This design comes from an exercise in tuning for small area, a short achievable clock period and few clock cycles on the open sky130 flow, not from production work.
At most, simulation tests tie the RTL to the original design; equivalence was not proved.
Some runs may be left out. An edit can pass the tests and still lose a function that they never use.
No functional check of the RTL was part of runs 2, 3, 5 and 6.

### flow/config.mk
export PLATFORM = sky130hd
export DESIGN_NAME = spu
export DESIGN_NICKNAME = spu
export VERILOG_FILES = /design/flow/design.v
export SDC_FILE = /design/flow/constraint.sdc
export NUM_CORES = 4
export LEC_CHECK = 0
export CAP_MARGIN = 20
export CORE_MARGIN = 2
export CORE_UTILIZATION = 40
export SLEW_MARGIN = 20
### flow/constraint.sdc
create_clock -name core_clock -period 8.0 [get_ports {clk}]
set_input_delay 1.6000 -clock core_clock [delete_from_list [all_inputs] [get_ports {clk}]]
set_output_delay 1.6000 -clock core_clock [all_outputs]
set_load 0.01 [all_outputs]
### flow/design.v
module reg_file #(
parameter  DEPTH = 4,
parameter  ADDR = 2,
parameter  WIDTH = 8)
(
input     rst,
input     clk,
input     w_en,                    
input     [ADDR-1:0]    w_addr,    
input     r1_en,                   
input     r2_en,                   
input     [ADDR-1:0]    r1_addr,   
input     [ADDR-1:0]    r2_addr,   
input     [WIDTH-1:0]   w_data,    
output    [WIDTH-1:0]   r1_data,   
output    [WIDTH-1:0]   r2_data    
);
reg [WIDTH-1:0]    rf[0:DEPTH-1];
assign  r1_data = (r1_en) ? rf[r1_addr] : {(WIDTH){1'b0}};
assign  r2_data = (r2_en) ? rf[r2_addr] : {(WIDTH){1'b0}};
always@(posedge clk or posedge rst)
begin: rf_block
  integer i;
  if(rst)
     for(i=0; i<DEPTH; i=i+1)
           rf[i] <= {(WIDTH){1'b0}};
  else if(w_en)
           rf[w_addr] <= w_data;
end
endmodule
module spu_ctrl(
input   clk,
input   rst,
input   start,                  
output  reg stop,               
input	  pco_en,		
input   [15:0] im_r_data,       
output  [7:0]  im_addr,         
output  reg im_rd,              
output  [7:0] dm_addr,          
output  reg dm_rd,              
output  reg dm_wr,              
output  reg rf_s1,
output  reg rf_s0,
output  reg [3:0] rf_w_addr,    
output  reg rf_w_wr,            
output  reg [3:0] rf_rp_addr,   
output  reg rf_rp_rd,           
output  reg [3:0] rf_rq_addr,   
output  reg rf_rq_rd,           
output  reg alu_s1,
output  reg	alu_s0,
output  [7:0] loac
);
parameter [3:0]  INIT   = 4'd0, 
                 FETCH  = 4'd1,
					  DECODE = 4'd2,
					  LOAD   = 4'd3,
					  STORE  = 4'd4,
                 ADD    = 4'd5,
					  LOAC	= 4'd6,
					  SUB		= 4'd7,
					  JMPZ	= 4'd8,
					  JUMP	= 4'd9,
                 STOP   = 4'd15;
parameter [3:0]  OP_LOAD   = 4'd0,
					  OP_STORE  = 4'd1,
                 OP_ADD    = 4'd2,
					  OP_LOAC	= 4'd3,
					  OP_SUB		= 4'd4,
					  OP_JMPZ	= 4'd5,
					  OP_JUMP	= 4'd6,
	              OP_STOP  	= 4'd15;				  
reg [7:0] pc;     
reg pc_inc;
reg pc_clr;
reg pc_jmpz;
reg pc_jump;
reg [15:0] ir;     
reg ir_ld;
reg [3:0] cs, ns;   
wire [3:0] ra, rb, rc;   
wire [3:0] op;           
wire [7:0] pco;	 
assign im_addr = pc;
assign op = ir[15:12];
assign ra = ir[11:8];
assign rb = ir[7:4];
assign rc = ir[3:0];
assign dm_addr = ir[7:0];
assign loac = ir[7:0];
assign pco = ir[7:0];
always@(posedge clk or posedge rst)
begin
	 if(rst)
		 pc <= 8'd0;
	 else if(pc_clr)
		 pc <= 8'd0;
	 else
		 case({pc_jump,pc_jmpz,pc_inc})
			3'b100:pc <= (pc + pco - 1'b1);
			3'b010:pc <= (pco_en? (pc + pco - 1'b1) : (pc));
			3'b001:pc <= (pc + 8'd1);
			default:pc <= pc;
		 endcase
end
always@(posedge clk or posedge rst)
begin
  if(rst)
     ir <= 16'd0;
  else if(ir_ld)
     ir <= im_r_data;
end
always@(posedge clk or posedge rst)
begin
  if(rst)
     cs <= INIT;
  else 
     cs <= ns;
end
always@(*)
begin
  case(cs)
  INIT:    if(start)
              ns = FETCH;
			  else
			     ns = INIT;
  FETCH:   ns = DECODE;
  DECODE:  case(op)
           OP_LOAD:  ns = LOAD;
			  OP_STORE: ns = STORE;
			  OP_ADD:   ns = ADD;
			  OP_LOAC:	ns	= LOAC;
			  OP_SUB:	ns = SUB;
			  OP_JMPZ:	ns	= JMPZ;
			  OP_JUMP:  ns = JUMP;
			  OP_STOP:  ns = STOP; 
           default:  ns = INIT;
			  endcase
  LOAD:    ns = FETCH;
  STORE:   ns = FETCH;
  ADD:     ns = FETCH;
  LOAC:	  ns = FETCH;
  SUB:	  ns = FETCH;
  JMPZ:    ns = FETCH;
  JUMP:	  ns = FETCH;
  STOP:    ns = INIT;
  default: ns = INIT;
  endcase
end
always@(*)
begin
  im_rd = 1'b0;
  pc_clr = 1'b0;
  pc_inc = 1'b0;
  pc_jmpz = 1'b0;
  pc_jump = 1'b0;
  ir_ld = 1'b0;  
  dm_rd = 1'b0;
  dm_wr = 1'b0;
  rf_s1 = 1'b0;
  rf_s0 = 1'b0;
  rf_w_addr  = 4'd0;
  rf_w_wr = 1'b0;
  rf_rp_addr = 4'd0;
  rf_rp_rd = 1'b0;  
  rf_rq_addr = 4'd0;
  rf_rq_rd = 1'b0;  
  alu_s1 = 1'b0;
  alu_s0 = 1'b0;
  stop = 1'b0; 
  case(cs)
  INIT:    begin
             pc_clr = 1'b1;  
           end
  FETCH:   begin
             im_rd  = 1'b1;
				 ir_ld  = 1'b1;
			    pc_inc = 1'b1;  
           end
  LOAD:    begin
             dm_rd = 1'b1;
			    rf_s0 = 1'b1; 
			    rf_w_addr = ra;
			    rf_w_wr = 1'b1;			  
           end
  STORE:   begin
             dm_wr = 1'b1; 
			    rf_rp_addr = ra;
			    rf_rp_rd = 1'b1;			  
           end
  ADD:     begin           
			    rf_rp_addr = rb;
			    rf_rp_rd = 1'b1;
			    rf_rq_addr = rc;
			    rf_rq_rd = 1'b1;
			    rf_w_addr = ra;
			    rf_w_wr = 1'b1;	
	          alu_s0 = 1'b1;		  
           end
  LOAC:	  begin
				 rf_s1 = 1'b1;
				 rf_w_addr = ra;
				 rf_w_wr = 1'b1;
			  end
  SUB:	  begin
				 rf_rp_addr = rb;
			    rf_rp_rd = 1'b1;
			    rf_rq_addr = rc;
			    rf_rq_rd = 1'b1;
			    rf_w_addr = ra;
			    rf_w_wr = 1'b1;	
	          alu_s1 = 1'b1;
			  end
  JMPZ:    begin
				 rf_rp_addr = ra;
				 rf_rp_rd = 1'b1;
				 pc_jmpz = 1'b1;
			  end
  JUMP:	  begin
				 pc_jump = 1'b1;
			  end
  STOP:    begin
             stop = 1'b1;  
           end
  default: begin
             im_rd = 1'b0;
             pc_clr = 1'b0;
             pc_inc = 1'b0;
				 pc_jmpz = 1'b0;
				 pc_jump = 1'b0;
             ir_ld = 1'b0;  
             dm_rd = 1'b0;
             dm_wr = 1'b0;
				 rf_s1 = 1'b0;
             rf_s0 = 1'b0;
             rf_w_addr  = 4'd0;
             rf_w_wr = 1'b0;
             rf_rp_addr = 4'd0;
             rf_rp_rd = 1'b0;  
             rf_rq_addr = 4'd0;
             rf_rq_rd = 1'b0;
				 alu_s1 = 1'b0;
             alu_s0 = 1'b0;
             stop = 1'b0;
			  end
  endcase
end
endmodule
module spu_datapath(
input clk,
input rst,
output pco_en,  
input rf_s1,
input rf_s0,
input  [3:0] rf_w_addr,   
input  rf_w_wr,           
input  [3:0] rf_rp_addr,  
input  rf_rp_rd,          
input  [3:0] rf_rq_addr,  
input  rf_rq_rd,          
input	 alu_s1,
input  alu_s0,
input	 [7:0] loac,
input  [15:0] dm_r_data,  
output [15:0] dm_w_data   
);
wire   [15:0] mux_out;
wire   [15:0] rf_rp_data;   
wire   [15:0] rf_rq_data;   
reg    [15:0] alu_out;
assign mux_out = rf_s1? loac : rf_s0? dm_r_data : alu_out;
assign dm_w_data = rf_rp_data;
assign pco_en = !rf_rp_data;
reg_file #(
 .DEPTH(16),
 .ADDR(4),
 .WIDTH(16))
rf(.rst(rst),
   .clk(clk),
   .w_en(rf_w_wr),         
   .w_addr(rf_w_addr),     
   .r1_en(rf_rp_rd),       
   .r2_en(rf_rq_rd),       
   .r1_addr(rf_rp_addr),   
   .r2_addr(rf_rq_addr),   
   .w_data(mux_out),       
   .r1_data(rf_rp_data),   
   .r2_data(rf_rq_data)    
);
always@(*)
begin
  case({alu_s1, alu_s0})
  2'd0: alu_out = rf_rp_data;
  2'd1: alu_out = rf_rp_data + rf_rq_data;
  2'd2: alu_out = rf_rp_data - rf_rq_data;
  default: alu_out = 16'd0;
  endcase
end
endmodule
module spu(
input  clk,
input  rst,
input  start,                   
output stop,                    
input   [15:0] im_r_data,       
output  [7:0]  im_addr,         
output  [7:0] dm_addr,          
output  dm_wr,                  
input  [15:0] dm_r_data,        
output [15:0] dm_w_data         
);
wire pco_en;
wire rf_s1;
wire rf_s0;
wire [3:0] rf_w_addr;    
wire rf_w_wr;            
wire [3:0] rf_rp_addr;   
wire rf_rp_rd;           
wire [3:0] rf_rq_addr;   
wire rf_rq_rd;           
wire alu_s1;
wire alu_s0;
wire [7:0] loac;
spu_ctrl c1(.clk(clk),
            .rst(rst),
            .start(start),             
            .stop(stop),               
				.pco_en(pco_en),
            .im_r_data(im_r_data),     
            .im_addr(im_addr),         
            .im_rd(),                  
            .dm_addr(dm_addr),         
            .dm_rd(),                  
            .dm_wr(dm_wr),             
            .rf_s1(rf_s1),
				.rf_s0(rf_s0),
            .rf_w_addr(rf_w_addr),     
            .rf_w_wr(rf_w_wr),         
            .rf_rp_addr(rf_rp_addr),   
            .rf_rp_rd(rf_rp_rd),       
            .rf_rq_addr(rf_rq_addr),   
            .rf_rq_rd(rf_rq_rd),       
            .alu_s1(alu_s1),
				.alu_s0(alu_s0),
				.loac(loac)
);
spu_datapath d1(.clk(clk),
                .rst(rst),
					 .pco_en(pco_en),
                .rf_s1(rf_s1),
					 .rf_s0(rf_s0),
                .rf_w_addr(rf_w_addr),       
                .rf_w_wr(rf_w_wr),           
                .rf_rp_addr(rf_rp_addr),     
                .rf_rp_rd(rf_rp_rd),         
                .rf_rq_addr(rf_rq_addr),     
                .rf_rq_rd(rf_rq_rd),         
                .alu_s1(alu_s1),
					 .alu_s0(alu_s0),
                .dm_r_data(dm_r_data),       
                .dm_w_data(dm_w_data),       
					 .loac(loac)
);
endmodule
### flow/run.sh
#!/bin/bash
# synth_recipe.tcl (not shown) runs the flow's synth.tcl, then flattens the netlist and writes it again
# the make line also repeats each setting of config.mk as NAME=value (left out here)
make -C /OpenROAD-flow-scripts/flow DESIGN_CONFIG=/design/flow/config.mk WORK_HOME=/design/flow/orfs CLKGATE_MAP_FILE= SYNTH_SCRIPT=/design/flow/synth_recipe.tcl finish
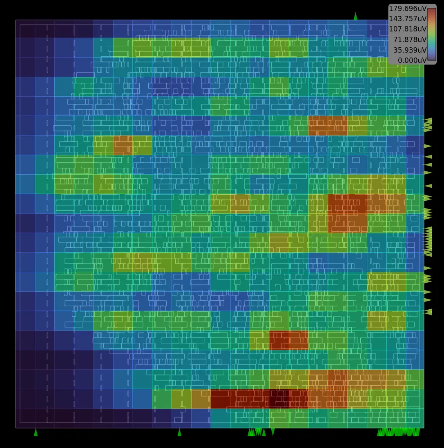
*IR drop over the die, run 1*

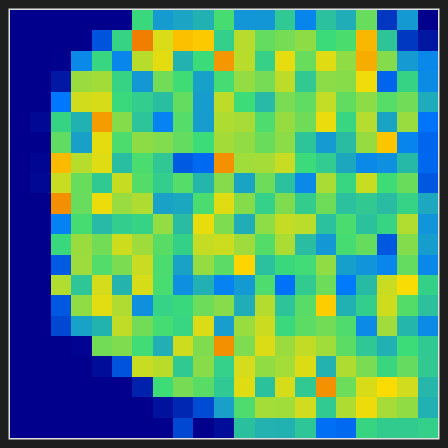
*Cell density map, run 1*
The die is cut into 21 by 21 equal tiles; dark blue is low, red is high, 0 to 100% covered.
mean over tiles: 42%
tiles over 75% full: 3.4%
emptiest ninth of the die: south-west
fullest tile: 86%

==> impl_metrics.json, run 1 <==
{
  "status": "finished clean",
  "cp_slowest_cell": "a21oi_1",
  "io_pins": 69,
  "wl_per_cell_um": 29.2,
  "final_hold_viol_count": 0,
  "dieArea_sq_um": 43700,
  "ys_ff_latch": 284,
  "root_buffer": "clkbuf_16",
  "cp_max_fo": 17,
  "first_pass_iters": 12,
  "die_h_um": 209,
  "clkSlewWorstSetupHoldPaths_ns": 0.06,
  "place_inst": 2481,
  "antenna_found_initial": 1,
  "synth_cell_types": 94,
  "regToRegStartpoint": "c1.cs[3]$_DFF_PP0_",
  "hp-start": "c1.pc[7]$_DFFE_PP0P_",
  "drv_slew": 0,
  "initial_core_util_pct": 40.3,
  "post-dp-hpwl_um": 50100,
  "cap_violations": 0,
  "place_congestion": 1.01,
  "grt_max_degree": 156,
  "postRouteAntennaNets": 0,
  "core_sq_um": 41800,
  "synth_cells": 1967,
  "fp.dieW_um": 209,
  "path_delay_family": "buffers and inverters",
  "fmax_mhz": 129,
  "synth-async-reset-ratio_pct": 100,
  "syn-num-nets": 2040,
  "final_common_cell": "nand2_1",
  "drt-total-wl_um": 74300,
  "r2r_end": "d1.rf.rf[6][15]$_DFFE_PP0P_",
  "startpoint_type": "register",
  "worst_pin_slew_ns": 1.21,
  "area_delta_synth_final_pct": 14.2,
  "grt_pass1_vias": 16100,
  "dpl_worst_slack_ns": 0.669,
  "min_path_type": "reg2reg",
  "viasPerCell": 6.71,
  "crit_chain": "inv_1, nand2_1, nor2_1, inv_1, ha_2, buf_4, or3b_1, or4b_1, o311ai_4, buf_4, a22oi_1, o22ai_1, a21oi_1, a21oi_1, clkdlybuf4s50_1",
  "layoutNonFillerInstCount": 2544,
  "ctsLongestPathBuffers": 3,
  "io_buffer_count": 68,
  "worstRegToRegCells": 24,
  "num_rows": 75,
  "hold_depth": 1,
  "clk_latency_ns": 0.55,
  "crit_path_end_kind": "primary output",
  "cts_tree": "done",
  "crit_arrival_ns": 6.13,
  "grt_first_pass_wirelength_um": 109000,
  "cp_slowest_stage_delay_ns": 0.75,
  "min_period_ns": 7.73,
  "critical_path_required_ns": 6.40,
  "synth_edf_count": 0,
  "ys_seq_area_share_pct": 42.2,
  "slew_headroom_pct": 19.3,
  "cts_buffers": 34,
  "netlist_area_sq_um": 16800,
  "worst-setup-path-type": "reg2out",
  "final_nets": 2051,
  "rsz0062_at_grt": "false",
  "yosys_warnings": 4,
  "drc": 0,
  "setup_tns_ns": 0,
  "hold_path_end": "c1.pc[7]$_DFFE_PP0P_"
}
Testbench counts for the RTL of run 1, summed over its fixed seeds: cycles 156,537.
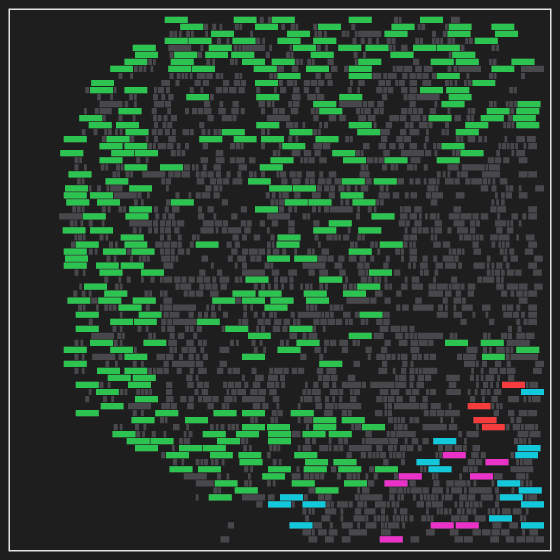
*Register map, names as in the netlist, run 1*
Other cells in gray.
[green] d1.rf.rf | flops: 256 | where: widely spread
[cyan] c1.ir | flops: 16
[red] c1.cs | flops: 4 | where: south-east
[magenta] c1.pc | flops: 8 | where: south-east
Final Util: 46.0%
Sequential cell area: 7110 sq um
sequential cell area share: 37.0%

run 1: state kept, by name (all words and copies together) (netlist names):
register	cells
c1.cs	4
c1.ir	16
c1.pc	8
d1.rf.rf	256
run 1: worst reg2reg max path, stage by stage (launching register included):
cell	delay (ns)
dfrtp_1	0.62
inv_1	0.21
nand2_1	0.12
nor2_1	0.07
inv_1	0.08
ha_2	0.60
buf_4	0.35
inv_2	0.09
buf_4	0.25
and2_1	0.50
a222oi_1	0.43
nand3_1	0.13
o221a_2	0.34
nor4_1	0.53
nor3b_1	0.31
a21oi_1	0.16
xnor2_1	0.19
ha_1	0.23
or3_1	0.36
o31ai_1	0.36
o21ai_0	0.26
a31oi_1	0.29
nor4_2	0.10
nor3_4	0.66
a31oi_1	0.19
run 1: through the flow:
stage          hold WS [ns]  cell area [sq um]
2_1_floorplan         0.455              16800
3_3_place_gp          0.481              18100
3_5_place_dp          0.493              18100
4_1_cts               0.507              19200
5_1_grt               0.528              19200
6_report              0.507              19200
run 1: worst max path at each step:
stage | endpoint | slack, ns | cells after the start
floorplan | d1.rf.rf[10][14]$_DFFE_PP0P_ | 1.99 | 31
global placement | d1.rf.rf[10][15]$_DFFE_PP0P_ | 0.88 | 24
detailed placement | d1.rf.rf[1][14]$_DFFE_PP0P_ | 0.67 | 28
CTS | dm_w_data[9] | 0.49 | 15
global route | d1.rf.rf[15][14]$_DFFE_PP0P_ | 0.005 | 28
finish | dm_w_data[9] | 0.27 | 15
run 1: logic make-up (layout without fill, tap and decap cells):
kind of cell	after synthesis	in the layout	synth area share, %
xor+xnor	32	32	1.84
buf+inv	229	265	5.92
flops	284	284	42.2
fa+ha+maj	38	38	2.91
other cells	0	2	0
compound gates	728	728	28.6
mux	14	14	0.862
simple gates	642	642	17.7
run 1: layer usage:
| layer | vias to the layer above | share of wire, % | track usage, % |
|---|---|---|---|
| met5 | - | 0 | 0 |
| met4 | 0 | 6.6 | 19.2 |
| met3 | 316 | 13 | 9.02 |
| met2 | 1280 | 41 | 48.9 |
| met1 | 8238 | 39 | 45.6 |
| li1 | 7247 | - | - |
run 1: layout make-up:
| cell class | instances | area (sq um) | area share [%] |
|---|---|---|---|
| Multi-Input combinational cell | 1454 | 8820 | 45.9 |
| Sequential cell | 284 | 7110 | 37.0 |
| Timing Repair Buffer | 151 | 1320 | 6.85 |
| Clock buffer | 46 | 990 | 5.15 |
| Tap cell | 539 | 674 | 3.51 |
| Inverter | 53 | 203 | 1.05 |
| Clock inverter | 15 | 116 | 0.605 |
| Antenna cell | 2 | 5.00 | 0.0260 |
run 1: timing repair:
item / in CTS / in global routing
resized for setup: 0 / 1
endpoints found under the setup margin: 0 / 17
endpoints found under the hold margin: 0 / 0
hold buffers: 0 / 0
run 1: cell usage after synthesis, types with 14 or more instances:
| master | number | share of area [%] |
|---|---|---|
| a22o_1 | 17 | 0.88 |
| nand4_1 | 14 | 0.52 |
| nor2_1 | 74 | 1.6 |
| nor2b_1 | 17 | 0.63 |
| and2_1 | 21 | 0.78 |
| dfrtp_1 | 284 | 42 |
| ha_1 | 36 | 2.7 |
| buf_2 | 25 | 0.74 |
| clkbuf_1 | 126 | 2.8 |
| xnor2_1 | 23 | 1.2 |
| o21ai_0 | 301 | 8.9 |
| and3_1 | 26 | 0.97 |
| a21oi_1 | 71 | 2.1 |
| nand2_1 | 351 | 7.8 |
| nor3_1 | 26 | 0.77 |
| a31oi_1 | 33 | 1.2 |
| inv_1 | 51 | 1.1 |
| o22ai_1 | 21 | 0.78 |
| nand3_1 | 53 | 1.6 |
| a22oi_1 | 106 | 4.7 |
| a222oi_1 | 38 | 2.3 |
==> run 2, diff against run 1 <==
==> flow/design.v (replaced) <==
module spu(
input  clk,
input  rst,
input  start,
output stop,
input   [15:0] im_r_data,
output  [7:0]  im_addr,
output  [7:0] dm_addr,
output  dm_wr,
input  [15:0] dm_r_data,
output [15:0] dm_w_data
);
localparam [3:0] OP_LOAD  = 4'd0,
                 OP_STORE = 4'd1,
                 OP_ADD   = 4'd2,
                 OP_LOAC  = 4'd3,
                 OP_SUB   = 4'd4,
                 OP_JMPZ  = 4'd5,
                 OP_JUMP  = 4'd6,
                 OP_STOP  = 4'd15;
reg  [7:0]  pc;       
reg         fv;       
reg  [15:0] ir;       
reg         vd;       
reg         stopd;    
reg  [3:0]  sa;       
reg  [15:0] a;        
reg  [15:0] b;        
reg         cin;      
reg  [7:0]  imme;     
reg  [3:0]  rae;      
reg         we_e;     
reg         ld_e;     
reg         lc_e;     
reg         st_e;     
reg         jz_e;     
reg  [15:0] rf [0:15];
wire [3:0]  op_f = im_r_data[15:12];
wire [3:0]  op_d = ir[15:12];
wire [16:0] sum17 = {a, 1'b1} + {b, cin};
wire [15:0] alu   = sum17[16:1];
wire [15:0] res   = ld_e ? dm_r_data : (lc_e ? {8'h00, imme} : alu);
wire        taken = jz_e & (a == 16'd0);
reg rst_q;
always @(posedge clk)
  rst_q <= rst;
wire [15:0] wd = res & {16{~rst_q}};
always @(posedge clk) begin: rf_write
  integer i;
  for (i = 0; i < 16; i = i + 1)
    if (rst_q | (we_e & (rae == i)))
      rf[i] <= wd;
end
wire        jump_d = vd & (op_d == OP_JUMP) & ~taken;
wire [3:0]  sb     = ir[3:0];
wire [15:0] va     = (we_e && rae == sa) ? res : rf[sa];
wire [15:0] vb     = (we_e && rae == sb) ? res : rf[sb];
wire        sub_d  = (op_d == OP_SUB);
wire        go_d   = vd & ~taken;
always @(posedge clk) begin
  a    <= va;
  b    <= sub_d ? ~vb : vb;
  cin  <= sub_d;
  imme <= ir[7:0];
  rae  <= ir[11:8];
  ld_e <= (op_d == OP_LOAD);
  lc_e <= (op_d == OP_LOAC);
end
always @(posedge clk or posedge rst) begin
  if (rst) begin
    we_e <= 1'b0;
    st_e <= 1'b0;
    jz_e <= 1'b0;
  end else begin
    we_e <= go_d & ((op_d == OP_LOAD) | (op_d == OP_ADD) | (op_d == OP_SUB) | (op_d == OP_LOAC));
    st_e <= go_d & (op_d == OP_STORE);
    jz_e <= go_d & (op_d == OP_JMPZ);
  end
end
wire        kill_f = taken | jump_d | stopd;
wire [7:0]  pc_jz  = pc + imme - 8'd2;
wire [7:0]  pc_jp  = pc + ir[7:0] - 8'd1;
always @(posedge clk) begin
  ir <= im_r_data;
  sa <= (op_f == OP_STORE || op_f == OP_JMPZ) ? im_r_data[11:8] : im_r_data[7:4];
end
always @(posedge clk or posedge rst) begin
  if (rst) begin
    pc    <= 8'd0;
    fv    <= 1'b0;
    vd    <= 1'b0;
    stopd <= 1'b0;
  end else begin
    vd    <= fv & ~kill_f;
    stopd <= fv & ~kill_f & (op_f == OP_STOP);
    if (start) begin
      pc <= 8'd0;
      fv <= 1'b1;
    end else begin
      if (stopd)
        fv <= 1'b0;
      if (taken)
        pc <= pc_jz;
      else if (jump_d)
        pc <= pc_jp;
      else
        pc <= pc + 8'd1;
    end
  end
end
assign im_addr   = pc;
assign dm_addr   = imme;
assign dm_wr     = st_e;
assign dm_w_data = a;
assign stop      = stopd;
endmodule
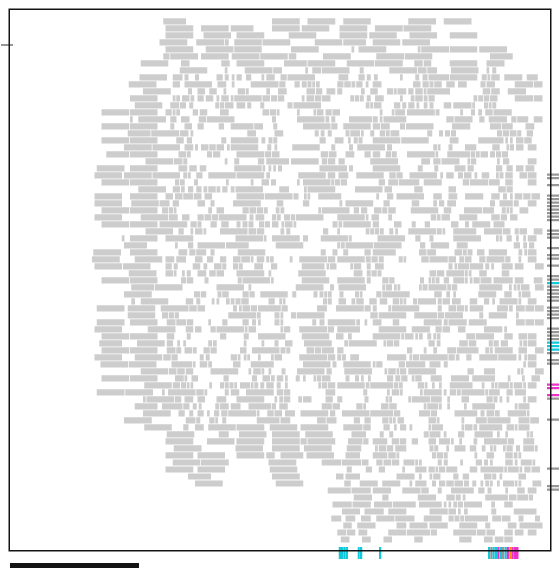
*Ports around the boundary, run 2*
The bar under the picture is 50 um long. Pins as bars across the die edge, other pins in gray.
[orange] dm_wr | pins: 1 | direction: output | edge: south
[cyan] im_r_data | pins: 16 | direction: input | edge: 12 south, 4 east
[magenta] im_addr | pins: 8 | direction: output | edge: 5 south, 3 east

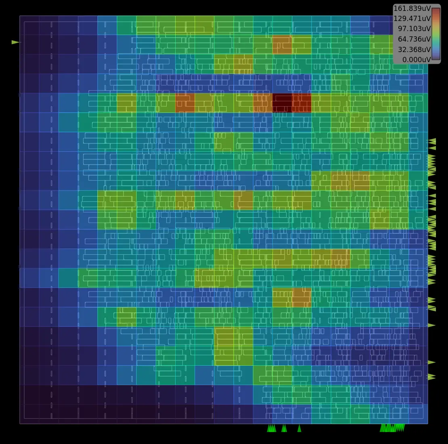
*IR drop over the die, run 2*

==> impl_metrics.json, run 2 <==
{
  "drc": 0,
  "final_cell_mix": "edfxtp_1, nor2_1, nand2_1",
  "clk_latency_ns": 0.54,
  "worst_clock_skew_ns": 0.0160,
  "setup_tns_ns": 0,
  "synth_top_family_by_area": "compound AO/OA/AOI/OAI gates",
  "largest_reg_flops": 256,
  "synth_top_area_cell": "edfxtp_1",
  "area_delta_synth_final_pct": 15.8,
  "dieArea_sq_um": 44000,
  "antenna_found_initial": 1,
  "crit_arrival_ns": 4.03,
  "synth.avg_cell_area_sq_um": 11.2,
  "crit_path_end_kind": "register",
  "final_hold_viol_count": 0,
  "synth_fa_ha_area_share_pct": 3.46,
  "synth_cells": 1509,
  "clkSlewWorstSetupHoldPaths_ns": 0.06,
  "rsz0062_at_grt": "false",
  "synth_cell_types": 68,
  "core_sq_um": 41900,
  "cts_max_level": 2,
  "die_h_um": 210,
  "viasPerCell": 6.53,
  "critical_path_required_ns": 8.41,
  "yosys.area.top_type_share_pct": 45.4,
  "fp.dieW_um": 210,
  "grt_pass1_vias": 13300,
  "cts_tree": "done",
  "wl_per_cell_um": 30.3,
  "io_pins": 69,
  "cp_slowest_stage_delay_ns": 0.95,
  "startpoint_type": "register",
  "placed_cell_area_sq_um": 18400,
  "synthMuxAreaShare_pct": 5.46,
  "grt_max_degree": 57,
  "cts_buffers": 35,
  "grt_first_pass_wirelength_um": 92100,
  "ctsLongestPathBuffers": 3,
  "crit_chain": "buf_4, nor2b_1, buf_4, a22o_1, nand2_1, o221ai_1, a2111oi_1, o22ai_1, xor2_1",
  "largest_register": "rf",
  "yosys_warnings": 2,
  "place_congestion": 0.982,
  "num_rows": 75,
  "post-dp-hpwl_um": 42400,
  "cp_slowest_cell": "a2111oi_1",
  "drv_slew": 0,
  "ys_ff_latch": 338,
  "synthSimpleGateAreaFrac_pct": 9.97,
  "synth_edf_count": 256,
  "cp_max_fo": 54,
  "cts_resized": 0,
  "grt-ovfl-total": 0,
  "min_period_ns": 3.62,
  "clkSinkCount": 338,
  "drt-total-wl_um": 64300,
  "postRouteAntennaNets": 0,
  "initial_core_util_pct": 40.5,
  "synth-async-reset-ratio_pct": 4.14,
  "worst-setup-path-type": "reg2reg",
  "drtIter0Drc": 2496,
  "final_nets": 1642,
  "final_util_pct": 46.9,
  "cap_violations": 0,
  "syn-num-nets": 1589,
  "synth_xor_xnor_area_share_pct": 2.90,
  "first_pass_iters": 6,
  "final_common_cell": "edfxtp_1",
  "ys_top_cells_by_count": "edfxtp_1, nor2_1, nand2_1",
  "track_usage_pct": 28.8,
  "min_path_type": "reg2reg",
  "synth_compound_area_share_pct": 19.2,
  "yosys-top-cells-area": "edfxtp_1, dfxtp_1, mux2i_1",
  "io_buffer_count": 68,
  "worst_pin_slew_ns": 1.22,
  "cts_setup_buffers": 0,
  "drive_gt1_share_pct": 11.1,
  "hold_buffers": 0,
  "ys_seq_area_share_pct": 55.5,
  "netlist_area_sq_um": 16900,
  "post-route-cell-area_sq_um": 19600,
  "ys.flop_type": "edfxtp_1",
  "antenna_cells": 0,
  "slew_headroom_pct": 18.5,
  "vias": 13900,
  "status": "finished clean",
  "fmax_mhz": 277,
  "root_buffer": "clkbuf_16",
  "synth.most_common_cell": "edfxtp_1"
}
## run 2: logic make-up after synthesis
family | Yosys count
AO/OA/AOI/OAI | 468
XOR/XNOR | 56
adder cells (fa/ha/maj) | 45
buffers and inverters | 153
flip-flops | 338
multiplexers | 84
AND/OR/NAND/NOR | 365
## run 2: path summary, 6_finish.rpt
path	start	end	slack, ns	cells after the start
min in group asynchronous	rst	pc[6]$_DFF_PP0_	1.50	2
worst min-delay path	ir[9]$_DFF_P_	rae[1]$_DFF_P_	0.33	0
worst max register to register	ir[0]$_DFF_P_	b[1]$_DFF_P_	4.38	9
worst min register to register	ir[9]$_DFF_P_	rae[1]$_DFF_P_	0.33	0
worst max-delay path	ir[0]$_DFF_P_	b[1]$_DFF_P_	4.38	9
max in group asynchronous	rst	pc[5]$_DFF_PP0_	6.12	2
## run 2: critical path, delay by kind of cell (launching register included)
kind                   cells  cell delay [ns]
flip-flops                 1             0.85
XOR/XNOR                   1             0.20
buffers and inverters      2             0.71
AO/OA/AOI/OAI              4             1.54
AND/OR/NAND/NOR            2             0.16
## run 2: area by class of cell
class	count	area [sq um]	area share, %
clock buffers	42	986	5.02
clock inverters	21	221	1.13
inverters	56	210	1.07
multi-input cells	1018	7100	36.2
flip-flops and latches	338	9410	48.0
well taps	539	674	3.44
repair buffers	113	1020	5.19
## run 2: through the flow
stage                     hold WS (ns)  cells  setup slack, ns
after floorplan                  0.310   1509             4.79
after detailed placement         0.317   2061             4.27
after global routing             0.328   2127             4.25
final                            0.328   2127             4.38
after CTS                        0.329   2124             4.26
after global placement           0.312   2061             4.37
## run 2: metal layers
metal | track usage (%) | part of all wire (%)
met1 | 37.2 | 38
met3 | 7.50 | 12
met5 | 0 | 0.028
met4 | 15.4 | 6.3
met2 | 44.5 | 44
==> run 3, diff against run 2 <==
--- a/flow/config.mk
+++ b/flow/config.mk
@@ -6,6 +6,8 @@
 export NUM_CORES = 4
 export LEC_CHECK = 0
+export ABC_CLOCK_PERIOD_IN_PS = 2800
 export CAP_MARGIN = 20
 export CORE_MARGIN = 2
 export CORE_UTILIZATION = 40
+export SETUP_SLACK_MARGIN = 5
 export SLEW_MARGIN = 20
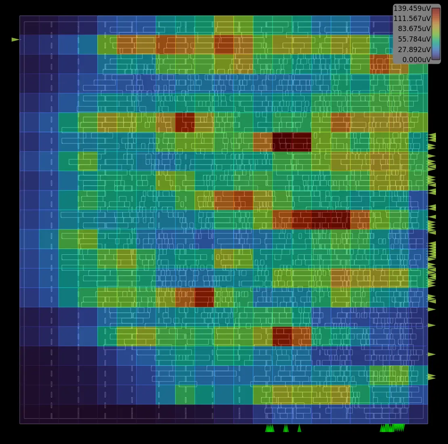
*IR drop over the die, run 3*

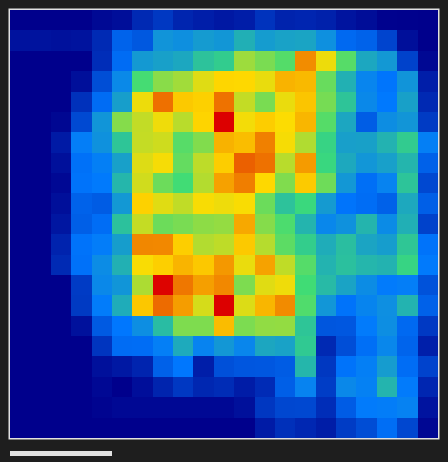
*Wiring heat map, run 3*
The bar under the picture is 50 um long. The die is cut into 21 by 21 equal tiles; dark blue is low, red is high, scaled to the fullest tile. Values are wire area over tile area, all layers added.
fullest tile: 0.86
mean over tiles: 0.28
nearly empty tiles: 19%
emptiest ninth of the die: south-west
densest ninth of the die: center
tiles over half the peak: 27%
DR WL/cell: 31.8 um
Global Route Usage Sum: 30.3%
Total Wirelength: 68300 um
routed via count: 14300

==> impl_metrics.json, run 3 <==
{
  "status": "finished clean",
  "largest_register": "rf",
  "clk_latency_ns": 0.54,
  "first_pass_iters": 10,
  "setup_tns_ns": 0,
  "synthSimpleGateAreaFrac_pct": 9.97,
  "cp_slowest_stage_delay_ns": 0.51,
  "grt_pass1_vias": 13700,
  "io_pins": 69,
  "ctsLongestPathBuffers": 3,
  "drive_gt1_share_pct": 14.3,
  "synth_fa_ha_area_share_pct": 3.46,
  "cts_max_level": 2,
  "synthMuxAreaShare_pct": 5.46,
  "ff_latch_area_sq_um": 9420,
  "worstRegToRegCells": 10,
  "crit_chain": "buf_4, clkinvlp_4, buf_4, nor2_1, a2bb2oi_1, o221ai_1, a221oi_1, o221ai_2, o21ai_0, o21ai_0",
  "drtIter0Drc": 2163,
  "cp_slowest_cell": "nor2_1",
  "core_sq_um": 41900,
  "synth-async-reset-ratio_pct": 4.14,
  "worst-setup-path-type": "reg2reg",
  "final_nets": 1659,
  "viasPerCell": 6.67,
  "post-dp-hpwl_um": 44200,
  "synth_top_area_cell": "edfxtp_1",
  "grt-ovfl-total": 0,
  "synth.avg_cell_area_sq_um": 11.2,
  "synth.most_common_cell": "edfxtp_1",
  "wl_met1_um": 25500,
  "cap_violations": 0,
  "grt_first_pass_wirelength_um": 96400,
  "num_rows": 75,
  "ys_ff_latch": 338,
  "synth_edf_count": 256,
  "synth_cells": 1509,
  "worst_pin_slew_ns": 1.27,
  "min_period_ns": 3.04,
  "hold_slack_ns": 0.325,
  "min_path_type": "reg2reg",
  "rsz0062_at_grt": "true",
  "final_hold_viol_count": 0,
  "ys_top_cells_by_count": "edfxtp_1, nor2_1, nand2_1",
  "crit_arrival_ns": 3.47,
  "r2r_end": "a[3]$_DFF_P_",
  "hold_buffers": 0,
  "drv_slew": 0,
  "routed.top_layer": "met4",
  "cts_buffers": 37,
  "hold_depth": 0,
  "antenna_cells": 0,
  "hp-start": "ir[10]$_DFF_P_",
  "yosys.area.top_type_share_pct": 45.4,
  "cp.buffers_inverters": 3,
  "largest_reg_flops": 256,
  "slew_headroom_pct": 15.5,
  "multi_input_area_sq_um": 7260,
  "worst_clock_skew_ns": 0.0149,
  "fp.dieW_um": 210,
  "hold_path_end": "rae[2]$_DFF_P_",
  "netlist_area_sq_um": 16900,
  "dieArea_sq_um": 44000,
  "initial_core_util_pct": 40.5,
  "crit_path_end_kind": "register",
  "root_buffer": "clkbuf_16",
  "grt_max_degree": 53,
  "fin_ws_ns": 4.96,
  "cts_tree": "done",
  "fmax_mhz": 328
}
[run 3: cell count changes in the layout (fill, tap and decap cells not counted), moves of 4 or more]
cell,before,now
clkdlybuf4s50_1,68,34
dlygate4sd2_1,0,33
nor2_1,107,94
clkbuf_1,2,12
nor2_2,7,16
dfxtp_1,60,54
buf_6,0,5
clkinv_1,7,2
buf_12,0,4
clkbuf_16,38,42
dfxtp_2,7,11
nor2_4,0,4
nor2b_1,19,15
nor2b_2,1,5
[run 3: how the worst max path moves through the flow]
stage | startpoint | to | depth (start not counted)
final | sa[0]$_DFF_P_ | a[3]$_DFF_P_ | 10
after global routing | a[5]$_DFF_P_ | rf[10][14]$_DFFE_PP_ | 10
after CTS | b[0]$_DFF_P_ | rf[8][15]$_DFFE_PP_ | 9
after detailed placement | b[0]$_DFF_P_ | rf[10][13]$_DFFE_PP_ | 9
after global placement | b[0]$_DFF_P_ | rf[12][13]$_DFFE_PP_ | 9
after floorplan | ir[1]$_DFF_P_ | pc[7]$_DFF_PP0_ | 17
[run 3: routing by layer]
layer,GRT usage [%],vias to the layer above
li1,-,5942
met1,39.9,6916
met2,46.4,1188
met3,7.80,282
met4,15.3,0
met5,0,-
[run 3: cell type report]
class	instances	area share [%]
Clock buffer	53	5.24
Clock inverter	15	0.675
Inverter	56	1.13
Multi-Input combinational cell	1018	36.3
Sequential cell	338	47.1
Tap cell	539	3.37
Timing Repair Buffer	128	6.24
[run 3: kinds of logic (layout without fill, tap and decap cells)]
family          Yosys count  count (layout)
simple gates            365             365
buf+inv                 153             252
xor+xnor                 56              56
fa+ha+maj                45              45
compound gates          468             468
flops                   338             338
mux                      84              84
[run 3: worst reg2reg max path: cells and delay by family, from the launching register on]
| kind | cells | cell delay, ns |
|---|---|---|
| buffers and inverters | 3 | 0.98 |
| AOI/OAI and AO/OA | 6 | 1.12 |
| DFF | 1 | 0.31 |
| and+or+nand+nor | 1 | 0.51 |
[run 3: repair_timing]
action	in CTS	in global routing
buffers inserted	13	3
resized for setup	63	37
cloned	0	3
pin swaps	1	2
endpoints found under the setup margin	220	424
[run 3: through the flow]
stage | util (%) | area [sq um]
finish | 47.8 | 20000
global route | 47.8 | 20000
CTS | 47.2 | 19800
detailed placement | 43.9 | 18400
global placement | 43.9 | 18400
floorplan | - | 16900
==> run 4, diff against run 3 <==
--- a/flow/design.v
+++ b/flow/design.v
@@ -24,5 +24,4 @@
 reg         vd;       
 reg         stopd;    
-reg  [3:0]  sa;       
 reg  [15:0] a;        
 reg  [15:0] b;        
@@ -42,15 +41,15 @@
 wire [15:0] res   = ld_e ? dm_r_data : (lc_e ? {8'h00, imme} : alu);
 wire        taken = jz_e & (a == 16'd0);
-reg rst_q;
-always @(posedge clk)
-  rst_q <= rst;
-wire [15:0] wd = res & {16{~rst_q}};
 always @(posedge clk) begin: rf_write
   integer i;
-  for (i = 0; i < 16; i = i + 1)
-    if (rst_q | (we_e & (rae == i)))
-      rf[i] <= wd;
+  if (rst) begin
+    for (i = 0; i < 16; i = i + 1)
+      rf[i] <= 16'd0;
+  end else if (we_e)
+    rf[rae] <= res;
 end
 wire        jump_d = vd & (op_d == OP_JUMP) & ~taken;
+wire        use_ra = (op_d == OP_STORE) | (op_d == OP_JMPZ);
+wire [3:0]  sa     = use_ra ? ir[11:8] : ir[7:4];
 wire [3:0]  sb     = ir[3:0];
 wire [15:0] va     = (we_e && rae == sa) ? res : rf[sa];
@@ -83,5 +82,4 @@
 always @(posedge clk) begin
   ir <= im_r_data;
-  sa <= (op_f == OP_STORE || op_f == OP_JMPZ) ? im_r_data[11:8] : im_r_data[7:4];
 end
 always @(posedge clk or posedge rst) begin
--- a/flow/config.mk
+++ b/flow/config.mk
@@ -6,8 +6,6 @@
 export NUM_CORES = 4
 export LEC_CHECK = 0
-export ABC_CLOCK_PERIOD_IN_PS = 2800
 export CAP_MARGIN = 20
 export CORE_MARGIN = 2
 export CORE_UTILIZATION = 40
-export SETUP_SLACK_MARGIN = 5
 export SLEW_MARGIN = 20
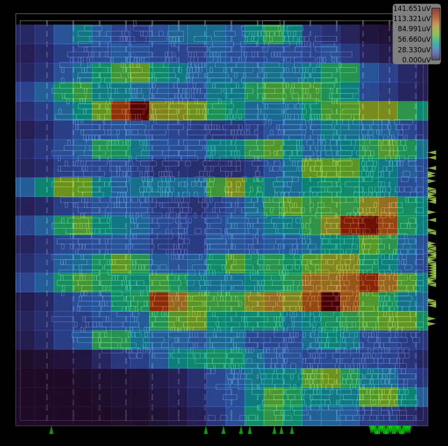
*IR drop over the die, run 4*

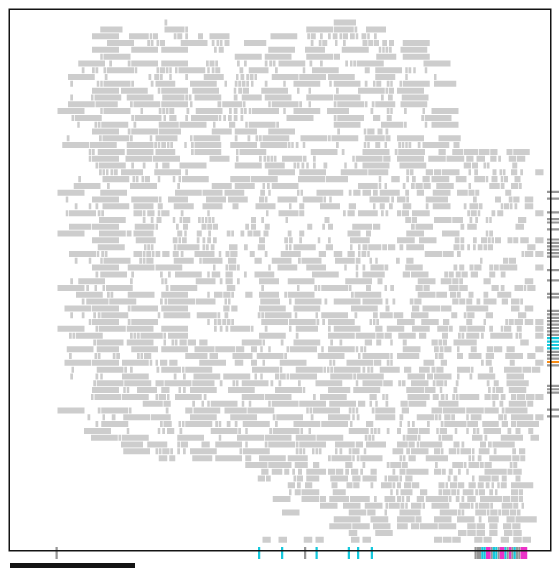
*Ports around the boundary, run 4*
The bar under the picture is 50 um long. Pins as bars across the die edge, other pins in gray.
[magenta] im_addr | pins: 8 | direction: output | edge: south
[cyan] im_r_data | pins: 16 | direction: input | edge: 12 south, 4 east
[orange] dm_wr | pins: 1 | direction: output | edge: east
all pins by edge: 38 east, 31 south

==> impl_metrics.json, run 4 <==
{
  "ys_top_cells_by_count": "nor2_1, nand2_1, edfxtp_1",
  "place_congestion": 0.954,
  "ys_seq_area_share_pct": 51.8,
  "vias": 13800,
  "worst_clock_skew_ns": 0.0182,
  "cts_buffers": 37,
  "largest_reg_flops": 256,
  "crit_arrival_ns": 4.52,
  "yosys.area.top_type_share_pct": 42.8,
  "status": "finished clean",
  "fmax_mhz": 231,
  "final_cell_mix": "nor2_1, nand2_1, edfxtp_1",
  "io_pins": 69,
  "antenna_found_initial": 2,
  "worst-setup-path-type": "in2reg",
  "hold_buffers": 0,
  "ff_latch_area_sq_um": 9310,
  "synth_cells": 1648,
  "setup_violations": 0,
  "cap_violations": 0,
  "synth_edf_count": 256,
  "die_h_um": 216,
  "cp_slowest_stage_delay_ns": 0.73,
  "synth_top_area_cell": "edfxtp_1",
  "cts_tree": "done",
  "dpl_worst_slack_ns": 3.19,
  "hold_slack_ns": 0.395,
  "synth.most_common_cell": "nor2_1",
  "cp_max_fo": 17,
  "final_common_cell": "nor2_1",
  "track_usage_pct": 26.6,
  "rsz0062_at_grt": "false",
  "critical_path_required_ns": 8.19,
  "slew_headroom_pct": 27.8,
  "ys_ff_latch": 333,
  "synth_cell_types": 76,
  "dieArea_sq_um": 46600,
  "yosys_warnings": 1,
  "postRouteAntennaNets": 0,
  "layoutNonFillerInstCount": 2290,
  "drtIter0Drc": 1955,
  "crit_path_end_kind": "register",
  "cts_setup_buffers": 0,
  "grt-ovfl-total": 0,
  "synth.avg_cell_area_sq_um": 10.9,
  "ctsLongestPathBuffers": 3,
  "fin_ws_ns": 3.67,
  "initial_core_util_pct": 40.6,
  "wl_per_cell_um": 27.1,
  "first_pass_iters": 6,
  "ys.flop_type": "edfxtp_1",
  "cts_resized": 0,
  "num_rows": 77,
  "largest_register": "rf",
  "root_buffer": "clkbuf_16",
  "n_fill_cell": 4056,
  "yosys-top-cells-area": "edfxtp_1, mux4_2, dfxtp_1",
  "drive_gt1_share_pct": 12.3,
  "clkSlewWorstSetupHoldPaths_ns": 0.06,
  "min_path_type": "reg2reg",
  "grt_max_degree": 66,
  "netlist_area_sq_um": 18000,
  "io_buffer_count": 68,
  "multi_input_area_sq_um": 8010,
  "drc": 0,
  "viasPerCell": 6.05,
  "area_delta_synth_final_pct": 13.4,
  "grt_first_pass_wirelength_um": 90100,
  "startpoint_type": "input pin",
  "worst_pin_slew_ns": 1.06,
  "synth-async-reset-ratio_pct": 4.20,
  "rrSetupSlack_ns": 4.07,
  "drv_slew": 0,
  "clk_latency_ns": 0.56,
  "fp.dieW_um": 216,
  "clkSinkCount": 333,
  "cp_slowest_cell": "nand2_1",
  "drt-total-wl_um": 62100,
  "grt_pass1_vias": 13000,
  "syn-num-nets": 1728,
  "final_hold_viol_count": 0,
  "fin_crit_sh_pct": 54.2,
  "min_period_ns": 4.33,
  "setup_tns_ns": 0,
  "cts_max_level": 2,
  "final_nets": 1751,
  "post-dp-hpwl_um": 43300,
  "crit_chain": "clkdlybuf4s50_1, nor2b_1, nor3b_1, nand3_1, nand2_1",
  "core_sq_um": 44200,
  "place_inst": 2224
}
Testbench counts for the RTL of run 4, summed over its fixed seeds: cycles 59,045.
run 4: cell count changes in the layout (fill, tap and decap cells not counted), sizes merged, moves of 23 or more:
cell           before  now
a22o               30    0
o21ai              85   36
a21oi              93   35
mux2               27    4
clkdlybuf4s50      34   68
nand2              97  281
a22oi              56    1
mux4                4   86
dlygate4sd2        33    0
mux2i              53   29
buf                57   30
nor2              114  315
run 4: cells by family after synthesis:
logic type	after synthesis	share of synthesized area, %
compound gates	206	8.28
xor+xnor	48	2.34
fa+ha+maj	45	3.26
buf+inv	171	4.31
flops	333	51.8
mux	119	12.9
simple gates	726	17.1
run 4: per-stage QoR:
| step | cell area, sq um | util [%] |
|---|---|---|
| after floorplan | 18000 | - |
| after global placement | 19200 | 43.3 |
| after detailed placement | 19200 | 43.3 |
| after CTS | 20300 | 46.0 |
| after global routing | 20400 | 46.0 |
| final | 20400 | 46.0 |
run 4: worst max-delay path, delay by kind of cell:
kind	cells	cell delay, ns
buffers and inverters	1	0.45
AND/OR/NAND/NOR	4	2.47
run 4: worst paths after layout:
path                                      from  cells after the start                       to
worst max register to register  ir[12]$_DFF_P_                      9             a[1]$_DFF_P_
worst max-delay path                       rst                      5  rf[3][15]$_SDFFCE_PN0P_
min in group asynchronous                  rst                      3           we_e$_DFF_PP0_
worst min-delay path             ir[5]$_DFF_P_                      0          imme[5]$_DFF_P_
worst min register to register   ir[5]$_DFF_P_                      0          imme[5]$_DFF_P_
max in group asynchronous                  rst                      3           jz_e$_DFF_PP0_
run 4: per-layer routing:
metal / routed length (um) / share of wire (%) / up-vias / GRT usage [%]
met5: 13 / 0.021 / - / 0
met1: 25200 / 41 / 6843 / 37.2
li1: - / - / 5993 / -
met4: 3520 / 5.7 / 2 / 13.6
met2: 26900 / 43 / 854 / 39.5
met3: 6510 / 10 / 157 / 5.20
run 4: layout make-up:
type	instances	share of cell area [%]
sequential	333	45.7
multi-input combinational	1144	39.3
timing repair buffer	98	4.47
antenna	1	0.0123
inverter	57	1.05
clock buffer	48	5.16
tap	592	3.64
clock inverter	17	0.633
==> run 5, diff against run 4 <==
--- a/flow/design.v
+++ b/flow/design.v
@@ -24,8 +24,10 @@
 reg         vd;       
 reg         stopd;    
+reg  [3:0]  sa;       
 reg  [15:0] a;        
 reg  [15:0] b;        
 reg         cin;      
 reg  [7:0]  imme;     
+reg  [7:0]  tgte;     
 reg  [3:0]  rae;      
 reg         we_e;     
@@ -41,18 +43,29 @@
 wire [15:0] res   = ld_e ? dm_r_data : (lc_e ? {8'h00, imme} : alu);
 wire        taken = jz_e & (a == 16'd0);
+reg rst_q;
+always @(posedge clk)
+  rst_q <= rst;
+wire [15:0] wd   = res & {16{~rst_q}};
+wire [15:0] wsel = {16{rst_q}} | ({16{we_e}} & (16'd1 << rae));
 always @(posedge clk) begin: rf_write
   integer i;
-  if (rst) begin
-    for (i = 0; i < 16; i = i + 1)
-      rf[i] <= 16'd0;
-  end else if (we_e)
-    rf[rae] <= res;
+  for (i = 0; i < 16; i = i + 1)
+    rf[i] <= (wd & {16{wsel[i]}}) | (rf[i] & {16{~wsel[i]}});
 end
-wire        jump_d = vd & (op_d == OP_JUMP) & ~taken;
-wire        use_ra = (op_d == OP_STORE) | (op_d == OP_JMPZ);
-wire [3:0]  sa     = use_ra ? ir[11:8] : ir[7:4];
-wire [3:0]  sb     = ir[3:0];
-wire [15:0] va     = (we_e && rae == sa) ? res : rf[sa];
-wire [15:0] vb     = (we_e && rae == sb) ? res : rf[sb];
+wire [3:0]  sb  = ir[3:0];
+wire [15:0] oha = 16'd1 << sa;
+wire [15:0] ohb = 16'd1 << sb;
+reg  [15:0] rda, rdb;
+always @(*) begin: rf_read
+  integer i;
+  rda = 16'd0;
+  rdb = 16'd0;
+  for (i = 0; i < 16; i = i + 1) begin
+    rda = rda | (rf[i] & {16{oha[i]}});
+    rdb = rdb | (rf[i] & {16{ohb[i]}});
+  end
+end
+wire [15:0] va     = (we_e && rae == sa) ? res : rda;
+wire [15:0] vb     = (we_e && rae == sb) ? res : rdb;
 wire        sub_d  = (op_d == OP_SUB);
 wire        go_d   = vd & ~taken;
@@ -62,4 +75,5 @@
   cin  <= sub_d;
   imme <= ir[7:0];
+  tgte <= pc + ir[7:0] + 8'hff;    
   rae  <= ir[11:8];
   ld_e <= (op_d == OP_LOAD);
@@ -77,9 +91,9 @@
   end
 end
-wire        kill_f = taken | jump_d | stopd;
-wire [7:0]  pc_jz  = pc + imme - 8'd2;
-wire [7:0]  pc_jp  = pc + ir[7:0] - 8'd1;
+wire        kill_f = taken | stopd;
+wire        jump_f = fv & ~kill_f & (op_f == OP_JUMP);
 always @(posedge clk) begin
   ir <= im_r_data;
+  sa <= (op_f == OP_STORE || op_f == OP_JMPZ) ? im_r_data[11:8] : im_r_data[7:4];
 end
 always @(posedge clk or posedge rst) begin
@@ -99,7 +113,7 @@
         fv <= 1'b0;
       if (taken)
-        pc <= pc_jz;
-      else if (jump_d)
-        pc <= pc_jp;
+        pc <= tgte;
+      else if (jump_f)
+        pc <= pc + im_r_data[7:0];
       else
         pc <= pc + 8'd1;
--- a/flow/config.mk
+++ b/flow/config.mk
@@ -6,6 +6,8 @@
 export NUM_CORES = 4
 export LEC_CHECK = 0
+export ABC_CLOCK_PERIOD_IN_PS = 2800
 export CAP_MARGIN = 20
 export CORE_MARGIN = 2
 export CORE_UTILIZATION = 40
+export SETUP_SLACK_MARGIN = 5
 export SLEW_MARGIN = 20
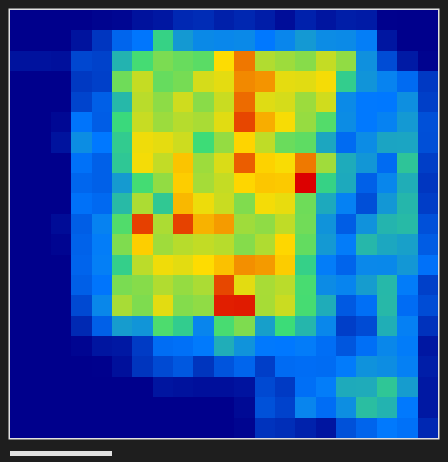
*Wiring heat map, run 5*
The bar under the picture is 50 um long. The die is cut into 21 by 21 equal tiles; dark blue is low, red is high, scaled to the fullest tile. Values are wire area over tile area, all layers added.
densest ninth of the die: center
fullest tile: 0.88
emptiest ninth of the die: south-west

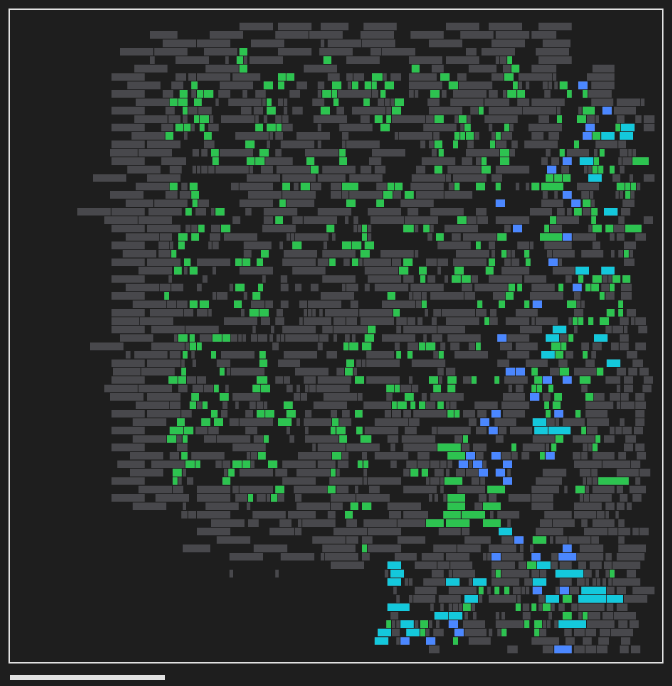
*Logic cells by family, run 5*
The bar under the picture is 50 um long.
[cyan] fa/ha/maj cells | cells: 38
[green] aoi and oai cells | cells: 377
[blue] xor and xnor cells | cells: 45 | where: a column on the right

==> impl_metrics.json, run 5 <==
{
  "status": "finished clean",
  "worst_clock_skew_ns": 0.0231,
  "synth_top_area_cell": "edfxtp_1",
  "antenna_cells": 0,
  "cp_max_fo": 3,
  "clkSlewWorstSetupHoldPaths_ns": 0.06,
  "ctsLongestPathBuffers": 3,
  "critical_path_required_ns": 8.41,
  "root_buffer": "clkbuf_16",
  "track_usage_pct": 31.1,
  "wl_per_cell_um": 33.0,
  "use_met3_pct": 10.1,
  "grt_first_pass_wirelength_um": 99200,
  "min_period_ns": 3.37,
  "setup_tns_ns": 0,
  "viasPerCell": 6.83,
  "final_util_pct": 48.1,
  "clk_latency_ns": 0.56,
  "synth.most_common_cell": "edfxtp_1",
  "initial_core_util_pct": 40.6,
  "netlist_area_sq_um": 17100,
  "ys_seq_area_share_pct": 55.9,
  "grt_max_degree": 63,
  "yosys.area.top_type_share_pct": 45.0,
  "synth_edf_count": 256,
  "globalRouteMet2Util_pct": 46.0,
  "rrSetupSlack_ns": 4.74,
  "die_h_um": 211,
  "vias": 14500,
  "cap_violations": 0,
  "final_nets": 1623,
  "clkSinkCount": 346,
  "startpoint_type": "input pin",
  "fmax_mhz": 297,
  "syn-num-nets": 1552,
  "cts_buffers": 38,
  "io_buffer_count": 68,
  "setup_violations": 0,
  "final_common_cell": "edfxtp_1",
  "area_delta_synth_final_pct": 18.3,
  "io_pins": 69,
  "crit_arrival_ns": 3.77,
  "met1_usage_pct": 40.7,
  "yosys-top-cells-area": "edfxtp_1, dfxtp_1, mux2i_1",
  "hold_buffers": 0,
  "drc": 0,
  "hold_slack_ns": 0.332,
  "n_fill_cell": 3705,
  "fp.dieW_um": 211,
  "fin_crit_sh_pct": 42.1,
  "first_pass_iters": 7,
  "dieArea_sq_um": 44400,
  "drt-total-wl_um": 69900,
  "grt_busiest_layer": "met2",
  "final_cell_mix": "edfxtp_1, nand2_1, nor2_1",
  "worst-setup-path-type": "in2reg",
  "crit_path_end_kind": "register",
  "ys_top_cells_by_count": "edfxtp_1, nand2_1, nor2_1",
  "slew_headroom_pct": 23.8,
  "drtIter0Drc": 2455,
  "cts_max_level": 2,
  "synth_cell_types": 80,
  "synth.avg_cell_area_sq_um": 11.6,
  "postRouteAntennaNets": 0,
  "rsz0062_at_grt": "true",
  "cts_tree": "done",
  "final_hold_viol_count": 0,
  "grt-ovfl-total": 0,
  "drive_gt1_share_pct": 15.8,
  "drv_slew": 0,
  "min_path_type": "reg2reg",
  "synth_cells": 1479,
  "worst_pin_slew_ns": 1.14,
  "antenna_found_initial": 1,
  "ys.flop_type": "edfxtp_1",
  "yosys_warnings": 2,
  "post-dp-hpwl_um": 43800,
  "place_congestion": 0.988,
  "core_sq_um": 42000,
  "ys_ff_latch": 346,
  "grt_pass1_vias": 13900,
  "num_rows": 75,
  "synth-async-reset-ratio_pct": 4.05
}
==> run 5: changes by cell type in the layout (fill, tap and decap cells not counted), sizes merged, moves of 20 or more <==
cell,change
mux2i,+20
mux4,-79
clkdlybuf4s50,-38
nor2,-217
a22oi,+58
and3,-25
nand2,-181
a22o,+22
dlygate4sd2,+34
a21oi,+50
mux2,+35
buf,+34
==> run 5: path summary, 6_finish.rpt <==
| check | start | to | cells after the start |
|---|---|---|---|
| max in group asynchronous | rst | pc[6]$_DFF_PP0_ | 2 |
| worst min-delay path | ir[10]$_DFF_P_ | rae[2]$_DFF_P_ | 0 |
| worst max register to register | a[15]$_DFF_P_ | pc[6]$_DFF_PP0_ | 15 |
| min in group asynchronous | rst | pc[7]$_DFF_PP0_ | 2 |
| worst max-delay path | im_r_data[12] | pc[6]$_DFF_PP0_ | 13 |
| worst min register to register | ir[10]$_DFF_P_ | rae[2]$_DFF_P_ | 0 |
==> run 5: repair_timing <==
item	4_1_cts	5_1_grt
resized for setup	95	38
setup endpoints to repair	250	190
buffers inserted	19	7
cloned	0	0
pin swaps	16	13
==> run 5: through the flow <==
stage	std cells	setup WS, ns	instance area (sq um)
global placement	2023	3.55	18500
CTS	2110	4.56	20000
detailed placement	2023	3.48	18500
global route	2117	4.54	20200
floorplan	1479	4.35	17100
finish	2117	4.63	20200
==> run 5: layer usage <==
metal  wire (um)  up-vias  share of wire (%)
li1            -     5888                  -
met2       30000     1232                 43
met4        4100        4                5.9
met5          33        -              0.047
met1       26000     7044                 37
met3        9720      286                 14
==> run 5: layout make-up <==
type                       count  area [sq um]  area share, %
timing repair buffer         130          1200           5.96
multi-input combinational    989          7320           36.2
sequential                   346          9590           47.5
tap                          539           674           3.34
clock inverter                24           248           1.23
inverter                      45           173          0.854
clock buffer                  44           995           4.92
==> run 5: critical path: stages <==
cell,delay (ns)
buf_8,0.09
or2_4,0.25
a2111oi_4,0.27
nand2_1,0.16
buf_6,0.15
fa_2,0.36
nor2b_2,0.13
o21ai_2,0.07
a21boi_1,0.18
o21ai_1,0.10
and3_1,0.17
o21ai_1,0.15
a21oi_1,0.09
==> run 5: logic make-up after synthesis <==
kind of cell | share of synthesized area (%)
adder cells (fa/ha/maj) | 2.91
multiplexers | 6.36
flip-flops | 55.9
AND/OR/NAND/NOR | 10.7
XOR/XNOR | 2.35
buffers and inverters | 3.52
AO/OA/AOI/OAI | 18.3
==> run 6, diff against run 5 <==
--- a/flow/design.v
+++ b/flow/design.v
@@ -24,5 +24,9 @@
 reg         vd;       
 reg         stopd;    
-reg  [3:0]  sa;       
+reg  [15:0] oha;      
+reg  [15:0] ohb;      
+reg         lcd;      
+reg         fwda;     
+reg         fwdb;     
 reg  [15:0] a;        
 reg  [15:0] b;        
@@ -33,5 +37,4 @@
 reg         we_e;     
 reg         ld_e;     
-reg         lc_e;     
 reg         st_e;     
 reg         jz_e;     
@@ -41,5 +44,5 @@
 wire [16:0] sum17 = {a, 1'b1} + {b, cin};
 wire [15:0] alu   = sum17[16:1];
-wire [15:0] res   = ld_e ? dm_r_data : (lc_e ? {8'h00, imme} : alu);
+wire [15:0] res   = ld_e ? dm_r_data : alu;
 wire        taken = jz_e & (a == 16'd0);
 reg rst_q;
@@ -53,11 +56,8 @@
     rf[i] <= (wd & {16{wsel[i]}}) | (rf[i] & {16{~wsel[i]}});
 end
-wire [3:0]  sb  = ir[3:0];
-wire [15:0] oha = 16'd1 << sa;
-wire [15:0] ohb = 16'd1 << sb;
 reg  [15:0] rda, rdb;
 always @(*) begin: rf_read
   integer i;
-  rda = 16'd0;
+  rda = {8'h00, ir[7:0] & {8{lcd}}};
   rdb = 16'd0;
   for (i = 0; i < 16; i = i + 1) begin
@@ -66,8 +66,9 @@
   end
 end
-wire [15:0] va     = (we_e && rae == sa) ? res : rda;
-wire [15:0] vb     = (we_e && rae == sb) ? res : rdb;
+wire [15:0] va     = fwda ? res : rda;
+wire [15:0] vb     = fwdb ? res : rdb;
 wire        sub_d  = (op_d == OP_SUB);
 wire        go_d   = vd & ~taken;
+wire        we_n   = go_d & ((op_d == OP_LOAD) | (op_d == OP_ADD) | (op_d == OP_SUB) | (op_d == OP_LOAC));
 always @(posedge clk) begin
   a    <= va;
@@ -78,5 +79,4 @@
   rae  <= ir[11:8];
   ld_e <= (op_d == OP_LOAD);
-  lc_e <= (op_d == OP_LOAC);
 end
 always @(posedge clk or posedge rst) begin
@@ -86,5 +86,5 @@
     jz_e <= 1'b0;
   end else begin
-    we_e <= go_d & ((op_d == OP_LOAD) | (op_d == OP_ADD) | (op_d == OP_SUB) | (op_d == OP_LOAC));
+    we_e <= we_n;
     st_e <= go_d & (op_d == OP_STORE);
     jz_e <= go_d & (op_d == OP_JMPZ);
@@ -93,7 +93,15 @@
 wire        kill_f = taken | stopd;
 wire        jump_f = fv & ~kill_f & (op_f == OP_JUMP);
+wire        rd_ra_f = (op_f == OP_STORE) | (op_f == OP_JMPZ);
+wire        rd_b_f  = (op_f == OP_ADD) | (op_f == OP_SUB);
+wire        rd_a_f  = rd_ra_f | rd_b_f;
+wire [3:0]  sa_f    = rd_ra_f ? im_r_data[11:8] : im_r_data[7:4];
 always @(posedge clk) begin
   ir <= im_r_data;
-  sa <= (op_f == OP_STORE || op_f == OP_JMPZ) ? im_r_data[11:8] : im_r_data[7:4];
+  oha  <= rd_a_f ? (16'd1 << sa_f) : 16'd0;
+  ohb  <= rd_b_f ? (16'd1 << im_r_data[3:0]) : 16'd0;
+  lcd  <= (op_f == OP_LOAC);
+  fwda <= we_n & rd_a_f & (ir[11:8] == sa_f);
+  fwdb <= we_n & rd_b_f & (ir[11:8] == im_r_data[3:0]);
 end
 always @(posedge clk or posedge rst) begin
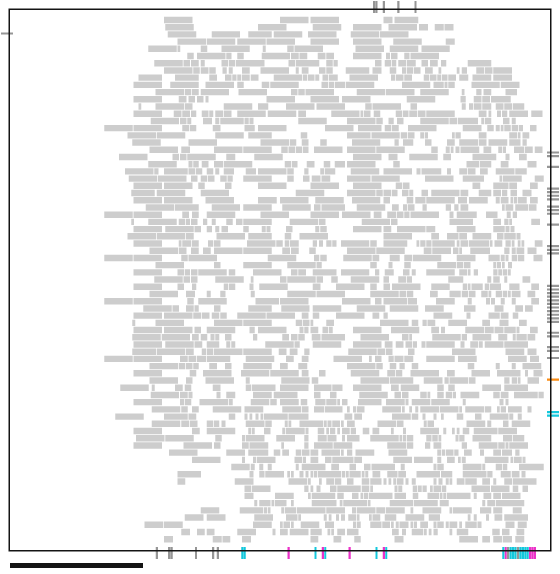
*Ports around the boundary, run 6*
The bar under the picture is 50 um long. Pins as bars across the die edge, other pins in gray.
[cyan] im_r_data | pins: 16 | direction: input | edge: 14 south, 2 east
[orange] dm_wr | pins: 1 | direction: output | edge: east
[magenta] im_addr | pins: 8 | direction: output | edge: south

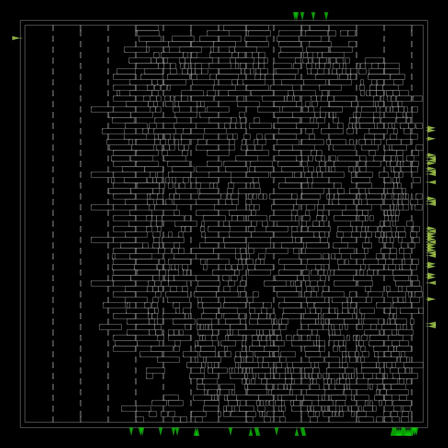
*Placement view, run 6*
std cell rows: 73
sequential cell area share: 53.8%
TAP cells: 525
core area: 39500 sq um
Final Util: 47.8%

==> impl_metrics.json, run 6 <==
{
  "status": "finished clean",
  "grt_pass1_vias": 11900,
  "critical_path.startpoint": "a[6]$_DFF_P_",
  "ys_top_cells_by_count": "edfxtp_1, a22oi_1, dfxtp_1",
  "post-dp-hpwl_um": 32800,
  "dieArea_sq_um": 41500,
  "cp_slowest_stage_delay_ns": 0.57,
  "setup_tns_ns": 0,
  "yosys.area.top_type_share_pct": 48.2,
  "viasPerCell": 6.44,
  "drv_slew": 0,
  "yosys_warnings": 2,
  "hp-start": "ir[8]$_DFF_P_",
  "synth_edf_count": 256,
  "setup_violations": 0,
  "fmax_mhz": 292,
  "slew_headroom_pct": 14.6,
  "worst_pin_slew_ns": 1.28,
  "io_pins": 69,
  "ys.flop_type": "edfxtp_1",
  "yosys-top-cells-area": "edfxtp_1, dfxtp_1, a22oi_1",
  "synth-async-reset-ratio_pct": 3.72,
  "initial_core_util_pct": 40.3,
  "rsz0062_at_grt": "true",
  "crit_arrival_ns": 3.82,
  "antenna_found_initial": 0,
  "min_period_ns": 3.42,
  "crit_path_end_kind": "register",
  "worst-setup-path-type": "reg2reg",
  "drtIter0Drc": 2136,
  "cp_max_fo": 7,
  "final_nets": 1415,
  "worstRegToRegCells": 14,
  "final_cell_mix": "edfxtp_1, a22oi_1, dfxtp_1",
  "wl_per_cell_um": 29.8,
  "synth.avg_cell_area_sq_um": 12.6,
  "cp_slowest_cell": "or4_4",
  "regToRegStartpoint": "a[6]$_DFF_P_",
  "drt-total-wl_um": 56500,
  "final_hold_viol_count": 0,
  "grt-ovfl-total": 0,
  "clkSlewWorstSetupHoldPaths_ns": 0.06,
  "clk_latency_ns": 0.54,
  "area_delta_synth_final_pct": 18.5,
  "grt_max_degree": 34,
  "ys_seq_area_share_pct": 63.7,
  "first_pass_iters": 7,
  "cts_tree": "done",
  "min_path_type": "reg2reg",
  "critical_path_required_ns": 8.40,
  "crit_chain": "or4_4, or4_4, o2111ai_4, or2_4, ha_4, inv_2, fa_2, nor2b_4, o21ai_2, a21boi_2, o21ai_1, and3_1, o21ai_1, a21oi_1",
  "fin_ws_ns": 4.58,
  "cts_buffers": 39,
  "netlist_area_sq_um": 15900,
  "postRouteAntennaNets": 0,
  "hold_depth": 0,
  "clkSinkCount": 376,
  "vias": 12200,
  "track_usage_pct": 27.1,
  "dpl_worst_slack_ns": 3.62,
  "root_buffer": "clkbuf_16",
  "drive_gt1_share_pct": 13.6,
  "drc": 0,
  "place_congestion": 0.869,
  "synth.most_common_cell": "edfxtp_1",
  "die_h_um": 204,
  "fp.dieW_um": 204,
  "synth_cell_types": 59,
  "grt_first_pass_wirelength_um": 81100,
  "ys_ff_latch": 376,
  "synth_cells": 1269,
  "synth_top_area_cell": "edfxtp_1",
  "ctsLongestPathBuffers": 3,
  "io_buffer_count": 68,
  "cts_max_level": 2,
  "cap_violations": 0,
  "syn-num-nets": 1342,
  "final_common_cell": "edfxtp_1",
  "fin_crit_sh_pct": 42.8,
  "worst_clock_skew_ns": 0.0129,
  "startpoint_type": "register",
  "antenna_cells": 0
}
-- run 6: worst max-delay path, delay by kind of cell (launching register included) --
kind            cells  cell delay [ns]
fa+ha+maj           2             0.48
buf+inv             1             0.03
simple gates        5             1.61
compound gates      6             0.84
flops               1             0.33
-- run 6: final cells by class --
cell class                      count  area (sq um)
Tap cell                          525           657
Inverter                           54           203
Clock buffer                       50          1090
Fill cell                        3456         20600
Clock inverter                     20           243
Timing Repair Buffer              117          1010
Sequential cell                   376         10200
Multi-Input combinational cell    754          5520
-- run 6: cell families after synthesis --
| group | synth area share (%) |
|---|---|
| flip-flops | 63.7 |
| XOR/XNOR | 2.75 |
| AND/OR/NAND/NOR | 8.14 |
| multiplexers | 0.628 |
| adder cells (fa/ha/maj) | 3.12 |
| buffers and inverters | 3.28 |
| AO/OA/AOI/OAI | 18.4 |
-- run 6: path summary, 6_finish.rpt --
path / end / slack, ns
worst max-delay path: pc[6]$_DFF_PP0_ / 4.58
worst min-delay path: rae[0]$_DFF_P_ / 0.43
worst max register to register: pc[6]$_DFF_PP0_ / 4.58
worst min register to register: rae[0]$_DFF_P_ / 0.43
max in group asynchronous: pc[0]$_DFF_PP0_ / 6.09
min in group asynchronous: jz_e$_DFF_PP0_ / 1.47
-- run 6: routing by layer --
layer	part of all wire (%)	global-route usage, %	vias up
met2	44	42.6	951
met5	0	0	-
met3	13	7.37	264
met4	6.5	14.6	0
li1	-	-	5135
met1	37	34.0	5855
-- run 6: repair_timing --
action,in CTS,in global routing
buffers inserted,8,5
gates resized for setup,74,25
hold buffers,0,0
pin swaps,16,8
endpoints found under the setup margin,205,233
-- run 6: through the flow --
stage               area [sq um]  std cells  hold slack (ns)
finish                     18900       1896            0.432
global route               18900       1896            0.452
global placement           17300       1813            0.423
CTS                        18800       1891            0.434
detailed placement         17300       1813            0.422
floorplan                  16000       1269            0.351
==> run 7, diff against run 6 <==
--- a/flow/design.v
+++ b/flow/design.v
@@ -69,4 +69,7 @@
 wire [15:0] vb     = fwdb ? res : rdb;
 wire        sub_d  = (op_d == OP_SUB);
+wire        jz_d   = (op_d == OP_JMPZ);
+wire [7:0]  tgt_d  = pc + ir[7:0] + 8'hff;    
+wire        taken_d = vd & jz_d & ~fwda & ~taken & (rda == 16'd0);
 wire        go_d   = vd & ~taken;
 wire        we_n   = go_d & ((op_d == OP_LOAD) | (op_d == OP_ADD) | (op_d == OP_SUB) | (op_d == OP_LOAC));
@@ -76,5 +79,5 @@
   cin  <= sub_d;
   imme <= ir[7:0];
-  tgte <= pc + ir[7:0] + 8'hff;    
+  tgte <= tgt_d;
   rae  <= ir[11:8];
   ld_e <= (op_d == OP_LOAD);
@@ -88,8 +91,31 @@
     we_e <= we_n;
     st_e <= go_d & (op_d == OP_STORE);
-    jz_e <= go_d & (op_d == OP_JMPZ);
+    jz_e <= go_d & jz_d & fwda;
   end
 end
-wire        kill_f = taken | stopd;
+reg  [7:0]  jt;
+always @(*) begin: jump_adder
+  reg [7:0] g, p, gg, pp, g2, p2;
+  integer i;
+  g = pc & im_r_data[7:0];
+  p = pc ^ im_r_data[7:0];
+  gg = g; pp = p;
+  for (i = 1; i < 8; i = i + 1) begin
+    g2[i] = gg[i] | (pp[i] & gg[i-1]);
+    p2[i] = pp[i] & pp[i-1];
+  end
+  g2[0] = gg[0]; p2[0] = pp[0];
+  gg = g2; pp = p2;
+  for (i = 2; i < 8; i = i + 1) begin
+    g2[i] = gg[i] | (pp[i] & gg[i-2]);
+    p2[i] = pp[i] & pp[i-2];
+  end
+  gg = g2; pp = p2;
+  for (i = 4; i < 8; i = i + 1) begin
+    g2[i] = gg[i] | (pp[i] & gg[i-4]);
+  end
+  jt = p ^ {g2[6:0], 1'b0};
+end
+wire        kill_f = taken | taken_d | stopd;
 wire        jump_f = fv & ~kill_f & (op_f == OP_JUMP);
 wire        rd_ra_f = (op_f == OP_STORE) | (op_f == OP_JMPZ);
@@ -120,8 +146,10 @@
       if (stopd)
         fv <= 1'b0;
-      if (taken)
+      if (jump_f)
+        pc <= jt;
+      else if (taken)
         pc <= tgte;
-      else if (jump_f)
-        pc <= pc + im_r_data[7:0];
+      else if (taken_d)
+        pc <= tgt_d;
       else
         pc <= pc + 8'd1;
==> flow/flow/run.sh (new file) <==
#!/bin/bash
set -uo pipefail
bash standard.sh SETUP_SLACK_MARGIN=5.6 finish > flow_make.log 2>&1
status=$?
tail -n 40 flow_make.log
exit $status
==> flow/standard.sh (new file) <==
#!/bin/bash
# synth_recipe.tcl (not shown) runs the flow's synth.tcl, then flattens the netlist and writes it again
# the make line also repeats each setting of config.mk as NAME=value (left out here)
make -C /OpenROAD-flow-scripts/flow DESIGN_CONFIG=/design/flow/config.mk WORK_HOME=/design/flow/orfs CLKGATE_MAP_FILE= SYNTH_SCRIPT=/design/flow/synth_recipe.tcl "${@:-finish}"
--- a/flow/config.mk
+++ b/flow/config.mk
@@ -10,4 +10,3 @@
 export CORE_MARGIN = 2
 export CORE_UTILIZATION = 40
-export SETUP_SLACK_MARGIN = 5
 export SLEW_MARGIN = 20
removed: flow/run.sh
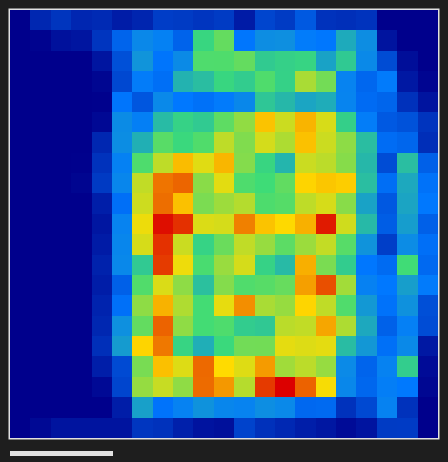
*Wiring heat map, run 7*
The bar under the picture is 50 um long. The die is cut into 21 by 21 equal tiles; dark blue is low, red is high, scaled to the fullest tile. Values are wire area over tile area, all layers added.
tiles over half the peak: 32%
mean over tiles: 0.24
fullest tile: 0.74
emptiest ninth of the die: north-west

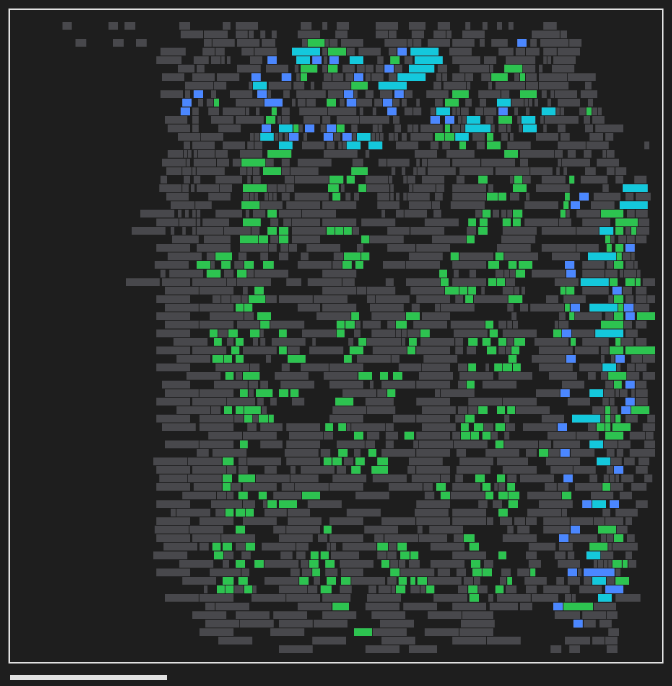
*Logic cells by family, run 7*
The bar under the picture is 50 um long.
[cyan] fa/ha/maj cells | cells: 39
[green] aoi and oai cells | cells: 293
[blue] xor and xnor cells | cells: 57

==> impl_metrics.json, run 7 <==
{
  "setup_violations": 0,
  "grt_max_degree": 35,
  "synth_edf_count": 256,
  "crit_chain": "buf_12, ha_4, fa_2, a21o_1, a21o_1, a21o_1, a21oi_2, xnor2_1, nor3_2, a311oi_2",
  "drc": 0,
  "clkSinkCount": 376,
  "fin_crit_sh_pct": 36.3,
  "slew_headroom_pct": 22.3,
  "worst_clock_skew_ns": 0.0172,
  "n_fill_cell": 3326,
  "die_h_um": 208,
  "drtIter0Drc": 2424,
  "grt_first_pass_wirelength_um": 84700,
  "vias": 13200,
  "ys_ff_latch": 376,
  "ys.flop_type": "edfxtp_1",
  "postRouteAntennaNets": 0,
  "clk_latency_ns": 0.54,
  "synth_top_area_cell": "edfxtp_1",
  "cap_violations": 0,
  "synth_cell_types": 69,
  "min_path_type": "reg2reg",
  "synthSimpleGateAreaFrac_pct": 8.87,
  "antenna_found_initial": 0,
  "grt-ovfl-total": 0,
  "fmax_mhz": 344,
  "netlist_area_sq_um": 16600,
  "fp.dieW_um": 208,
  "worst_pin_slew_ns": 1.16,
  "rsz0062_at_grt": "true",
  "wl_per_cell_um": 29.5,
  "viasPerCell": 6.47,
  "synth_compound_area_share_pct": 17.9,
  "antenna_cells": 0,
  "drive_gt1_share_pct": 33.2,
  "root_buffer": "clkbuf_16",
  "synth.most_common_cell": "edfxtp_1",
  "final_nets": 1546,
  "io_buffer_count": 68,
  "ctsLongestPathBuffers": 3,
  "ys_seq_area_share_pct": 61.2,
  "cp.buffers_inverters": 1,
  "cts_tree": "done",
  "num_rows": 74,
  "setup_tns_ns": 0,
  "path_delay_family": "compound AO/OA/AOI/OAI gates",
  "cp_slowest_stage_delay_ns": 0.33,
  "syn-num-nets": 1356,
  "post-dp-hpwl_um": 34200,
  "io_pins": 69,
  "dieArea_sq_um": 43100,
  "synth_top_family_by_area": "compound AO/OA/AOI/OAI gates",
  "grt_pass1_vias": 12300,
  "startpoint_type": "input pin",
  "final_hold_viol_count": 0,
  "critical_path_required_ns": 8.42,
  "crit_path_end_kind": "register",
  "area_delta_synth_final_pct": 30.3,
  "track_usage_pct": 26.7,
  "status": "finished clean",
  "synth_xor_xnor_area_share_pct": 3.01,
  "synthMuxAreaShare_pct": 1.71,
  "first_pass_iters": 9,
  "hold_buffers": 0,
  "worst-setup-path-type": "in2reg",
  "crit_arrival_ns": 3.33,
  "yosys-top-cells-area": "edfxtp_1, dfxtp_1, a22oi_1",
  "yosys.area.top_type_share_pct": 46.3,
  "synth_cells": 1282,
  "synth_fa_ha_area_share_pct": 3.08,
  "final_common_cell": "edfxtp_1",
  "synth.avg_cell_area_sq_um": 12.9,
  "synth-async-reset-ratio_pct": 3.72,
  "final_cell_mix": "edfxtp_1, buf_4, a22oi_1"
}
Testbench counts for the RTL of run 7, summed over its fixed seeds: cycles 54,590.
-- run 7: changes by cell type after synthesis, sizes merged, moves of 15 or more --
cell    change
a21oi      -16
a221oi     +39
a22o       +33
a22oi      -57
buf        +35
clkbuf     -31
mux2i      +15
-- run 7: final timing paths --
path                                     from         endpoint  slack (ns)  cells past startpoint
worst max-delay path             im_r_data[0]  pc[6]$_DFF_PP0_        5.10                     10
worst min register to register  ir[2]$_DFF_P_  imme[2]$_DFF_P_        0.40                      0
worst min-delay path            ir[2]$_DFF_P_  imme[2]$_DFF_P_        0.40                      0
min in group asynchronous                 rst   jz_e$_DFF_PP0_        1.50                      2
max in group asynchronous                 rst  pc[4]$_DFF_PP0_        6.00                      2
worst max register to register   b[0]$_DFF_P_         register        5.13                     11
-- run 7: routing by layer --
layer | GRT usage [%] | up-vias | wire length (um)
li1 | - | 5437 | -
met1 | 36.0 | 6411 | 22500
met2 | 41.1 | 1081 | 26700
met3 | 6.78 | 230 | 7910
met4 | 10.8 | 0 | 2830
met5 | 0 | - | 0
-- run 7: worst register-to-register path, stage by stage, from the launching register on --
cell and delay, ns:
dfxtp_4 0.35, fa_2 0.41, a211oi_4 0.26, o21ai_2 0.10
a311o_1 0.42, o211a_1 0.28, a211oi_2 0.25, mux2i_4 0.12
buf_12 0.16, nor2_4 0.13, buf_6 0.13, buf_16 0.11
-- run 7: through the flow --
| step | instance area, sq um | util (%) | hold slack [ns] | worst slack, ns | instances |
|---|---|---|---|---|---|
| floorplan | 16800 | - | 0.350 | 4.77 | 1282 |
| global placement | 18000 | 43.9 | 0.408 | 3.95 | 1834 |
| detailed placement | 18000 | 43.9 | 0.397 | 3.94 | 1834 |
| CTS | 20500 | 50.0 | 0.409 | 5.17 | 1962 |
| global route | 21600 | 52.8 | 0.409 | 5.04 | 2033 |
| finish | 21600 | 52.8 | 0.404 | 5.10 | 2033 |
-- run 7: area by class of cell --
class | instances | area, sq um | share of cell area, %
clock buffers | 49 | 1070 | 4.94
clock inverters | 20 | 221 | 1.02
inverters | 41 | 160 | 0.741
multi-input cells | 777 | 6810 | 31.5
flip-flops and latches | 376 | 10300 | 47.4
well taps | 532 | 666 | 3.08
repair buffers | 238 | 2440 | 11.3
-- run 7: logic make-up (layout without fill, tap and decap cells) --
kind of cell    count (synthesis)  in the layout
compound gates                370            370
xor+xnor                       57             57
fa+ha+maj                      39             39
buf+inv                       130            348
flops                         376            376
mux                            28             28
simple gates                  282            283
-- run 7: repair_timing --
item / in CTS / in global routing
setup endpoints to repair: 371 / 473
setup buffers: 54 / 69
cloned: 5 / 2
pin swaps: 51 / 70
gates resized for setup: 361 / 116
==> run 8, diff against run 7 <==
==> flow/run.sh (new file) <==
#!/bin/bash
# synth_recipe.tcl (not shown) runs the flow's synth.tcl, then flattens the netlist and writes it again
# the make line also repeats each setting of config.mk as NAME=value (left out here)
make -C /OpenROAD-flow-scripts/flow DESIGN_CONFIG=/design/flow/config.mk WORK_HOME=/design/flow/orfs CLKGATE_MAP_FILE= SYNTH_SCRIPT=/design/flow/synth_recipe.tcl finish
--- a/flow/config.mk
+++ b/flow/config.mk
@@ -10,3 +10,4 @@
 export CORE_MARGIN = 2
 export CORE_UTILIZATION = 40
+export SETUP_SLACK_MARGIN = 5
 export SLEW_MARGIN = 20
removed: flow/flow/run.sh
removed: flow/standard.sh
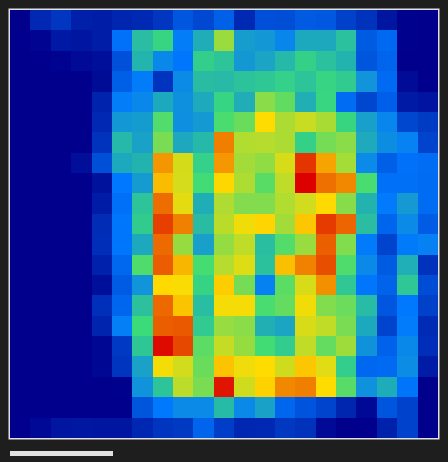
*Wiring heat map, run 8*
The bar under the picture is 50 um long. The die is cut into 21 by 21 equal tiles; dark blue is low, red is high, scaled to the fullest tile. Values are wire area over tile area, all layers added.
densest ninth of the die: center
tiles over half the peak: 28%
nearly empty tiles: 21%
emptiest ninth of the die: south-west
fullest tile: 0.71
mean over tiles: 0.23
Total Wirelength: 57000 um
DR WL/cell: 29.7 um
Global Route Usage Sum: 25.9%

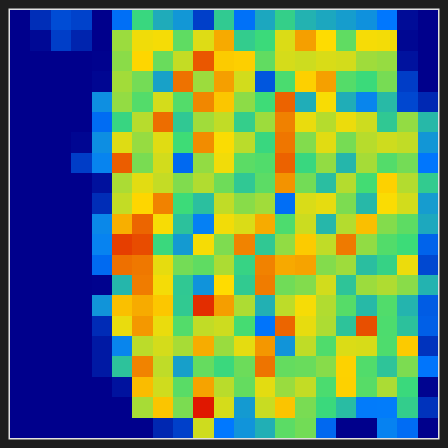
*Cell density map, run 8*
The die is cut into 21 by 21 equal tiles; dark blue is low, red is high, 0 to 100% covered.
emptiest ninth of the die: south-west
mean over tiles: 43%
fullest tile: 97%

==> impl_metrics.json, run 8 <==
{
  "status": "finished clean",
  "crit_path_end_kind": "register",
  "synth-async-reset-ratio_pct": 3.72,
  "first_pass_iters": 7,
  "dpl_worst_slack_ns": 3.89,
  "rrSetupSlack_ns": 5.06,
  "fp.dieW_um": 208,
  "viasPerCell": 6.43,
  "synth.most_common_cell": "edfxtp_1",
  "ys_seq_area_share_pct": 61.2,
  "min_path_type": "reg2reg",
  "antenna_found_initial": 0,
  "final_cell_mix": "edfxtp_1, a22oi_1, dfxtp_1",
  "startpoint_type": "input pin",
  "grt_first_pass_wirelength_um": 81900,
  "cp_max_fo": 8,
  "place_congestion": 0.909,
  "ctsLongestPathBuffers": 3,
  "clkSlewWorstSetupHoldPaths_ns": 0.07,
  "io_buffer_count": 68,
  "synth.avg_cell_area_sq_um": 12.9,
  "initial_core_util_pct": 40.6,
  "crit_arrival_ns": 3.47,
  "synth_cells": 1282,
  "critical_path.startpoint": "im_r_data[1]",
  "fin_ws_ns": 4.97,
  "netlist_area_sq_um": 16600,
  "yosys.area.top_type_share_pct": 46.3,
  "cts_tree": "done",
  "num_rows": 74,
  "grt_max_degree": 35,
  "area_delta_synth_final_pct": 16.6,
  "setup_violations": 0,
  "setup_tns_ns": 0,
  "worst_pin_slew_ns": 1.10,
  "grt-ovfl-total": 0,
  "ys_top_cells_by_count": "edfxtp_1, dfxtp_1, a22oi_1",
  "yosys-top-cells-area": "edfxtp_1, dfxtp_1, a22oi_1",
  "cap_violations": 0,
  "dieArea_sq_um": 43100,
  "drtIter0Drc": 2239,
  "synth_edf_count": 256,
  "min_period_ns": 3.03,
  "root_buffer": "clkbuf_16",
  "slew_headroom_pct": 26.2,
  "clkSinkCount": 376,
  "r2r_end": "pc[5]$_DFF_PP0_",
  "hold_buffers": 0,
  "drv_slew": 0,
  "die_h_um": 208,
  "fmax_mhz": 330,
  "postRouteAntennaNets": 0,
  "post-route-cell-area_sq_um": 19400,
  "fin_crit_sh_pct": 37.9,
  "final_hold_viol_count": 0,
  "post-dp-hpwl_um": 34200,
  "drc": 0,
  "critical_path_required_ns": 8.43,
  "syn-num-nets": 1356,
  "drive_gt1_share_pct": 15.7,
  "worst_clock_skew_ns": 0.0156,
  "placed_cell_area_sq_um": 17900,
  "rsz0062_at_grt": "true",
  "final_common_cell": "edfxtp_1",
  "final_nets": 1434,
  "synth_cell_types": 69,
  "ys_ff_latch": 376,
  "cts_max_level": 2,
  "synth_top_area_cell": "edfxtp_1",
  "cts_buffers": 37,
  "regToRegStartpoint": "oha[7]$_SDFF_PP0_",
  "grt_pass1_vias": 12000,
  "core_sq_um": 40900,
  "vias": 12300,
  "clk_latency_ns": 0.54,
  "yosys_warnings": 2,
  "n_fill_cell": 3623,
  "ys.flop_type": "edfxtp_1",
  "worstRegToRegCells": 8,
  "crit_path_end": "pc[7]$_DFF_PP0_",
  "antenna_cells": 0,
  "io_pins": 69,
  "worst-setup-path-type": "in2reg"
}
==> run 8: worst min path at each step <==
stage / startpoint / endpoint / slack [ns] / depth (start not counted)
finish: ir[2]$_DFF_P_ / imme[2]$_DFF_P_ / 0.41 / 0
floorplan: ir[3]$_DFF_P_ / imme[3]$_DFF_P_ / 0.35 / 0
detailed placement: ir[2]$_DFF_P_ / imme[2]$_DFF_P_ / 0.40 / 0
global route: ir[2]$_DFF_P_ / imme[2]$_DFF_P_ / 0.41 / 0
global placement: ir[2]$_DFF_P_ / imme[2]$_DFF_P_ / 0.41 / 0
CTS: ir[2]$_DFF_P_ / imme[2]$_DFF_P_ / 0.41 / 0
==> run 8: metal layers <==
metal,GRT usage (%),up-vias,part of all wire [%]
met4,11.6,0,5.2
met1,35.3,6003,39
met2,39.7,903,44
met3,5.90,205,12
met5,0,-,0
li1,-,5208,-
==> run 8: kinds of logic after synthesis <==
logic type / count (synthesis) / share of synthesized area [%]
AND/OR/NAND/NOR: 282 / 8.87
multiplexers: 28 / 1.71
AO/OA/AOI/OAI: 370 / 17.9
XOR/XNOR: 57 / 3.01
adder cells (fa/ha/maj): 39 / 3.08
flip-flops: 376 / 61.2
buffers and inverters: 130 / 4.27
==> run 8: layout make-up <==
class | instances | area [sq um] | share of cell area (%)
timing repair buffer | 128 | 1120 | 5.77
clock buffer | 48 | 1040 | 5.37
multi-input combinational | 776 | 6080 | 31.4
clock inverter | 15 | 125 | 0.646
inverter | 41 | 154 | 0.795
tap | 532 | 666 | 3.44
sequential | 376 | 10200 | 52.6
==> run 8: stage by stage <==
stage / util (%) / instances / hold slack, ns
2_1_floorplan: - / 1282 / 0.350
3_3_place_gp: 43.6 / 1835 / 0.406
3_5_place_dp: 43.6 / 1835 / 0.398
4_1_cts: 46.9 / 1907 / 0.408
5_1_grt: 47.3 / 1916 / 0.413
6_report: 47.3 / 1916 / 0.407
==> run 8: repair_timing <==
item                       4_1_cts  5_1_grt
pin swaps                        2       12
cloned                           0        0
setup endpoints to repair      188      149
resized for setup               86       26
buffers inserted                 9        9
==> run 8: critical path, cell delays in order <==
cell and delay, ns:
clkdlybuf4s15_2 0.25, ha_1 0.31, a21o_1 0.16, a21oi_2 0.17, nor2b_1 0.07, o21a_1 0.20
o41ai_2 0.25, xnor2_1 0.16, nor3_1 0.07, a311oi_2 0.23
==> run 9, diff against run 8 <==
==> flow/flow/run.sh (new file) <==
#!/bin/bash
# Layout flow: the standard ORFS layout (standard.sh, with the standard
# synthesis unchanged), except that the port buffers are plain buf_2 cells
# rather than the delay-cell buffers the resizer picks by default (the
# platform matches cell footprints when resizing, so a delay cell can never
# become a plain buffer later). Every port still gets its own buffer.
# make's full output goes to flow_make.log; each ORFS step writes its own log
# under orfs/logs/.
set -uo pipefail
bash standard.sh "BUFFER_PORTS_ARGS=-buffer_cell sky130_fd_sc_hd__buf_2" SETUP_SLACK_MARGIN=5.3 finish > flow_make.log 2>&1
status=$?
tail -n 40 flow_make.log
exit $status
==> flow/standard.sh (new file) <==
#!/bin/bash
# synth_recipe.tcl (not shown) runs the flow's synth.tcl, then flattens the netlist and writes it again
# the make line also repeats each setting of config.mk as NAME=value (left out here)
make -C /OpenROAD-flow-scripts/flow DESIGN_CONFIG=/design/flow/config.mk WORK_HOME=/design/flow/orfs CLKGATE_MAP_FILE= SYNTH_SCRIPT=/design/flow/synth_recipe.tcl "${@:-finish}"
--- a/flow/config.mk
+++ b/flow/config.mk
@@ -10,4 +10,3 @@
 export CORE_MARGIN = 2
 export CORE_UTILIZATION = 40
-export SETUP_SLACK_MARGIN = 5
 export SLEW_MARGIN = 20
removed: flow/run.sh
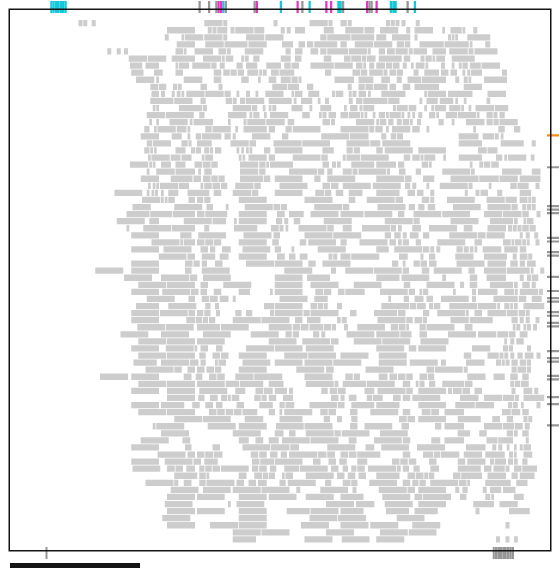
*Ports around the boundary, run 9*
The bar under the picture is 50 um long. Pins as bars across the die edge, other pins in gray.
[orange] dm_wr | pins: 1 | direction: output | edge: east
[cyan] im_r_data | pins: 16 | direction: input | edge: north
[magenta] im_addr | pins: 8 | direction: output | edge: north
all pins by edge: 34 north, 25 east, 10 south

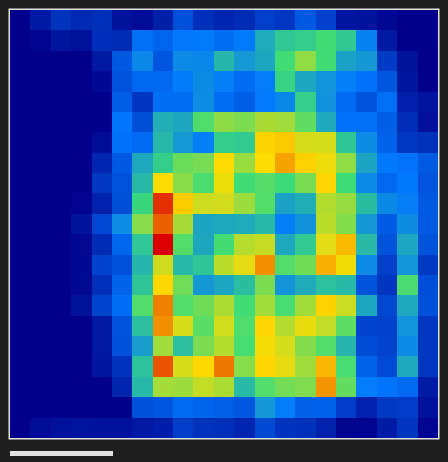
*Wiring heat map, run 9*
The bar under the picture is 50 um long. The die is cut into 21 by 21 equal tiles; dark blue is low, red is high, scaled to the fullest tile. Values are wire area over tile area, all layers added.
routed via count: 12700
Global Route Usage Sum: 26.1%
Total Wirelength: 58700 um
DR WL/cell: 30.0 um

==> impl_metrics.json, run 9 <==
{
  "clk_latency_ns": 0.55,
  "cap_violations": 0,
  "core_sq_um": 40900,
  "viasPerCell": 6.50,
  "regToRegStartpoint": "a[5]$_DFF_P_",
  "num_rows": 74,
  "ys_ff_latch": 376,
  "place_congestion": 0.935,
  "first_pass_iters": 8,
  "drc": 0,
  "crit_arrival_ns": 3.33,
  "status": "finished clean",
  "n_fill_cell": 3534,
  "die_h_um": 208,
  "ys_top_cells_by_count": "edfxtp_1, dfxtp_1, a22oi_1",
  "initial_core_util_pct": 40.6,
  "fin_ws_ns": 5.12,
  "min_period_ns": 2.88,
  "final_hold_viol_count": 0,
  "synth_top_area_cell": "edfxtp_1",
  "antenna_cells": 0,
  "postRouteAntennaNets": 0,
  "fmax_mhz": 347,
  "grt-ovfl-total": 0,
  "grt_first_pass_wirelength_um": 82600,
  "hold_depth": 0,
  "post-dp-hpwl_um": 34200,
  "layoutNonFillerInstCount": 1953,
  "io_buffer_count": 68,
  "cts_tree": "done",
  "ys_seq_area_share_pct": 61.2,
  "startpoint_type": "input pin",
  "synth_cells": 1282,
  "area_delta_synth_final_pct": 20.5,
  "clkSlewWorstSetupHoldPaths_ns": 0.06,
  "hold_path_end": "imme[2]$_DFF_P_",
  "yosys_warnings": 2,
  "final_nets": 1465,
  "rsz0062_at_grt": "true",
  "final_common_cell": "edfxtp_1",
  "drv_slew": 0,
  "slew_headroom_pct": 12.1,
  "drtIter0Drc": 2106,
  "worstRegToRegCells": 12,
  "worst_pin_slew_ns": 1.32,
  "io_pins": 69,
  "netlist_area_sq_um": 16600,
  "final_cell_mix": "edfxtp_1, a22oi_1, dfxtp_1",
  "final_util_pct": 48.9,
  "synth.avg_cell_area_sq_um": 12.9,
  "hold_buffers": 0,
  "setup_tns_ns": 0,
  "clkSinkCount": 376,
  "synth_cell_types": 69,
  "antenna_found_initial": 0,
  "cts_max_level": 2,
  "hp-start": "ir[2]$_DFF_P_",
  "ctsLongestPathBuffers": 3,
  "grt_pass1_vias": 12200,
  "critical_path_required_ns": 8.45,
  "grt_max_degree": 35,
  "dpl_worst_slack_ns": 4.40,
  "synth_edf_count": 256,
  "crit_path_end_kind": "register",
  "fp.dieW_um": 208,
  "root_buffer": "clkbuf_16",
  "yosys.area.top_type_share_pct": 46.3,
  "place_inst": 1838,
  "ys.flop_type": "edfxtp_1",
  "setup_violations": 0,
  "dieArea_sq_um": 43100,
  "fin_crit_sh_pct": 36.0,
  "yosys-top-cells-area": "edfxtp_1, dfxtp_1, a22oi_1",
  "rrSetupSlack_ns": 5.19,
  "synth.most_common_cell": "edfxtp_1",
  "worst-setup-path-type": "in2reg",
  "worst_clock_skew_ns": 0.0221,
  "cts_buffers": 38,
  "cp_max_fo": 2,
  "drive_gt1_share_pct": 25.4,
  "synth-async-reset-ratio_pct": 3.72,
  "syn-num-nets": 1356,
  "min_path_type": "reg2reg"
}
## run 9: changes by cell type in the layout (fill, tap and decap cells not counted), sizes merged, moves of 3 or more
cell,before,now
clkinvlp,3,0
clkbuf,49,57
buf,61,157
clkdlybuf4s50,31,0
dlygate4sd2,29,0
dlymetal6s2s,5,0
bufinv,2,5
## run 9: repair_timing
item / in CTS / in global routing
endpoints found under the setup margin: 242 / 192
resized for setup: 84 / 69
setup buffers: 18 / 26
pin swaps: 25 / 26
cloned: 0 / 1
## run 9: worst max-delay path by stage
stage | startpoint | end | slack, ns | cells past startpoint
detailed placement | im_r_data[0] | pc[6]$_DFF_PP0_ | 4.40 | 10
global route | im_r_data[0] | pc[6]$_DFF_PP0_ | 5.06 | 10
finish | im_r_data[0] | pc[6]$_DFF_PP0_ | 5.12 | 10
CTS | im_r_data[0] | pc[6]$_DFF_PP0_ | 5.09 | 10
floorplan | im_r_data[0] | pc[6]$_DFF_PP0_ | 4.77 | 9
global placement | im_r_data[0] | pc[6]$_DFF_PP0_ | 4.45 | 10
## run 9: final cells by class
cell class / count / area [sq um] / share of cell area, %
flip-flops and latches: 376 / 10200 / 51.0
multi-input cells: 776 / 6370 / 31.8
repair buffers: 158 / 1230 / 6.17
clock buffers: 56 / 1190 / 5.94
well taps: 532 / 666 / 3.33
clock inverters: 14 / 188 / 0.938
inverters: 41 / 154 / 0.769
## run 9: stage by stage
stage          hold slack [ns]  instance area (sq um)
6_report                 0.412                  20000
5_1_grt                  0.414                  20000
4_1_cts                  0.413                  19400
3_5_place_dp             0.405                  17500
3_3_place_gp             0.398                  17500
2_1_floorplan            0.350                  16700
## run 9: critical path, cell delays in order
cell and delay, ns:
buf_12 0.10, ha_4 0.16, fa_2 0.39, a21o_1 0.19
a21o_1 0.17, a21o_1 0.17, a21oi_2 0.16, xnor2_2 0.15
nor3_2 0.07, a311oi_2 0.18
## run 9: kinds of logic after synthesis
logic type | count (synthesis) | share of synthesized area [%]
flip-flops | 376 | 61.2
AO/OA/AOI/OAI | 370 | 17.9
AND/OR/NAND/NOR | 282 | 8.87
buffers and inverters | 130 | 4.27
XOR/XNOR | 57 | 3.01
adder cells (fa/ha/maj) | 39 | 3.08
multiplexers | 28 | 1.71
## run 9: layer usage
layer  track usage [%]  wire (um)  vias to the layer above
li1                  -          -                     5265
met1              34.1      22400                     6181
met2              40.6      26300                     1017
met3              7.73       7480                      222
met4              10.8       2500                        0
met5                 0          0                        -
==> run 10, diff against run 9 <==
--- a/flow/flow/run.sh
+++ b/flow/flow/run.sh
@@ -8,5 +8,5 @@
 # under orfs/logs/.
 set -uo pipefail
-bash standard.sh "BUFFER_PORTS_ARGS=-buffer_cell sky130_fd_sc_hd__buf_2" SETUP_SLACK_MARGIN=5.3 finish > flow_make.log 2>&1
+bash standard.sh "BUFFER_PORTS_ARGS=-buffer_cell sky130_fd_sc_hd__buf_2" finish > flow_make.log 2>&1
 status=$?
 tail -n 40 flow_make.log
--- a/flow/config.mk
+++ b/flow/config.mk
@@ -10,3 +10,4 @@
 export CORE_MARGIN = 2
 export CORE_UTILIZATION = 40
+export SETUP_SLACK_MARGIN = 5
 export SLEW_MARGIN = 20
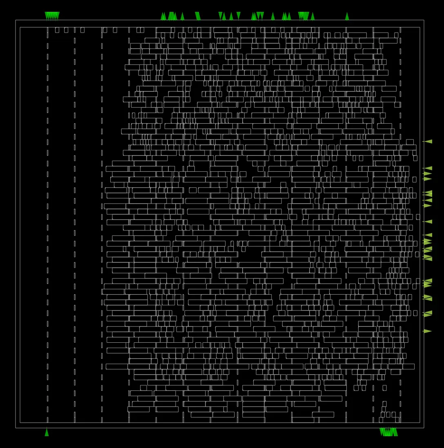
*Placement view, run 10*
non-filler instance count after layout: 1913
fillcell total: 3585

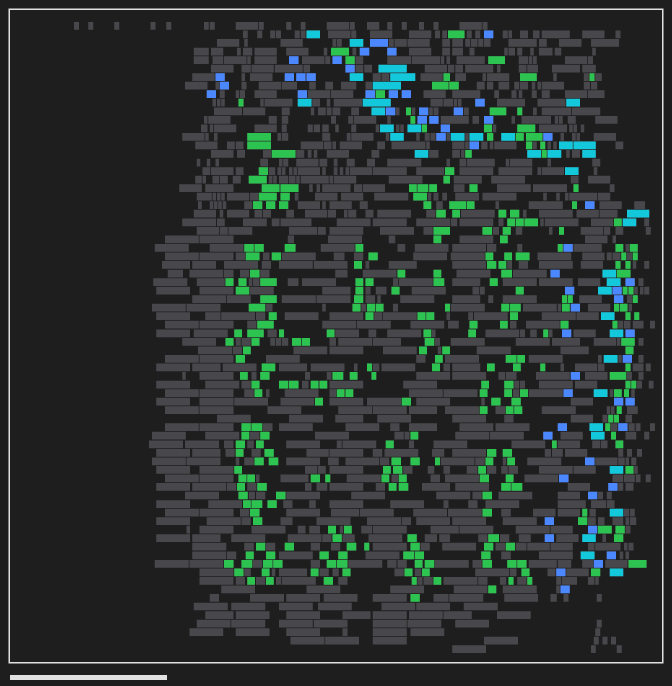
*Logic cells by family, run 10*
The bar under the picture is 50 um long.
commonest non-fill, non-tap cell in the layout: edfxtp_1
multi-input combinational area share: 31.7%

==> impl_metrics.json, run 10 <==
{
  "yosys.area.top_type_share_pct": 46.3,
  "min_path_type": "reg2reg",
  "post-dp-hpwl_um": 34200,
  "crit_path_end_kind": "register",
  "clk_latency_ns": 0.54,
  "core_sq_um": 40900,
  "cts_buffers": 37,
  "drv_slew": 0,
  "vias": 12600,
  "ys.flop_type": "edfxtp_1",
  "drtIter0Drc": 2138,
  "dieArea_sq_um": 43100,
  "num_rows": 74,
  "grt_pass1_vias": 12000,
  "io_buffer_count": 68,
  "yosys_warnings": 2,
  "antenna_cells": 0,
  "drt-total-wl_um": 57100,
  "fmax_mhz": 334,
  "cts_max_level": 2,
  "cap_violations": 0,
  "synthSimpleGateAreaFrac_pct": 8.87,
  "netlist_area_sq_um": 16600,
  "cts_tree": "done",
  "synth-async-reset-ratio_pct": 3.72,
  "grt_first_pass_wirelength_um": 80800,
  "synth_fa_ha_area_share_pct": 3.08,
  "ys_top_cells_by_count": "edfxtp_1, dfxtp_1, a22oi_1",
  "grt_max_degree": 35,
  "ctsLongestPathBuffers": 3,
  "synth.most_common_cell": "edfxtp_1",
  "synth_top_family_by_area": "compound AO/OA/AOI/OAI gates",
  "final_util_pct": 46.8,
  "synth_compound_area_share_pct": 17.9,
  "root_buffer": "clkbuf_16",
  "synth_cell_types": 69,
  "setup_violations": 0,
  "viasPerCell": 6.58,
  "synth.avg_cell_area_sq_um": 12.9,
  "status": "finished clean",
  "startpoint_type": "register",
  "initial_core_util_pct": 40.6,
  "synthMuxAreaShare_pct": 1.71,
  "final_hold_viol_count": 0,
  "io_pins": 69,
  "synth_edf_count": 256,
  "drc": 0,
  "final_cell_mix": "edfxtp_1, a22oi_1, dfxtp_1",
  "grt-ovfl-total": 0,
  "clkSlewWorstSetupHoldPaths_ns": 0.07,
  "rrSetupSlack_ns": 5.00,
  "area_delta_synth_final_pct": 15.5,
  "final_nets": 1426,
  "drive_gt1_share_pct": 20.3,
  "cp_max_fo": 3,
  "track_usage_pct": 25.5,
  "postRouteAntennaNets": 0,
  "slew_headroom_pct": 14.6,
  "place_congestion": 0.879,
  "clkSinkCount": 376,
  "antenna_found_initial": 2,
  "fp.dieW_um": 208,
  "fin_crit_sh_pct": 37.5,
  "critical_path_required_ns": 8.41,
  "ys_seq_area_share_pct": 61.2,
  "die_h_um": 208,
  "synth_top_area_cell": "edfxtp_1",
  "worst_clock_skew_ns": 0.0198,
  "crit_arrival_ns": 3.41,
  "rsz0062_at_grt": "true",
  "yosys-top-cells-area": "edfxtp_1, dfxtp_1, a22oi_1",
  "synth_cells": 1282,
  "worst_pin_slew_ns": 1.28,
  "synth_xor_xnor_area_share_pct": 3.01,
  "first_pass_iters": 6,
  "hold_buffers": 0,
  "ys_ff_latch": 376,
  "worst-setup-path-type": "reg2reg",
  "min_period_ns": 3.00,
  "syn-num-nets": 1356,
  "setup_tns_ns": 0,
  "wl_per_cell_um": 29.8
}
==> run 10: cell counts after synthesis <==
No cell type changed its count.
==> run 10: routing by layer <==
metal	GRT usage, %	routed length, um
met4	12.2	2850
met2	38.5	25300
met1	33.8	21600
met5	0.556	35
met3	7.28	7320
==> run 10: through the flow <==
stage / cells / setup WS [ns] / hold WS, ns / instance area (sq um)
CTS: 1905 / 4.93 / 0.413 / 19000
global placement: 1833 / 4.42 / 0.401 / 17500
detailed placement: 1834 / 4.33 / 0.400 / 17500
finish: 1913 / 5.00 / 0.414 / 19200
global route: 1913 / 4.99 / 0.425 / 19200
floorplan: 1282 / 4.77 / 0.350 / 16600
==> run 10: timing repair <==
action	in CTS	in global routing
endpoints found under the setup margin	144	177
pin swaps	5	13
gates resized for setup	30	29
buffers inserted	3	8
==> run 10: worst paths after layout <==
path | from | endpoint | cells after the start
setup / recovery | a[5]$_DFF_P_ | b[8]$_DFF_P_ | 9
hold / removal | ir[11]$_DFF_P_ | rae[3]$_DFF_P_ | 0
setup reg to reg | a[5]$_DFF_P_ | b[8]$_DFF_P_ | 9
hold reg to reg | ir[11]$_DFF_P_ | rae[3]$_DFF_P_ | 0
max in group asynchronous | rst | pc[0]$_DFF_PP0_ | 2
min in group asynchronous | rst | pc[1]$_DFF_PP0_ | 2
==> run 10: final cells by class <==
class                   count  area [sq um]
fillers                  3585         21800
flip-flops and latches    376         10200
multi-input cells         776          6070
clock buffers              52          1130
repair buffers            120           776
well taps                 532           666
clock inverters            16           199
inverters                  41           154
==> run 10: worst max-delay path: stages (launching register included) <==
cell      delay (ns)
dfxtp_1         0.33
ha_1            0.34
a211oi_2        0.39
o211ai_1        0.29
a21oi_1         0.19
o21bai_1        0.08
xor2_1          0.16
mux2i_1         0.56
a21oi_1         0.31
xor2_1          0.20
==> run 10: kinds of logic (layout without fill, tap and decap cells) <==
logic type | count (synthesis) | in the layout
AOI/OAI and AO/OA | 370 | 370
xor gates and xnor gates | 57 | 57
adders and majority gates | 39 | 39
buffers and inverters | 130 | 229
DFF | 376 | 376
muxes | 28 | 28
and+or+nand+nor | 282 | 282
==> run 11, diff against run 10 <==
--- a/flow/design.v
+++ b/flow/design.v
@@ -32,6 +32,4 @@
 reg  [15:0] b;        
 reg         cin;      
-reg  [7:0]  imme;     
-reg  [7:0]  tgte;     
 reg  [3:0]  rae;      
 reg         we_e;     
@@ -70,4 +68,5 @@
 wire        sub_d  = (op_d == OP_SUB);
 wire        jz_d   = (op_d == OP_JMPZ);
+wire        ls_d   = (op_d == OP_LOAD) | (op_d == OP_STORE);
 wire [7:0]  tgt_d  = pc + ir[7:0] + 8'hff;    
 wire        taken_d = vd & jz_d & ~fwda & ~taken & (rda == 16'd0);
@@ -76,8 +75,6 @@
 always @(posedge clk) begin
   a    <= va;
-  b    <= sub_d ? ~vb : vb;
+  b    <= (sub_d ? ~vb : vb) | {8'h00, (ir[7:0] & {8{ls_d}}) | (tgt_d & {8{jz_d}})};
   cin  <= sub_d;
-  imme <= ir[7:0];
-  tgte <= tgt_d;
   rae  <= ir[11:8];
   ld_e <= (op_d == OP_LOAD);
@@ -149,5 +146,5 @@
         pc <= jt;
       else if (taken)
-        pc <= tgte;
+        pc <= b[7:0];
       else if (taken_d)
         pc <= tgt_d;
@@ -158,5 +155,5 @@
 end
 assign im_addr   = pc;
-assign dm_addr   = imme;
+assign dm_addr   = b[7:0];
 assign dm_wr     = st_e;
 assign dm_w_data = a;
--- a/flow/config.mk
+++ b/flow/config.mk
@@ -6,8 +6,11 @@
 export NUM_CORES = 4
 export LEC_CHECK = 0
-export ABC_CLOCK_PERIOD_IN_PS = 2800
+export ABC_AREA = 1
 export CAP_MARGIN = 20
 export CORE_MARGIN = 2
 export CORE_UTILIZATION = 40
+export CTS_BUF_LIST = sky130_fd_sc_hd__clkbuf_8
+export CTS_CLUSTER_DIAMETER = 60
+export CTS_CLUSTER_SIZE = 16
 export SETUP_SLACK_MARGIN = 5
 export SLEW_MARGIN = 20
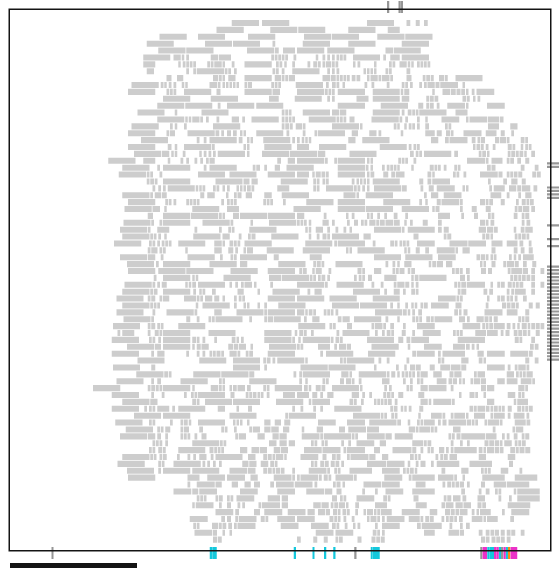
*Ports around the boundary, run 11*
The bar under the picture is 50 um long. Pins as bars across the die edge, other pins in gray.
[cyan] im_r_data | pins: 16 | direction: input | edge: south
[magenta] im_addr | pins: 8 | direction: output | edge: south
[orange] dm_wr | pins: 1 | direction: output | edge: south
all pins by edge: 37 east, 29 south, 3 north

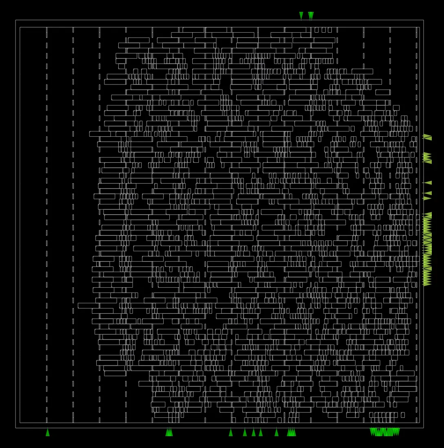
*Placement view, run 11*
sequential cell area share: 52.2%
seq_cells: 360
non-filler instance count after layout: 2556
core area: 43200 sq um
std cell rows: 76

==> impl_metrics.json, run 11 <==
{
  "synth_compound_area_share_pct": 8.34,
  "cts_tree": "done",
  "hold_slack_ns": 0.397,
  "grt_busiest_layer": "met2",
  "worst_pin_slew_ns": 1.21,
  "hp-start": "ir[8]$_DFF_P_",
  "synthMuxAreaShare_pct": 0.0572,
  "path_delay_family": "flip-flops",
  "cp.buffers_inverters": 1,
  "post-dp-hpwl_um": 38700,
  "ys_top_cells_by_count": "nand2_1, edfxtp_1, nor2_1",
  "status": "finished clean",
  "drv_slew": 0,
  "crit_path_end_kind": "primary output",
  "crit_arrival_ns": 1.35,
  "netlist_area_sq_um": 17500,
  "final_cell_mix": "nand2_1, edfxtp_1, nor2_1",
  "yosys-top-cells-area": "edfxtp_1, nand2_1, dfxtp_1",
  "io_pins": 69,
  "drc": 0,
  "regToRegStartpoint": "a[3]$_DFF_P_",
  "cts_max_level": 1,
  "yosys_warnings": 2,
  "setup_tns_ns": 0,
  "synth.most_common_cell": "nand2_1",
  "post-route-cell-area_sq_um": 18900,
  "wl_per_cell_um": 23.0,
  "cts_setup_buffers": 0,
  "vias": 14300,
  "n_fill_cell": 4165,
  "placed_cell_area_sq_um": 18300,
  "synth_cells": 1910,
  "cp_max_fo": 5,
  "root_buffer": "clkbuf_8",
  "antenna_found_initial": 2,
  "track_usage_pct": 25.8,
  "synth_fa_ha_area_share_pct": 2.92,
  "rrSetupSlack_ns": 5.07,
  "ctsLongestPathBuffers": 3,
  "fp.dieW_um": 213,
  "clkSlewWorstSetupHoldPaths_ns": 0.11,
  "grt_first_pass_wirelength_um": 85300,
  "startpoint_type": "register",
  "yosys.area.top_type_share_pct": 43.9,
  "synth_top_family_by_area": "simple AND/OR/NAND/NOR gates",
  "synthSimpleGateAreaFrac_pct": 24.9,
  "grt_max_degree": 27,
  "worstRegToRegCells": 8,
  "place_congestion": 0.925,
  "viasPerCell": 5.58,
  "ys.flop_type": "edfxtp_1",
  "synth_xor_xnor_area_share_pct": 1.60,
  "final_hold_viol_count": 0,
  "synth-async-reset-ratio_pct": 3.89,
  "synth.avg_cell_area_sq_um": 9.17,
  "ys_ff_latch": 360,
  "io_buffer_count": 68,
  "drt-total-wl_um": 58700,
  "syn-num-nets": 1984,
  "fmax_mhz": 339,
  "slew_headroom_pct": 19.1,
  "crit_path_end": "im_addr[2]",
  "first_pass_iters": 6,
  "crit_chain": "buf_2",
  "synth_cell_types": 53,
  "dieArea_sq_um": 45500,
  "met1_usage_pct": 32.4,
  "setup_violations": 0,
  "rsz0062_at_grt": "true",
  "area_delta_synth_final_pct": 7.77,
  "crit_cells": 1,
  "use_met3_pct": 4.49,
  "grt_pass1_vias": 13500,
  "place_inst": 2509,
  "critical_path_required_ns": 6.40,
  "die_h_um": 213,
  "globalRouteMet2Util_pct": 43.9,
  "clkSinkCount": 360,
  "initial_core_util_pct": 40.6,
  "dpl_worst_slack_ns": 4.62,
  "grt-ovfl-total": 0,
  "final_util_pct": 43.7,
  "postRouteAntennaNets": 0,
  "min_period_ns": 2.95,
  "final_common_cell": "nand2_1",
  "worst_clock_skew_ns": 0.0583,
  "synth_edf_count": 256,
  "clk_latency_ns": 0.66,
  "final_nets": 2028,
  "synth_top_area_cell": "edfxtp_1",
  "critical_path.startpoint": "pc[2]$_DFF_PP0_",
  "cp_slowest_cell": "dfrtp_1",
  "fin_ws_ns": 5.05,
  "drtIter0Drc": 1612,
  "cap_violations": 0,
  "cp_slowest_stage_delay_ns": 0.52,
  "fin_crit_sh_pct": 36.9,
  "ys_seq_area_share_pct": 56.2,
  "worst-setup-path-type": "reg2out",
  "drive_gt1_share_pct": 10.2,
  "min_path_type": "reg2reg",
  "cts_buffers": 28
}
Testbench counts for the RTL of run 11, summed over its fixed seeds: cycles 54,590.
==> run 11: repair_timing <==
action	CTS	global route
endpoints found under the setup margin	97	196
endpoints found under the hold margin	0	0
hold buffers	0	0
pin swaps	0	0
gates resized for setup	7	5
==> run 11: worst min-delay path by stage <==
| stage | endpoint | cells past startpoint |
|---|---|---|
| after global routing | rae[0]$_DFF_P_ | 0 |
| final | rae[0]$_DFF_P_ | 0 |
| after global placement | rae[3]$_DFF_P_ | 0 |
| after floorplan | rae[3]$_DFF_P_ | 0 |
| after CTS | rae[0]$_DFF_P_ | 0 |
| after detailed placement | rae[0]$_DFF_P_ | 0 |
==> run 11: cell families (layout without fill, tap and decap cells) <==
kind of cell,count (synthesis),after routing
and+or+nand+nor,1045,1045
DFF,360,360
AOI/OAI and AO/OA,225,225
buffers and inverters,208,268
adders and majority gates,39,39
xor gates and xnor gates,32,32
muxes,1,1
other,0,1
==> run 11: layout make-up <==
cell class | count | area (sq um) | area share (%)
Antenna cell | 1 | 2.50 | 0.0133
Clock buffer | 29 | 399 | 2.12
Clock inverter | 17 | 138 | 0.729
Inverter | 120 | 450 | 2.39
Multi-Input combinational cell | 1342 | 6710 | 35.6
Sequential cell | 360 | 9840 | 52.2
Tap cell | 585 | 732 | 3.88
Timing Repair Buffer | 102 | 596 | 3.16
==> run 11: metal layers <==
metal | vias to the layer above | wire, um
met5 | - | 0
met4 | 0 | 2390
met3 | 173 | 5400
met2 | 746 | 27800
met1 | 6800 | 23100
li1 | 6534 | -
==> run 12, diff against run 11 <==
--- a/flow/config.mk
+++ b/flow/config.mk
@@ -6,5 +6,4 @@
 export NUM_CORES = 4
 export LEC_CHECK = 0
-export ABC_AREA = 1
 export CAP_MARGIN = 20
 export CORE_MARGIN = 2
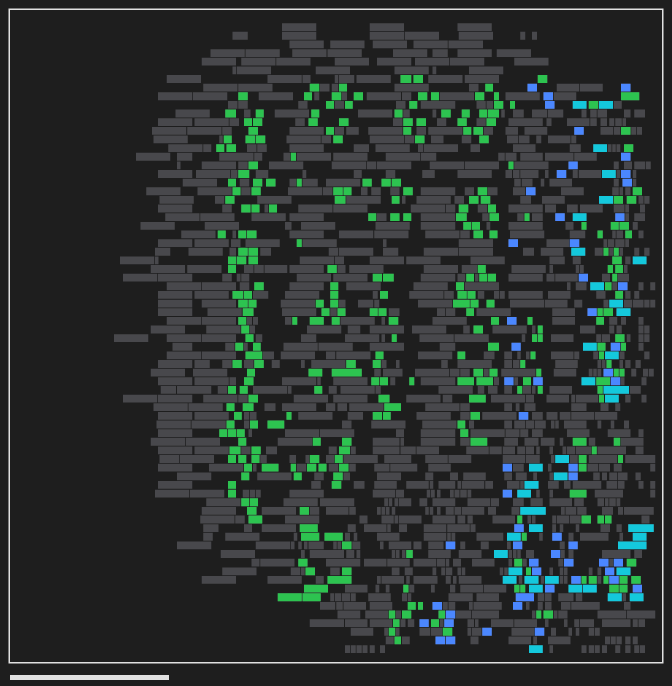
*Logic cells by family, run 12*
The bar under the picture is 50 um long.
multi-input combinational area share: 33.5%
non-filler instance count after layout: 1910

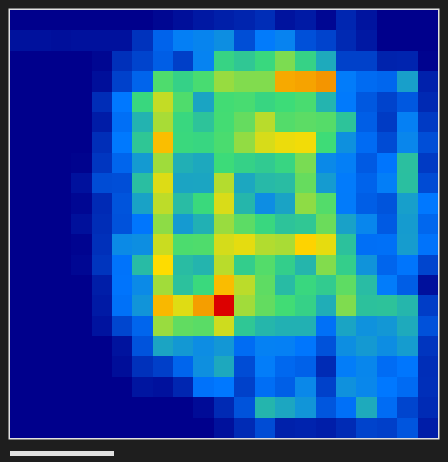
*Wiring heat map, run 12*
The bar under the picture is 50 um long. The die is cut into 21 by 21 equal tiles; dark blue is low, red is high, scaled to the fullest tile. Values are wire area over tile area, all layers added.
Global Route Usage Sum: 26.8%
Total Wirelength: 57700 um
DR WL/cell: 30.2 um
routed via count: 12600

==> impl_metrics.json, run 12 <==
{
  "status": "finished clean",
  "antenna_found_initial": 0,
  "ys_top_cells_by_count": "edfxtp_1, a22oi_1, dfxtp_1",
  "grt_max_degree": 32,
  "synthMuxAreaShare_pct": 1.62,
  "cap_violations": 0,
  "fin_ws_ns": 5.01,
  "cp_slowest_stage_delay_ns": 0.62,
  "final_hold_viol_count": 0,
  "cts_buffers": 29,
  "die_h_um": 205,
  "synth_cell_types": 64,
  "fp.dieW_um": 205,
  "yosys-top-cells-area": "edfxtp_1, dfxtp_1, a22oi_1",
  "antenna_cells": 0,
  "ys_ff_latch": 360,
  "worst-setup-path-type": "reg2reg",
  "first_pass_iters": 9,
  "use_met3_pct": 6.95,
  "grt_pass1_vias": 12100,
  "crit_chain": "a22o_1, a221oi_1, and3_1, nand3_2, or4_4, or3_4, mux2i_1, o41ai_1",
  "synth-async-reset-ratio_pct": 3.89,
  "path_delay_family": "simple AND/OR/NAND/NOR gates",
  "final_nets": 1436,
  "synth_compound_area_share_pct": 19.0,
  "worst_clock_skew_ns": 0.0188,
  "dieArea_sq_um": 42200,
  "globalRouteMet2Util_pct": 43.2,
  "post-dp-hpwl_um": 35200,
  "drtIter0Drc": 2075,
  "min_path_type": "reg2reg",
  "worst_pin_slew_ns": 1.38,
  "hold_buffers": 0,
  "netlist_area_sq_um": 16200,
  "met1_usage_pct": 33.7,
  "final_common_cell": "edfxtp_1",
  "synth_fa_ha_area_share_pct": 3.15,
  "setup_violations": 0,
  "core_sq_um": 39900,
  "yosys_warnings": 2,
  "drv_slew": 0,
  "io_buffer_count": 68,
  "cp_slowest_cell": "or4_4",
  "drive_gt1_share_pct": 20.0,
  "ys.flop_type": "edfxtp_1",
  "synth.avg_cell_area_sq_um": 12.5,
  "area_delta_synth_final_pct": 13.2,
  "cp.buffers_inverters": 0,
  "cts_max_level": 1,
  "syn-num-nets": 1371,
  "drc": 0,
  "grt-ovfl-total": 0,
  "io_pins": 69,
  "final_cell_mix": "edfxtp_1, a22oi_1, dfxtp_1",
  "hold_slack_ns": 0.427,
  "setup_tns_ns": 0,
  "synth_xor_xnor_area_share_pct": 3.03,
  "yosys.area.top_type_share_pct": 47.4,
  "crit_path_end_kind": "register",
  "rrSetupSlack_ns": 5.01,
  "place_congestion": 0.931,
  "ctsLongestPathBuffers": 3,
  "min_period_ns": 2.99,
  "num_rows": 73,
  "synth_top_family_by_area": "compound AO/OA/AOI/OAI gates",
  "grt_busiest_layer": "met2",
  "rsz0062_at_grt": "true",
  "postRouteAntennaNets": 0,
  "fmax_mhz": 334,
  "cts_tree": "done",
  "dpl_worst_slack_ns": 4.40,
  "synth_cells": 1297,
  "slew_headroom_pct": 8.09,
  "synth_edf_count": 256,
  "cp_max_fo": 16,
  "synthSimpleGateAreaFrac_pct": 8.57,
  "ys_seq_area_share_pct": 60.7,
  "fin_crit_sh_pct": 37.4,
  "grt_first_pass_wirelength_um": 81500,
  "critical_path_required_ns": 8.54,
  "clkSlewWorstSetupHoldPaths_ns": 0.10,
  "viasPerCell": 6.58,
  "startpoint_type": "register",
  "clk_latency_ns": 0.65,
  "root_buffer": "clkbuf_8",
  "clkSinkCount": 360,
  "crit_arrival_ns": 3.53,
  "initial_core_util_pct": 40.6,
  "synth.most_common_cell": "edfxtp_1",
  "synth_top_area_cell": "edfxtp_1"
}
-- run 12: cell count changes in the layout (fill, tap and decap cells not counted), sizes merged, moves of 15 or more --
cell    previous run  this run
a221oi            23        75
nand2            673        46
nor2             165        79
inv              130        66
a22oi              2       101
nand3            145        35
nor3              14        33
a22o              35        65
o21ai             67        20
mux2i              1        24
a21oi             60        45
buf              102       132
-- run 12: final timing paths --
path | start | to | cells past startpoint
max | oha[12]$_SDFF_PN0_ | pc[5]$_DFF_PP0_ | 8
min | ir[11]$_DFF_P_ | rae[3]$_DFF_P_ | 0
max reg2reg | oha[12]$_SDFF_PN0_ | pc[5]$_DFF_PP0_ | 8
min reg2reg | ir[11]$_DFF_P_ | rae[3]$_DFF_P_ | 0
max in group asynchronous | rst | pc[1]$_DFF_PP0_ | 2
min in group asynchronous | rst | jz_e$_DFF_PP0_ | 2
-- run 12: cell type report --
| class | count | area (sq um) |
|---|---|---|
| Clock buffer | 29 | 399 |
| Clock inverter | 25 | 209 |
| Fill cell | 3548 | 21600 |
| Inverter | 48 | 180 |
| Multi-Input combinational cell | 791 | 6160 |
| Sequential cell | 360 | 9870 |
| Tap cell | 525 | 657 |
| Timing Repair Buffer | 132 | 886 |
-- run 12: kinds of logic after synthesis --
group,Yosys count
compound gates,392
xor+xnor,56
fa+ha+maj,39
buf+inv,146
flops,360
mux,26
simple gates,278
-- run 12: layer usage --
metal | routed length [um] | share of wire [%] | vias up
met2 | 26100 | 45 | 1036
li1 | - | - | 5268
met3 | 7600 | 13 | 250
met5 | 0 | 0 | -
met4 | 2980 | 5.2 | 0
met1 | 21100 | 37 | 6020
-- run 12: what timing repair did --
action / 4_1_cts / 5_1_grt
buffers inserted: 1 / 25
cloned: 0 / 0
endpoints found under the setup margin: 143 / 184
gates resized for setup: 34 / 66
pin swaps: 1 / 20
-- run 12: metrics by stage --
| step | cells | cell area [sq um] | util, % |
|---|---|---|---|
| floorplan | 1297 | 16200 | - |
| global placement | 1830 | 17200 | 43.0 |
| detailed placement | 1830 | 17200 | 43.0 |
| CTS | 1885 | 17900 | 44.8 |
| global route | 1910 | 18400 | 46.0 |
| finish | 1910 | 18400 | 46.0 |

[port drivers added, routing unchanged]
No port has a modelled driver above. Below, the same layouts with a new extraction and two added sets of constraints. Step 1 sets driving cells, clkbuf_16 on the clock port and buf_2 on the other inputs (assumed; they add their load-dependent delay and slew). Step 2, shift: input delay + t, output delay - t, t = (earliest + latest rising clock arrival at the registers) / 2. This alone moves slack from input paths to output paths. Three values: ideal ports, drivers, drivers and shift; two values: the first two.
| run | t, ns | setup WS [ns] | worst setup path after step 2 | worst slew at a driven data input, ns | cell pins on the clock port's net |
|---|---|---|---|---|---|
| run 1 | 0.603 | 0.271 / 0.213 / 0.388 | register to register | 0.05 | 1 |
| run 2 | 0.585 | 4.384 / 4.384 / 4.384 | register to register | 0.06 | 1 |
| run 3 | 0.593 | 4.955 / 4.955 / 4.530 | input to register | 0.06 | 1 |
| run 4 | 0.607 | 3.665 / 3.702 / 3.095 | input to register | 0.07 | 1 |
| run 5 | 0.613 | 4.632 / 4.654 / 4.041 | input to register | 0.06 | 1 |
| run 6 | 0.591 | 4.577 / 4.577 / 4.022 | input to register | 0.04 | 1 |
| run 7 | 0.588 | 5.095 / 5.106 / 4.518 | input to register | 0.06 | 1 |
| run 8 | 0.585 | 4.967 / 4.976 / 4.415 | input to register | 0.04 | 1 |
| run 9 | 0.587 | 5.122 / 5.129 / 4.542 | input to register | 0.07 | 1 |
| run 10 | 0.585 | 5.002 / 5.002 / 4.520 | input to register | 0.06 | 1 |
| run 11 | 0.681 | 5.048 / 4.997 / 4.600 | input to register | 0.04 | 1 |
| run 12 | 0.693 | 5.009 / 4.969 / 4.521 | input to register | 0.04 | 1 |
After both steps setup and hold are still met in every run listed. The setup slack of run 5, which loses most, moves by +0.022 ns with the drivers and by -0.591 ns with both steps.
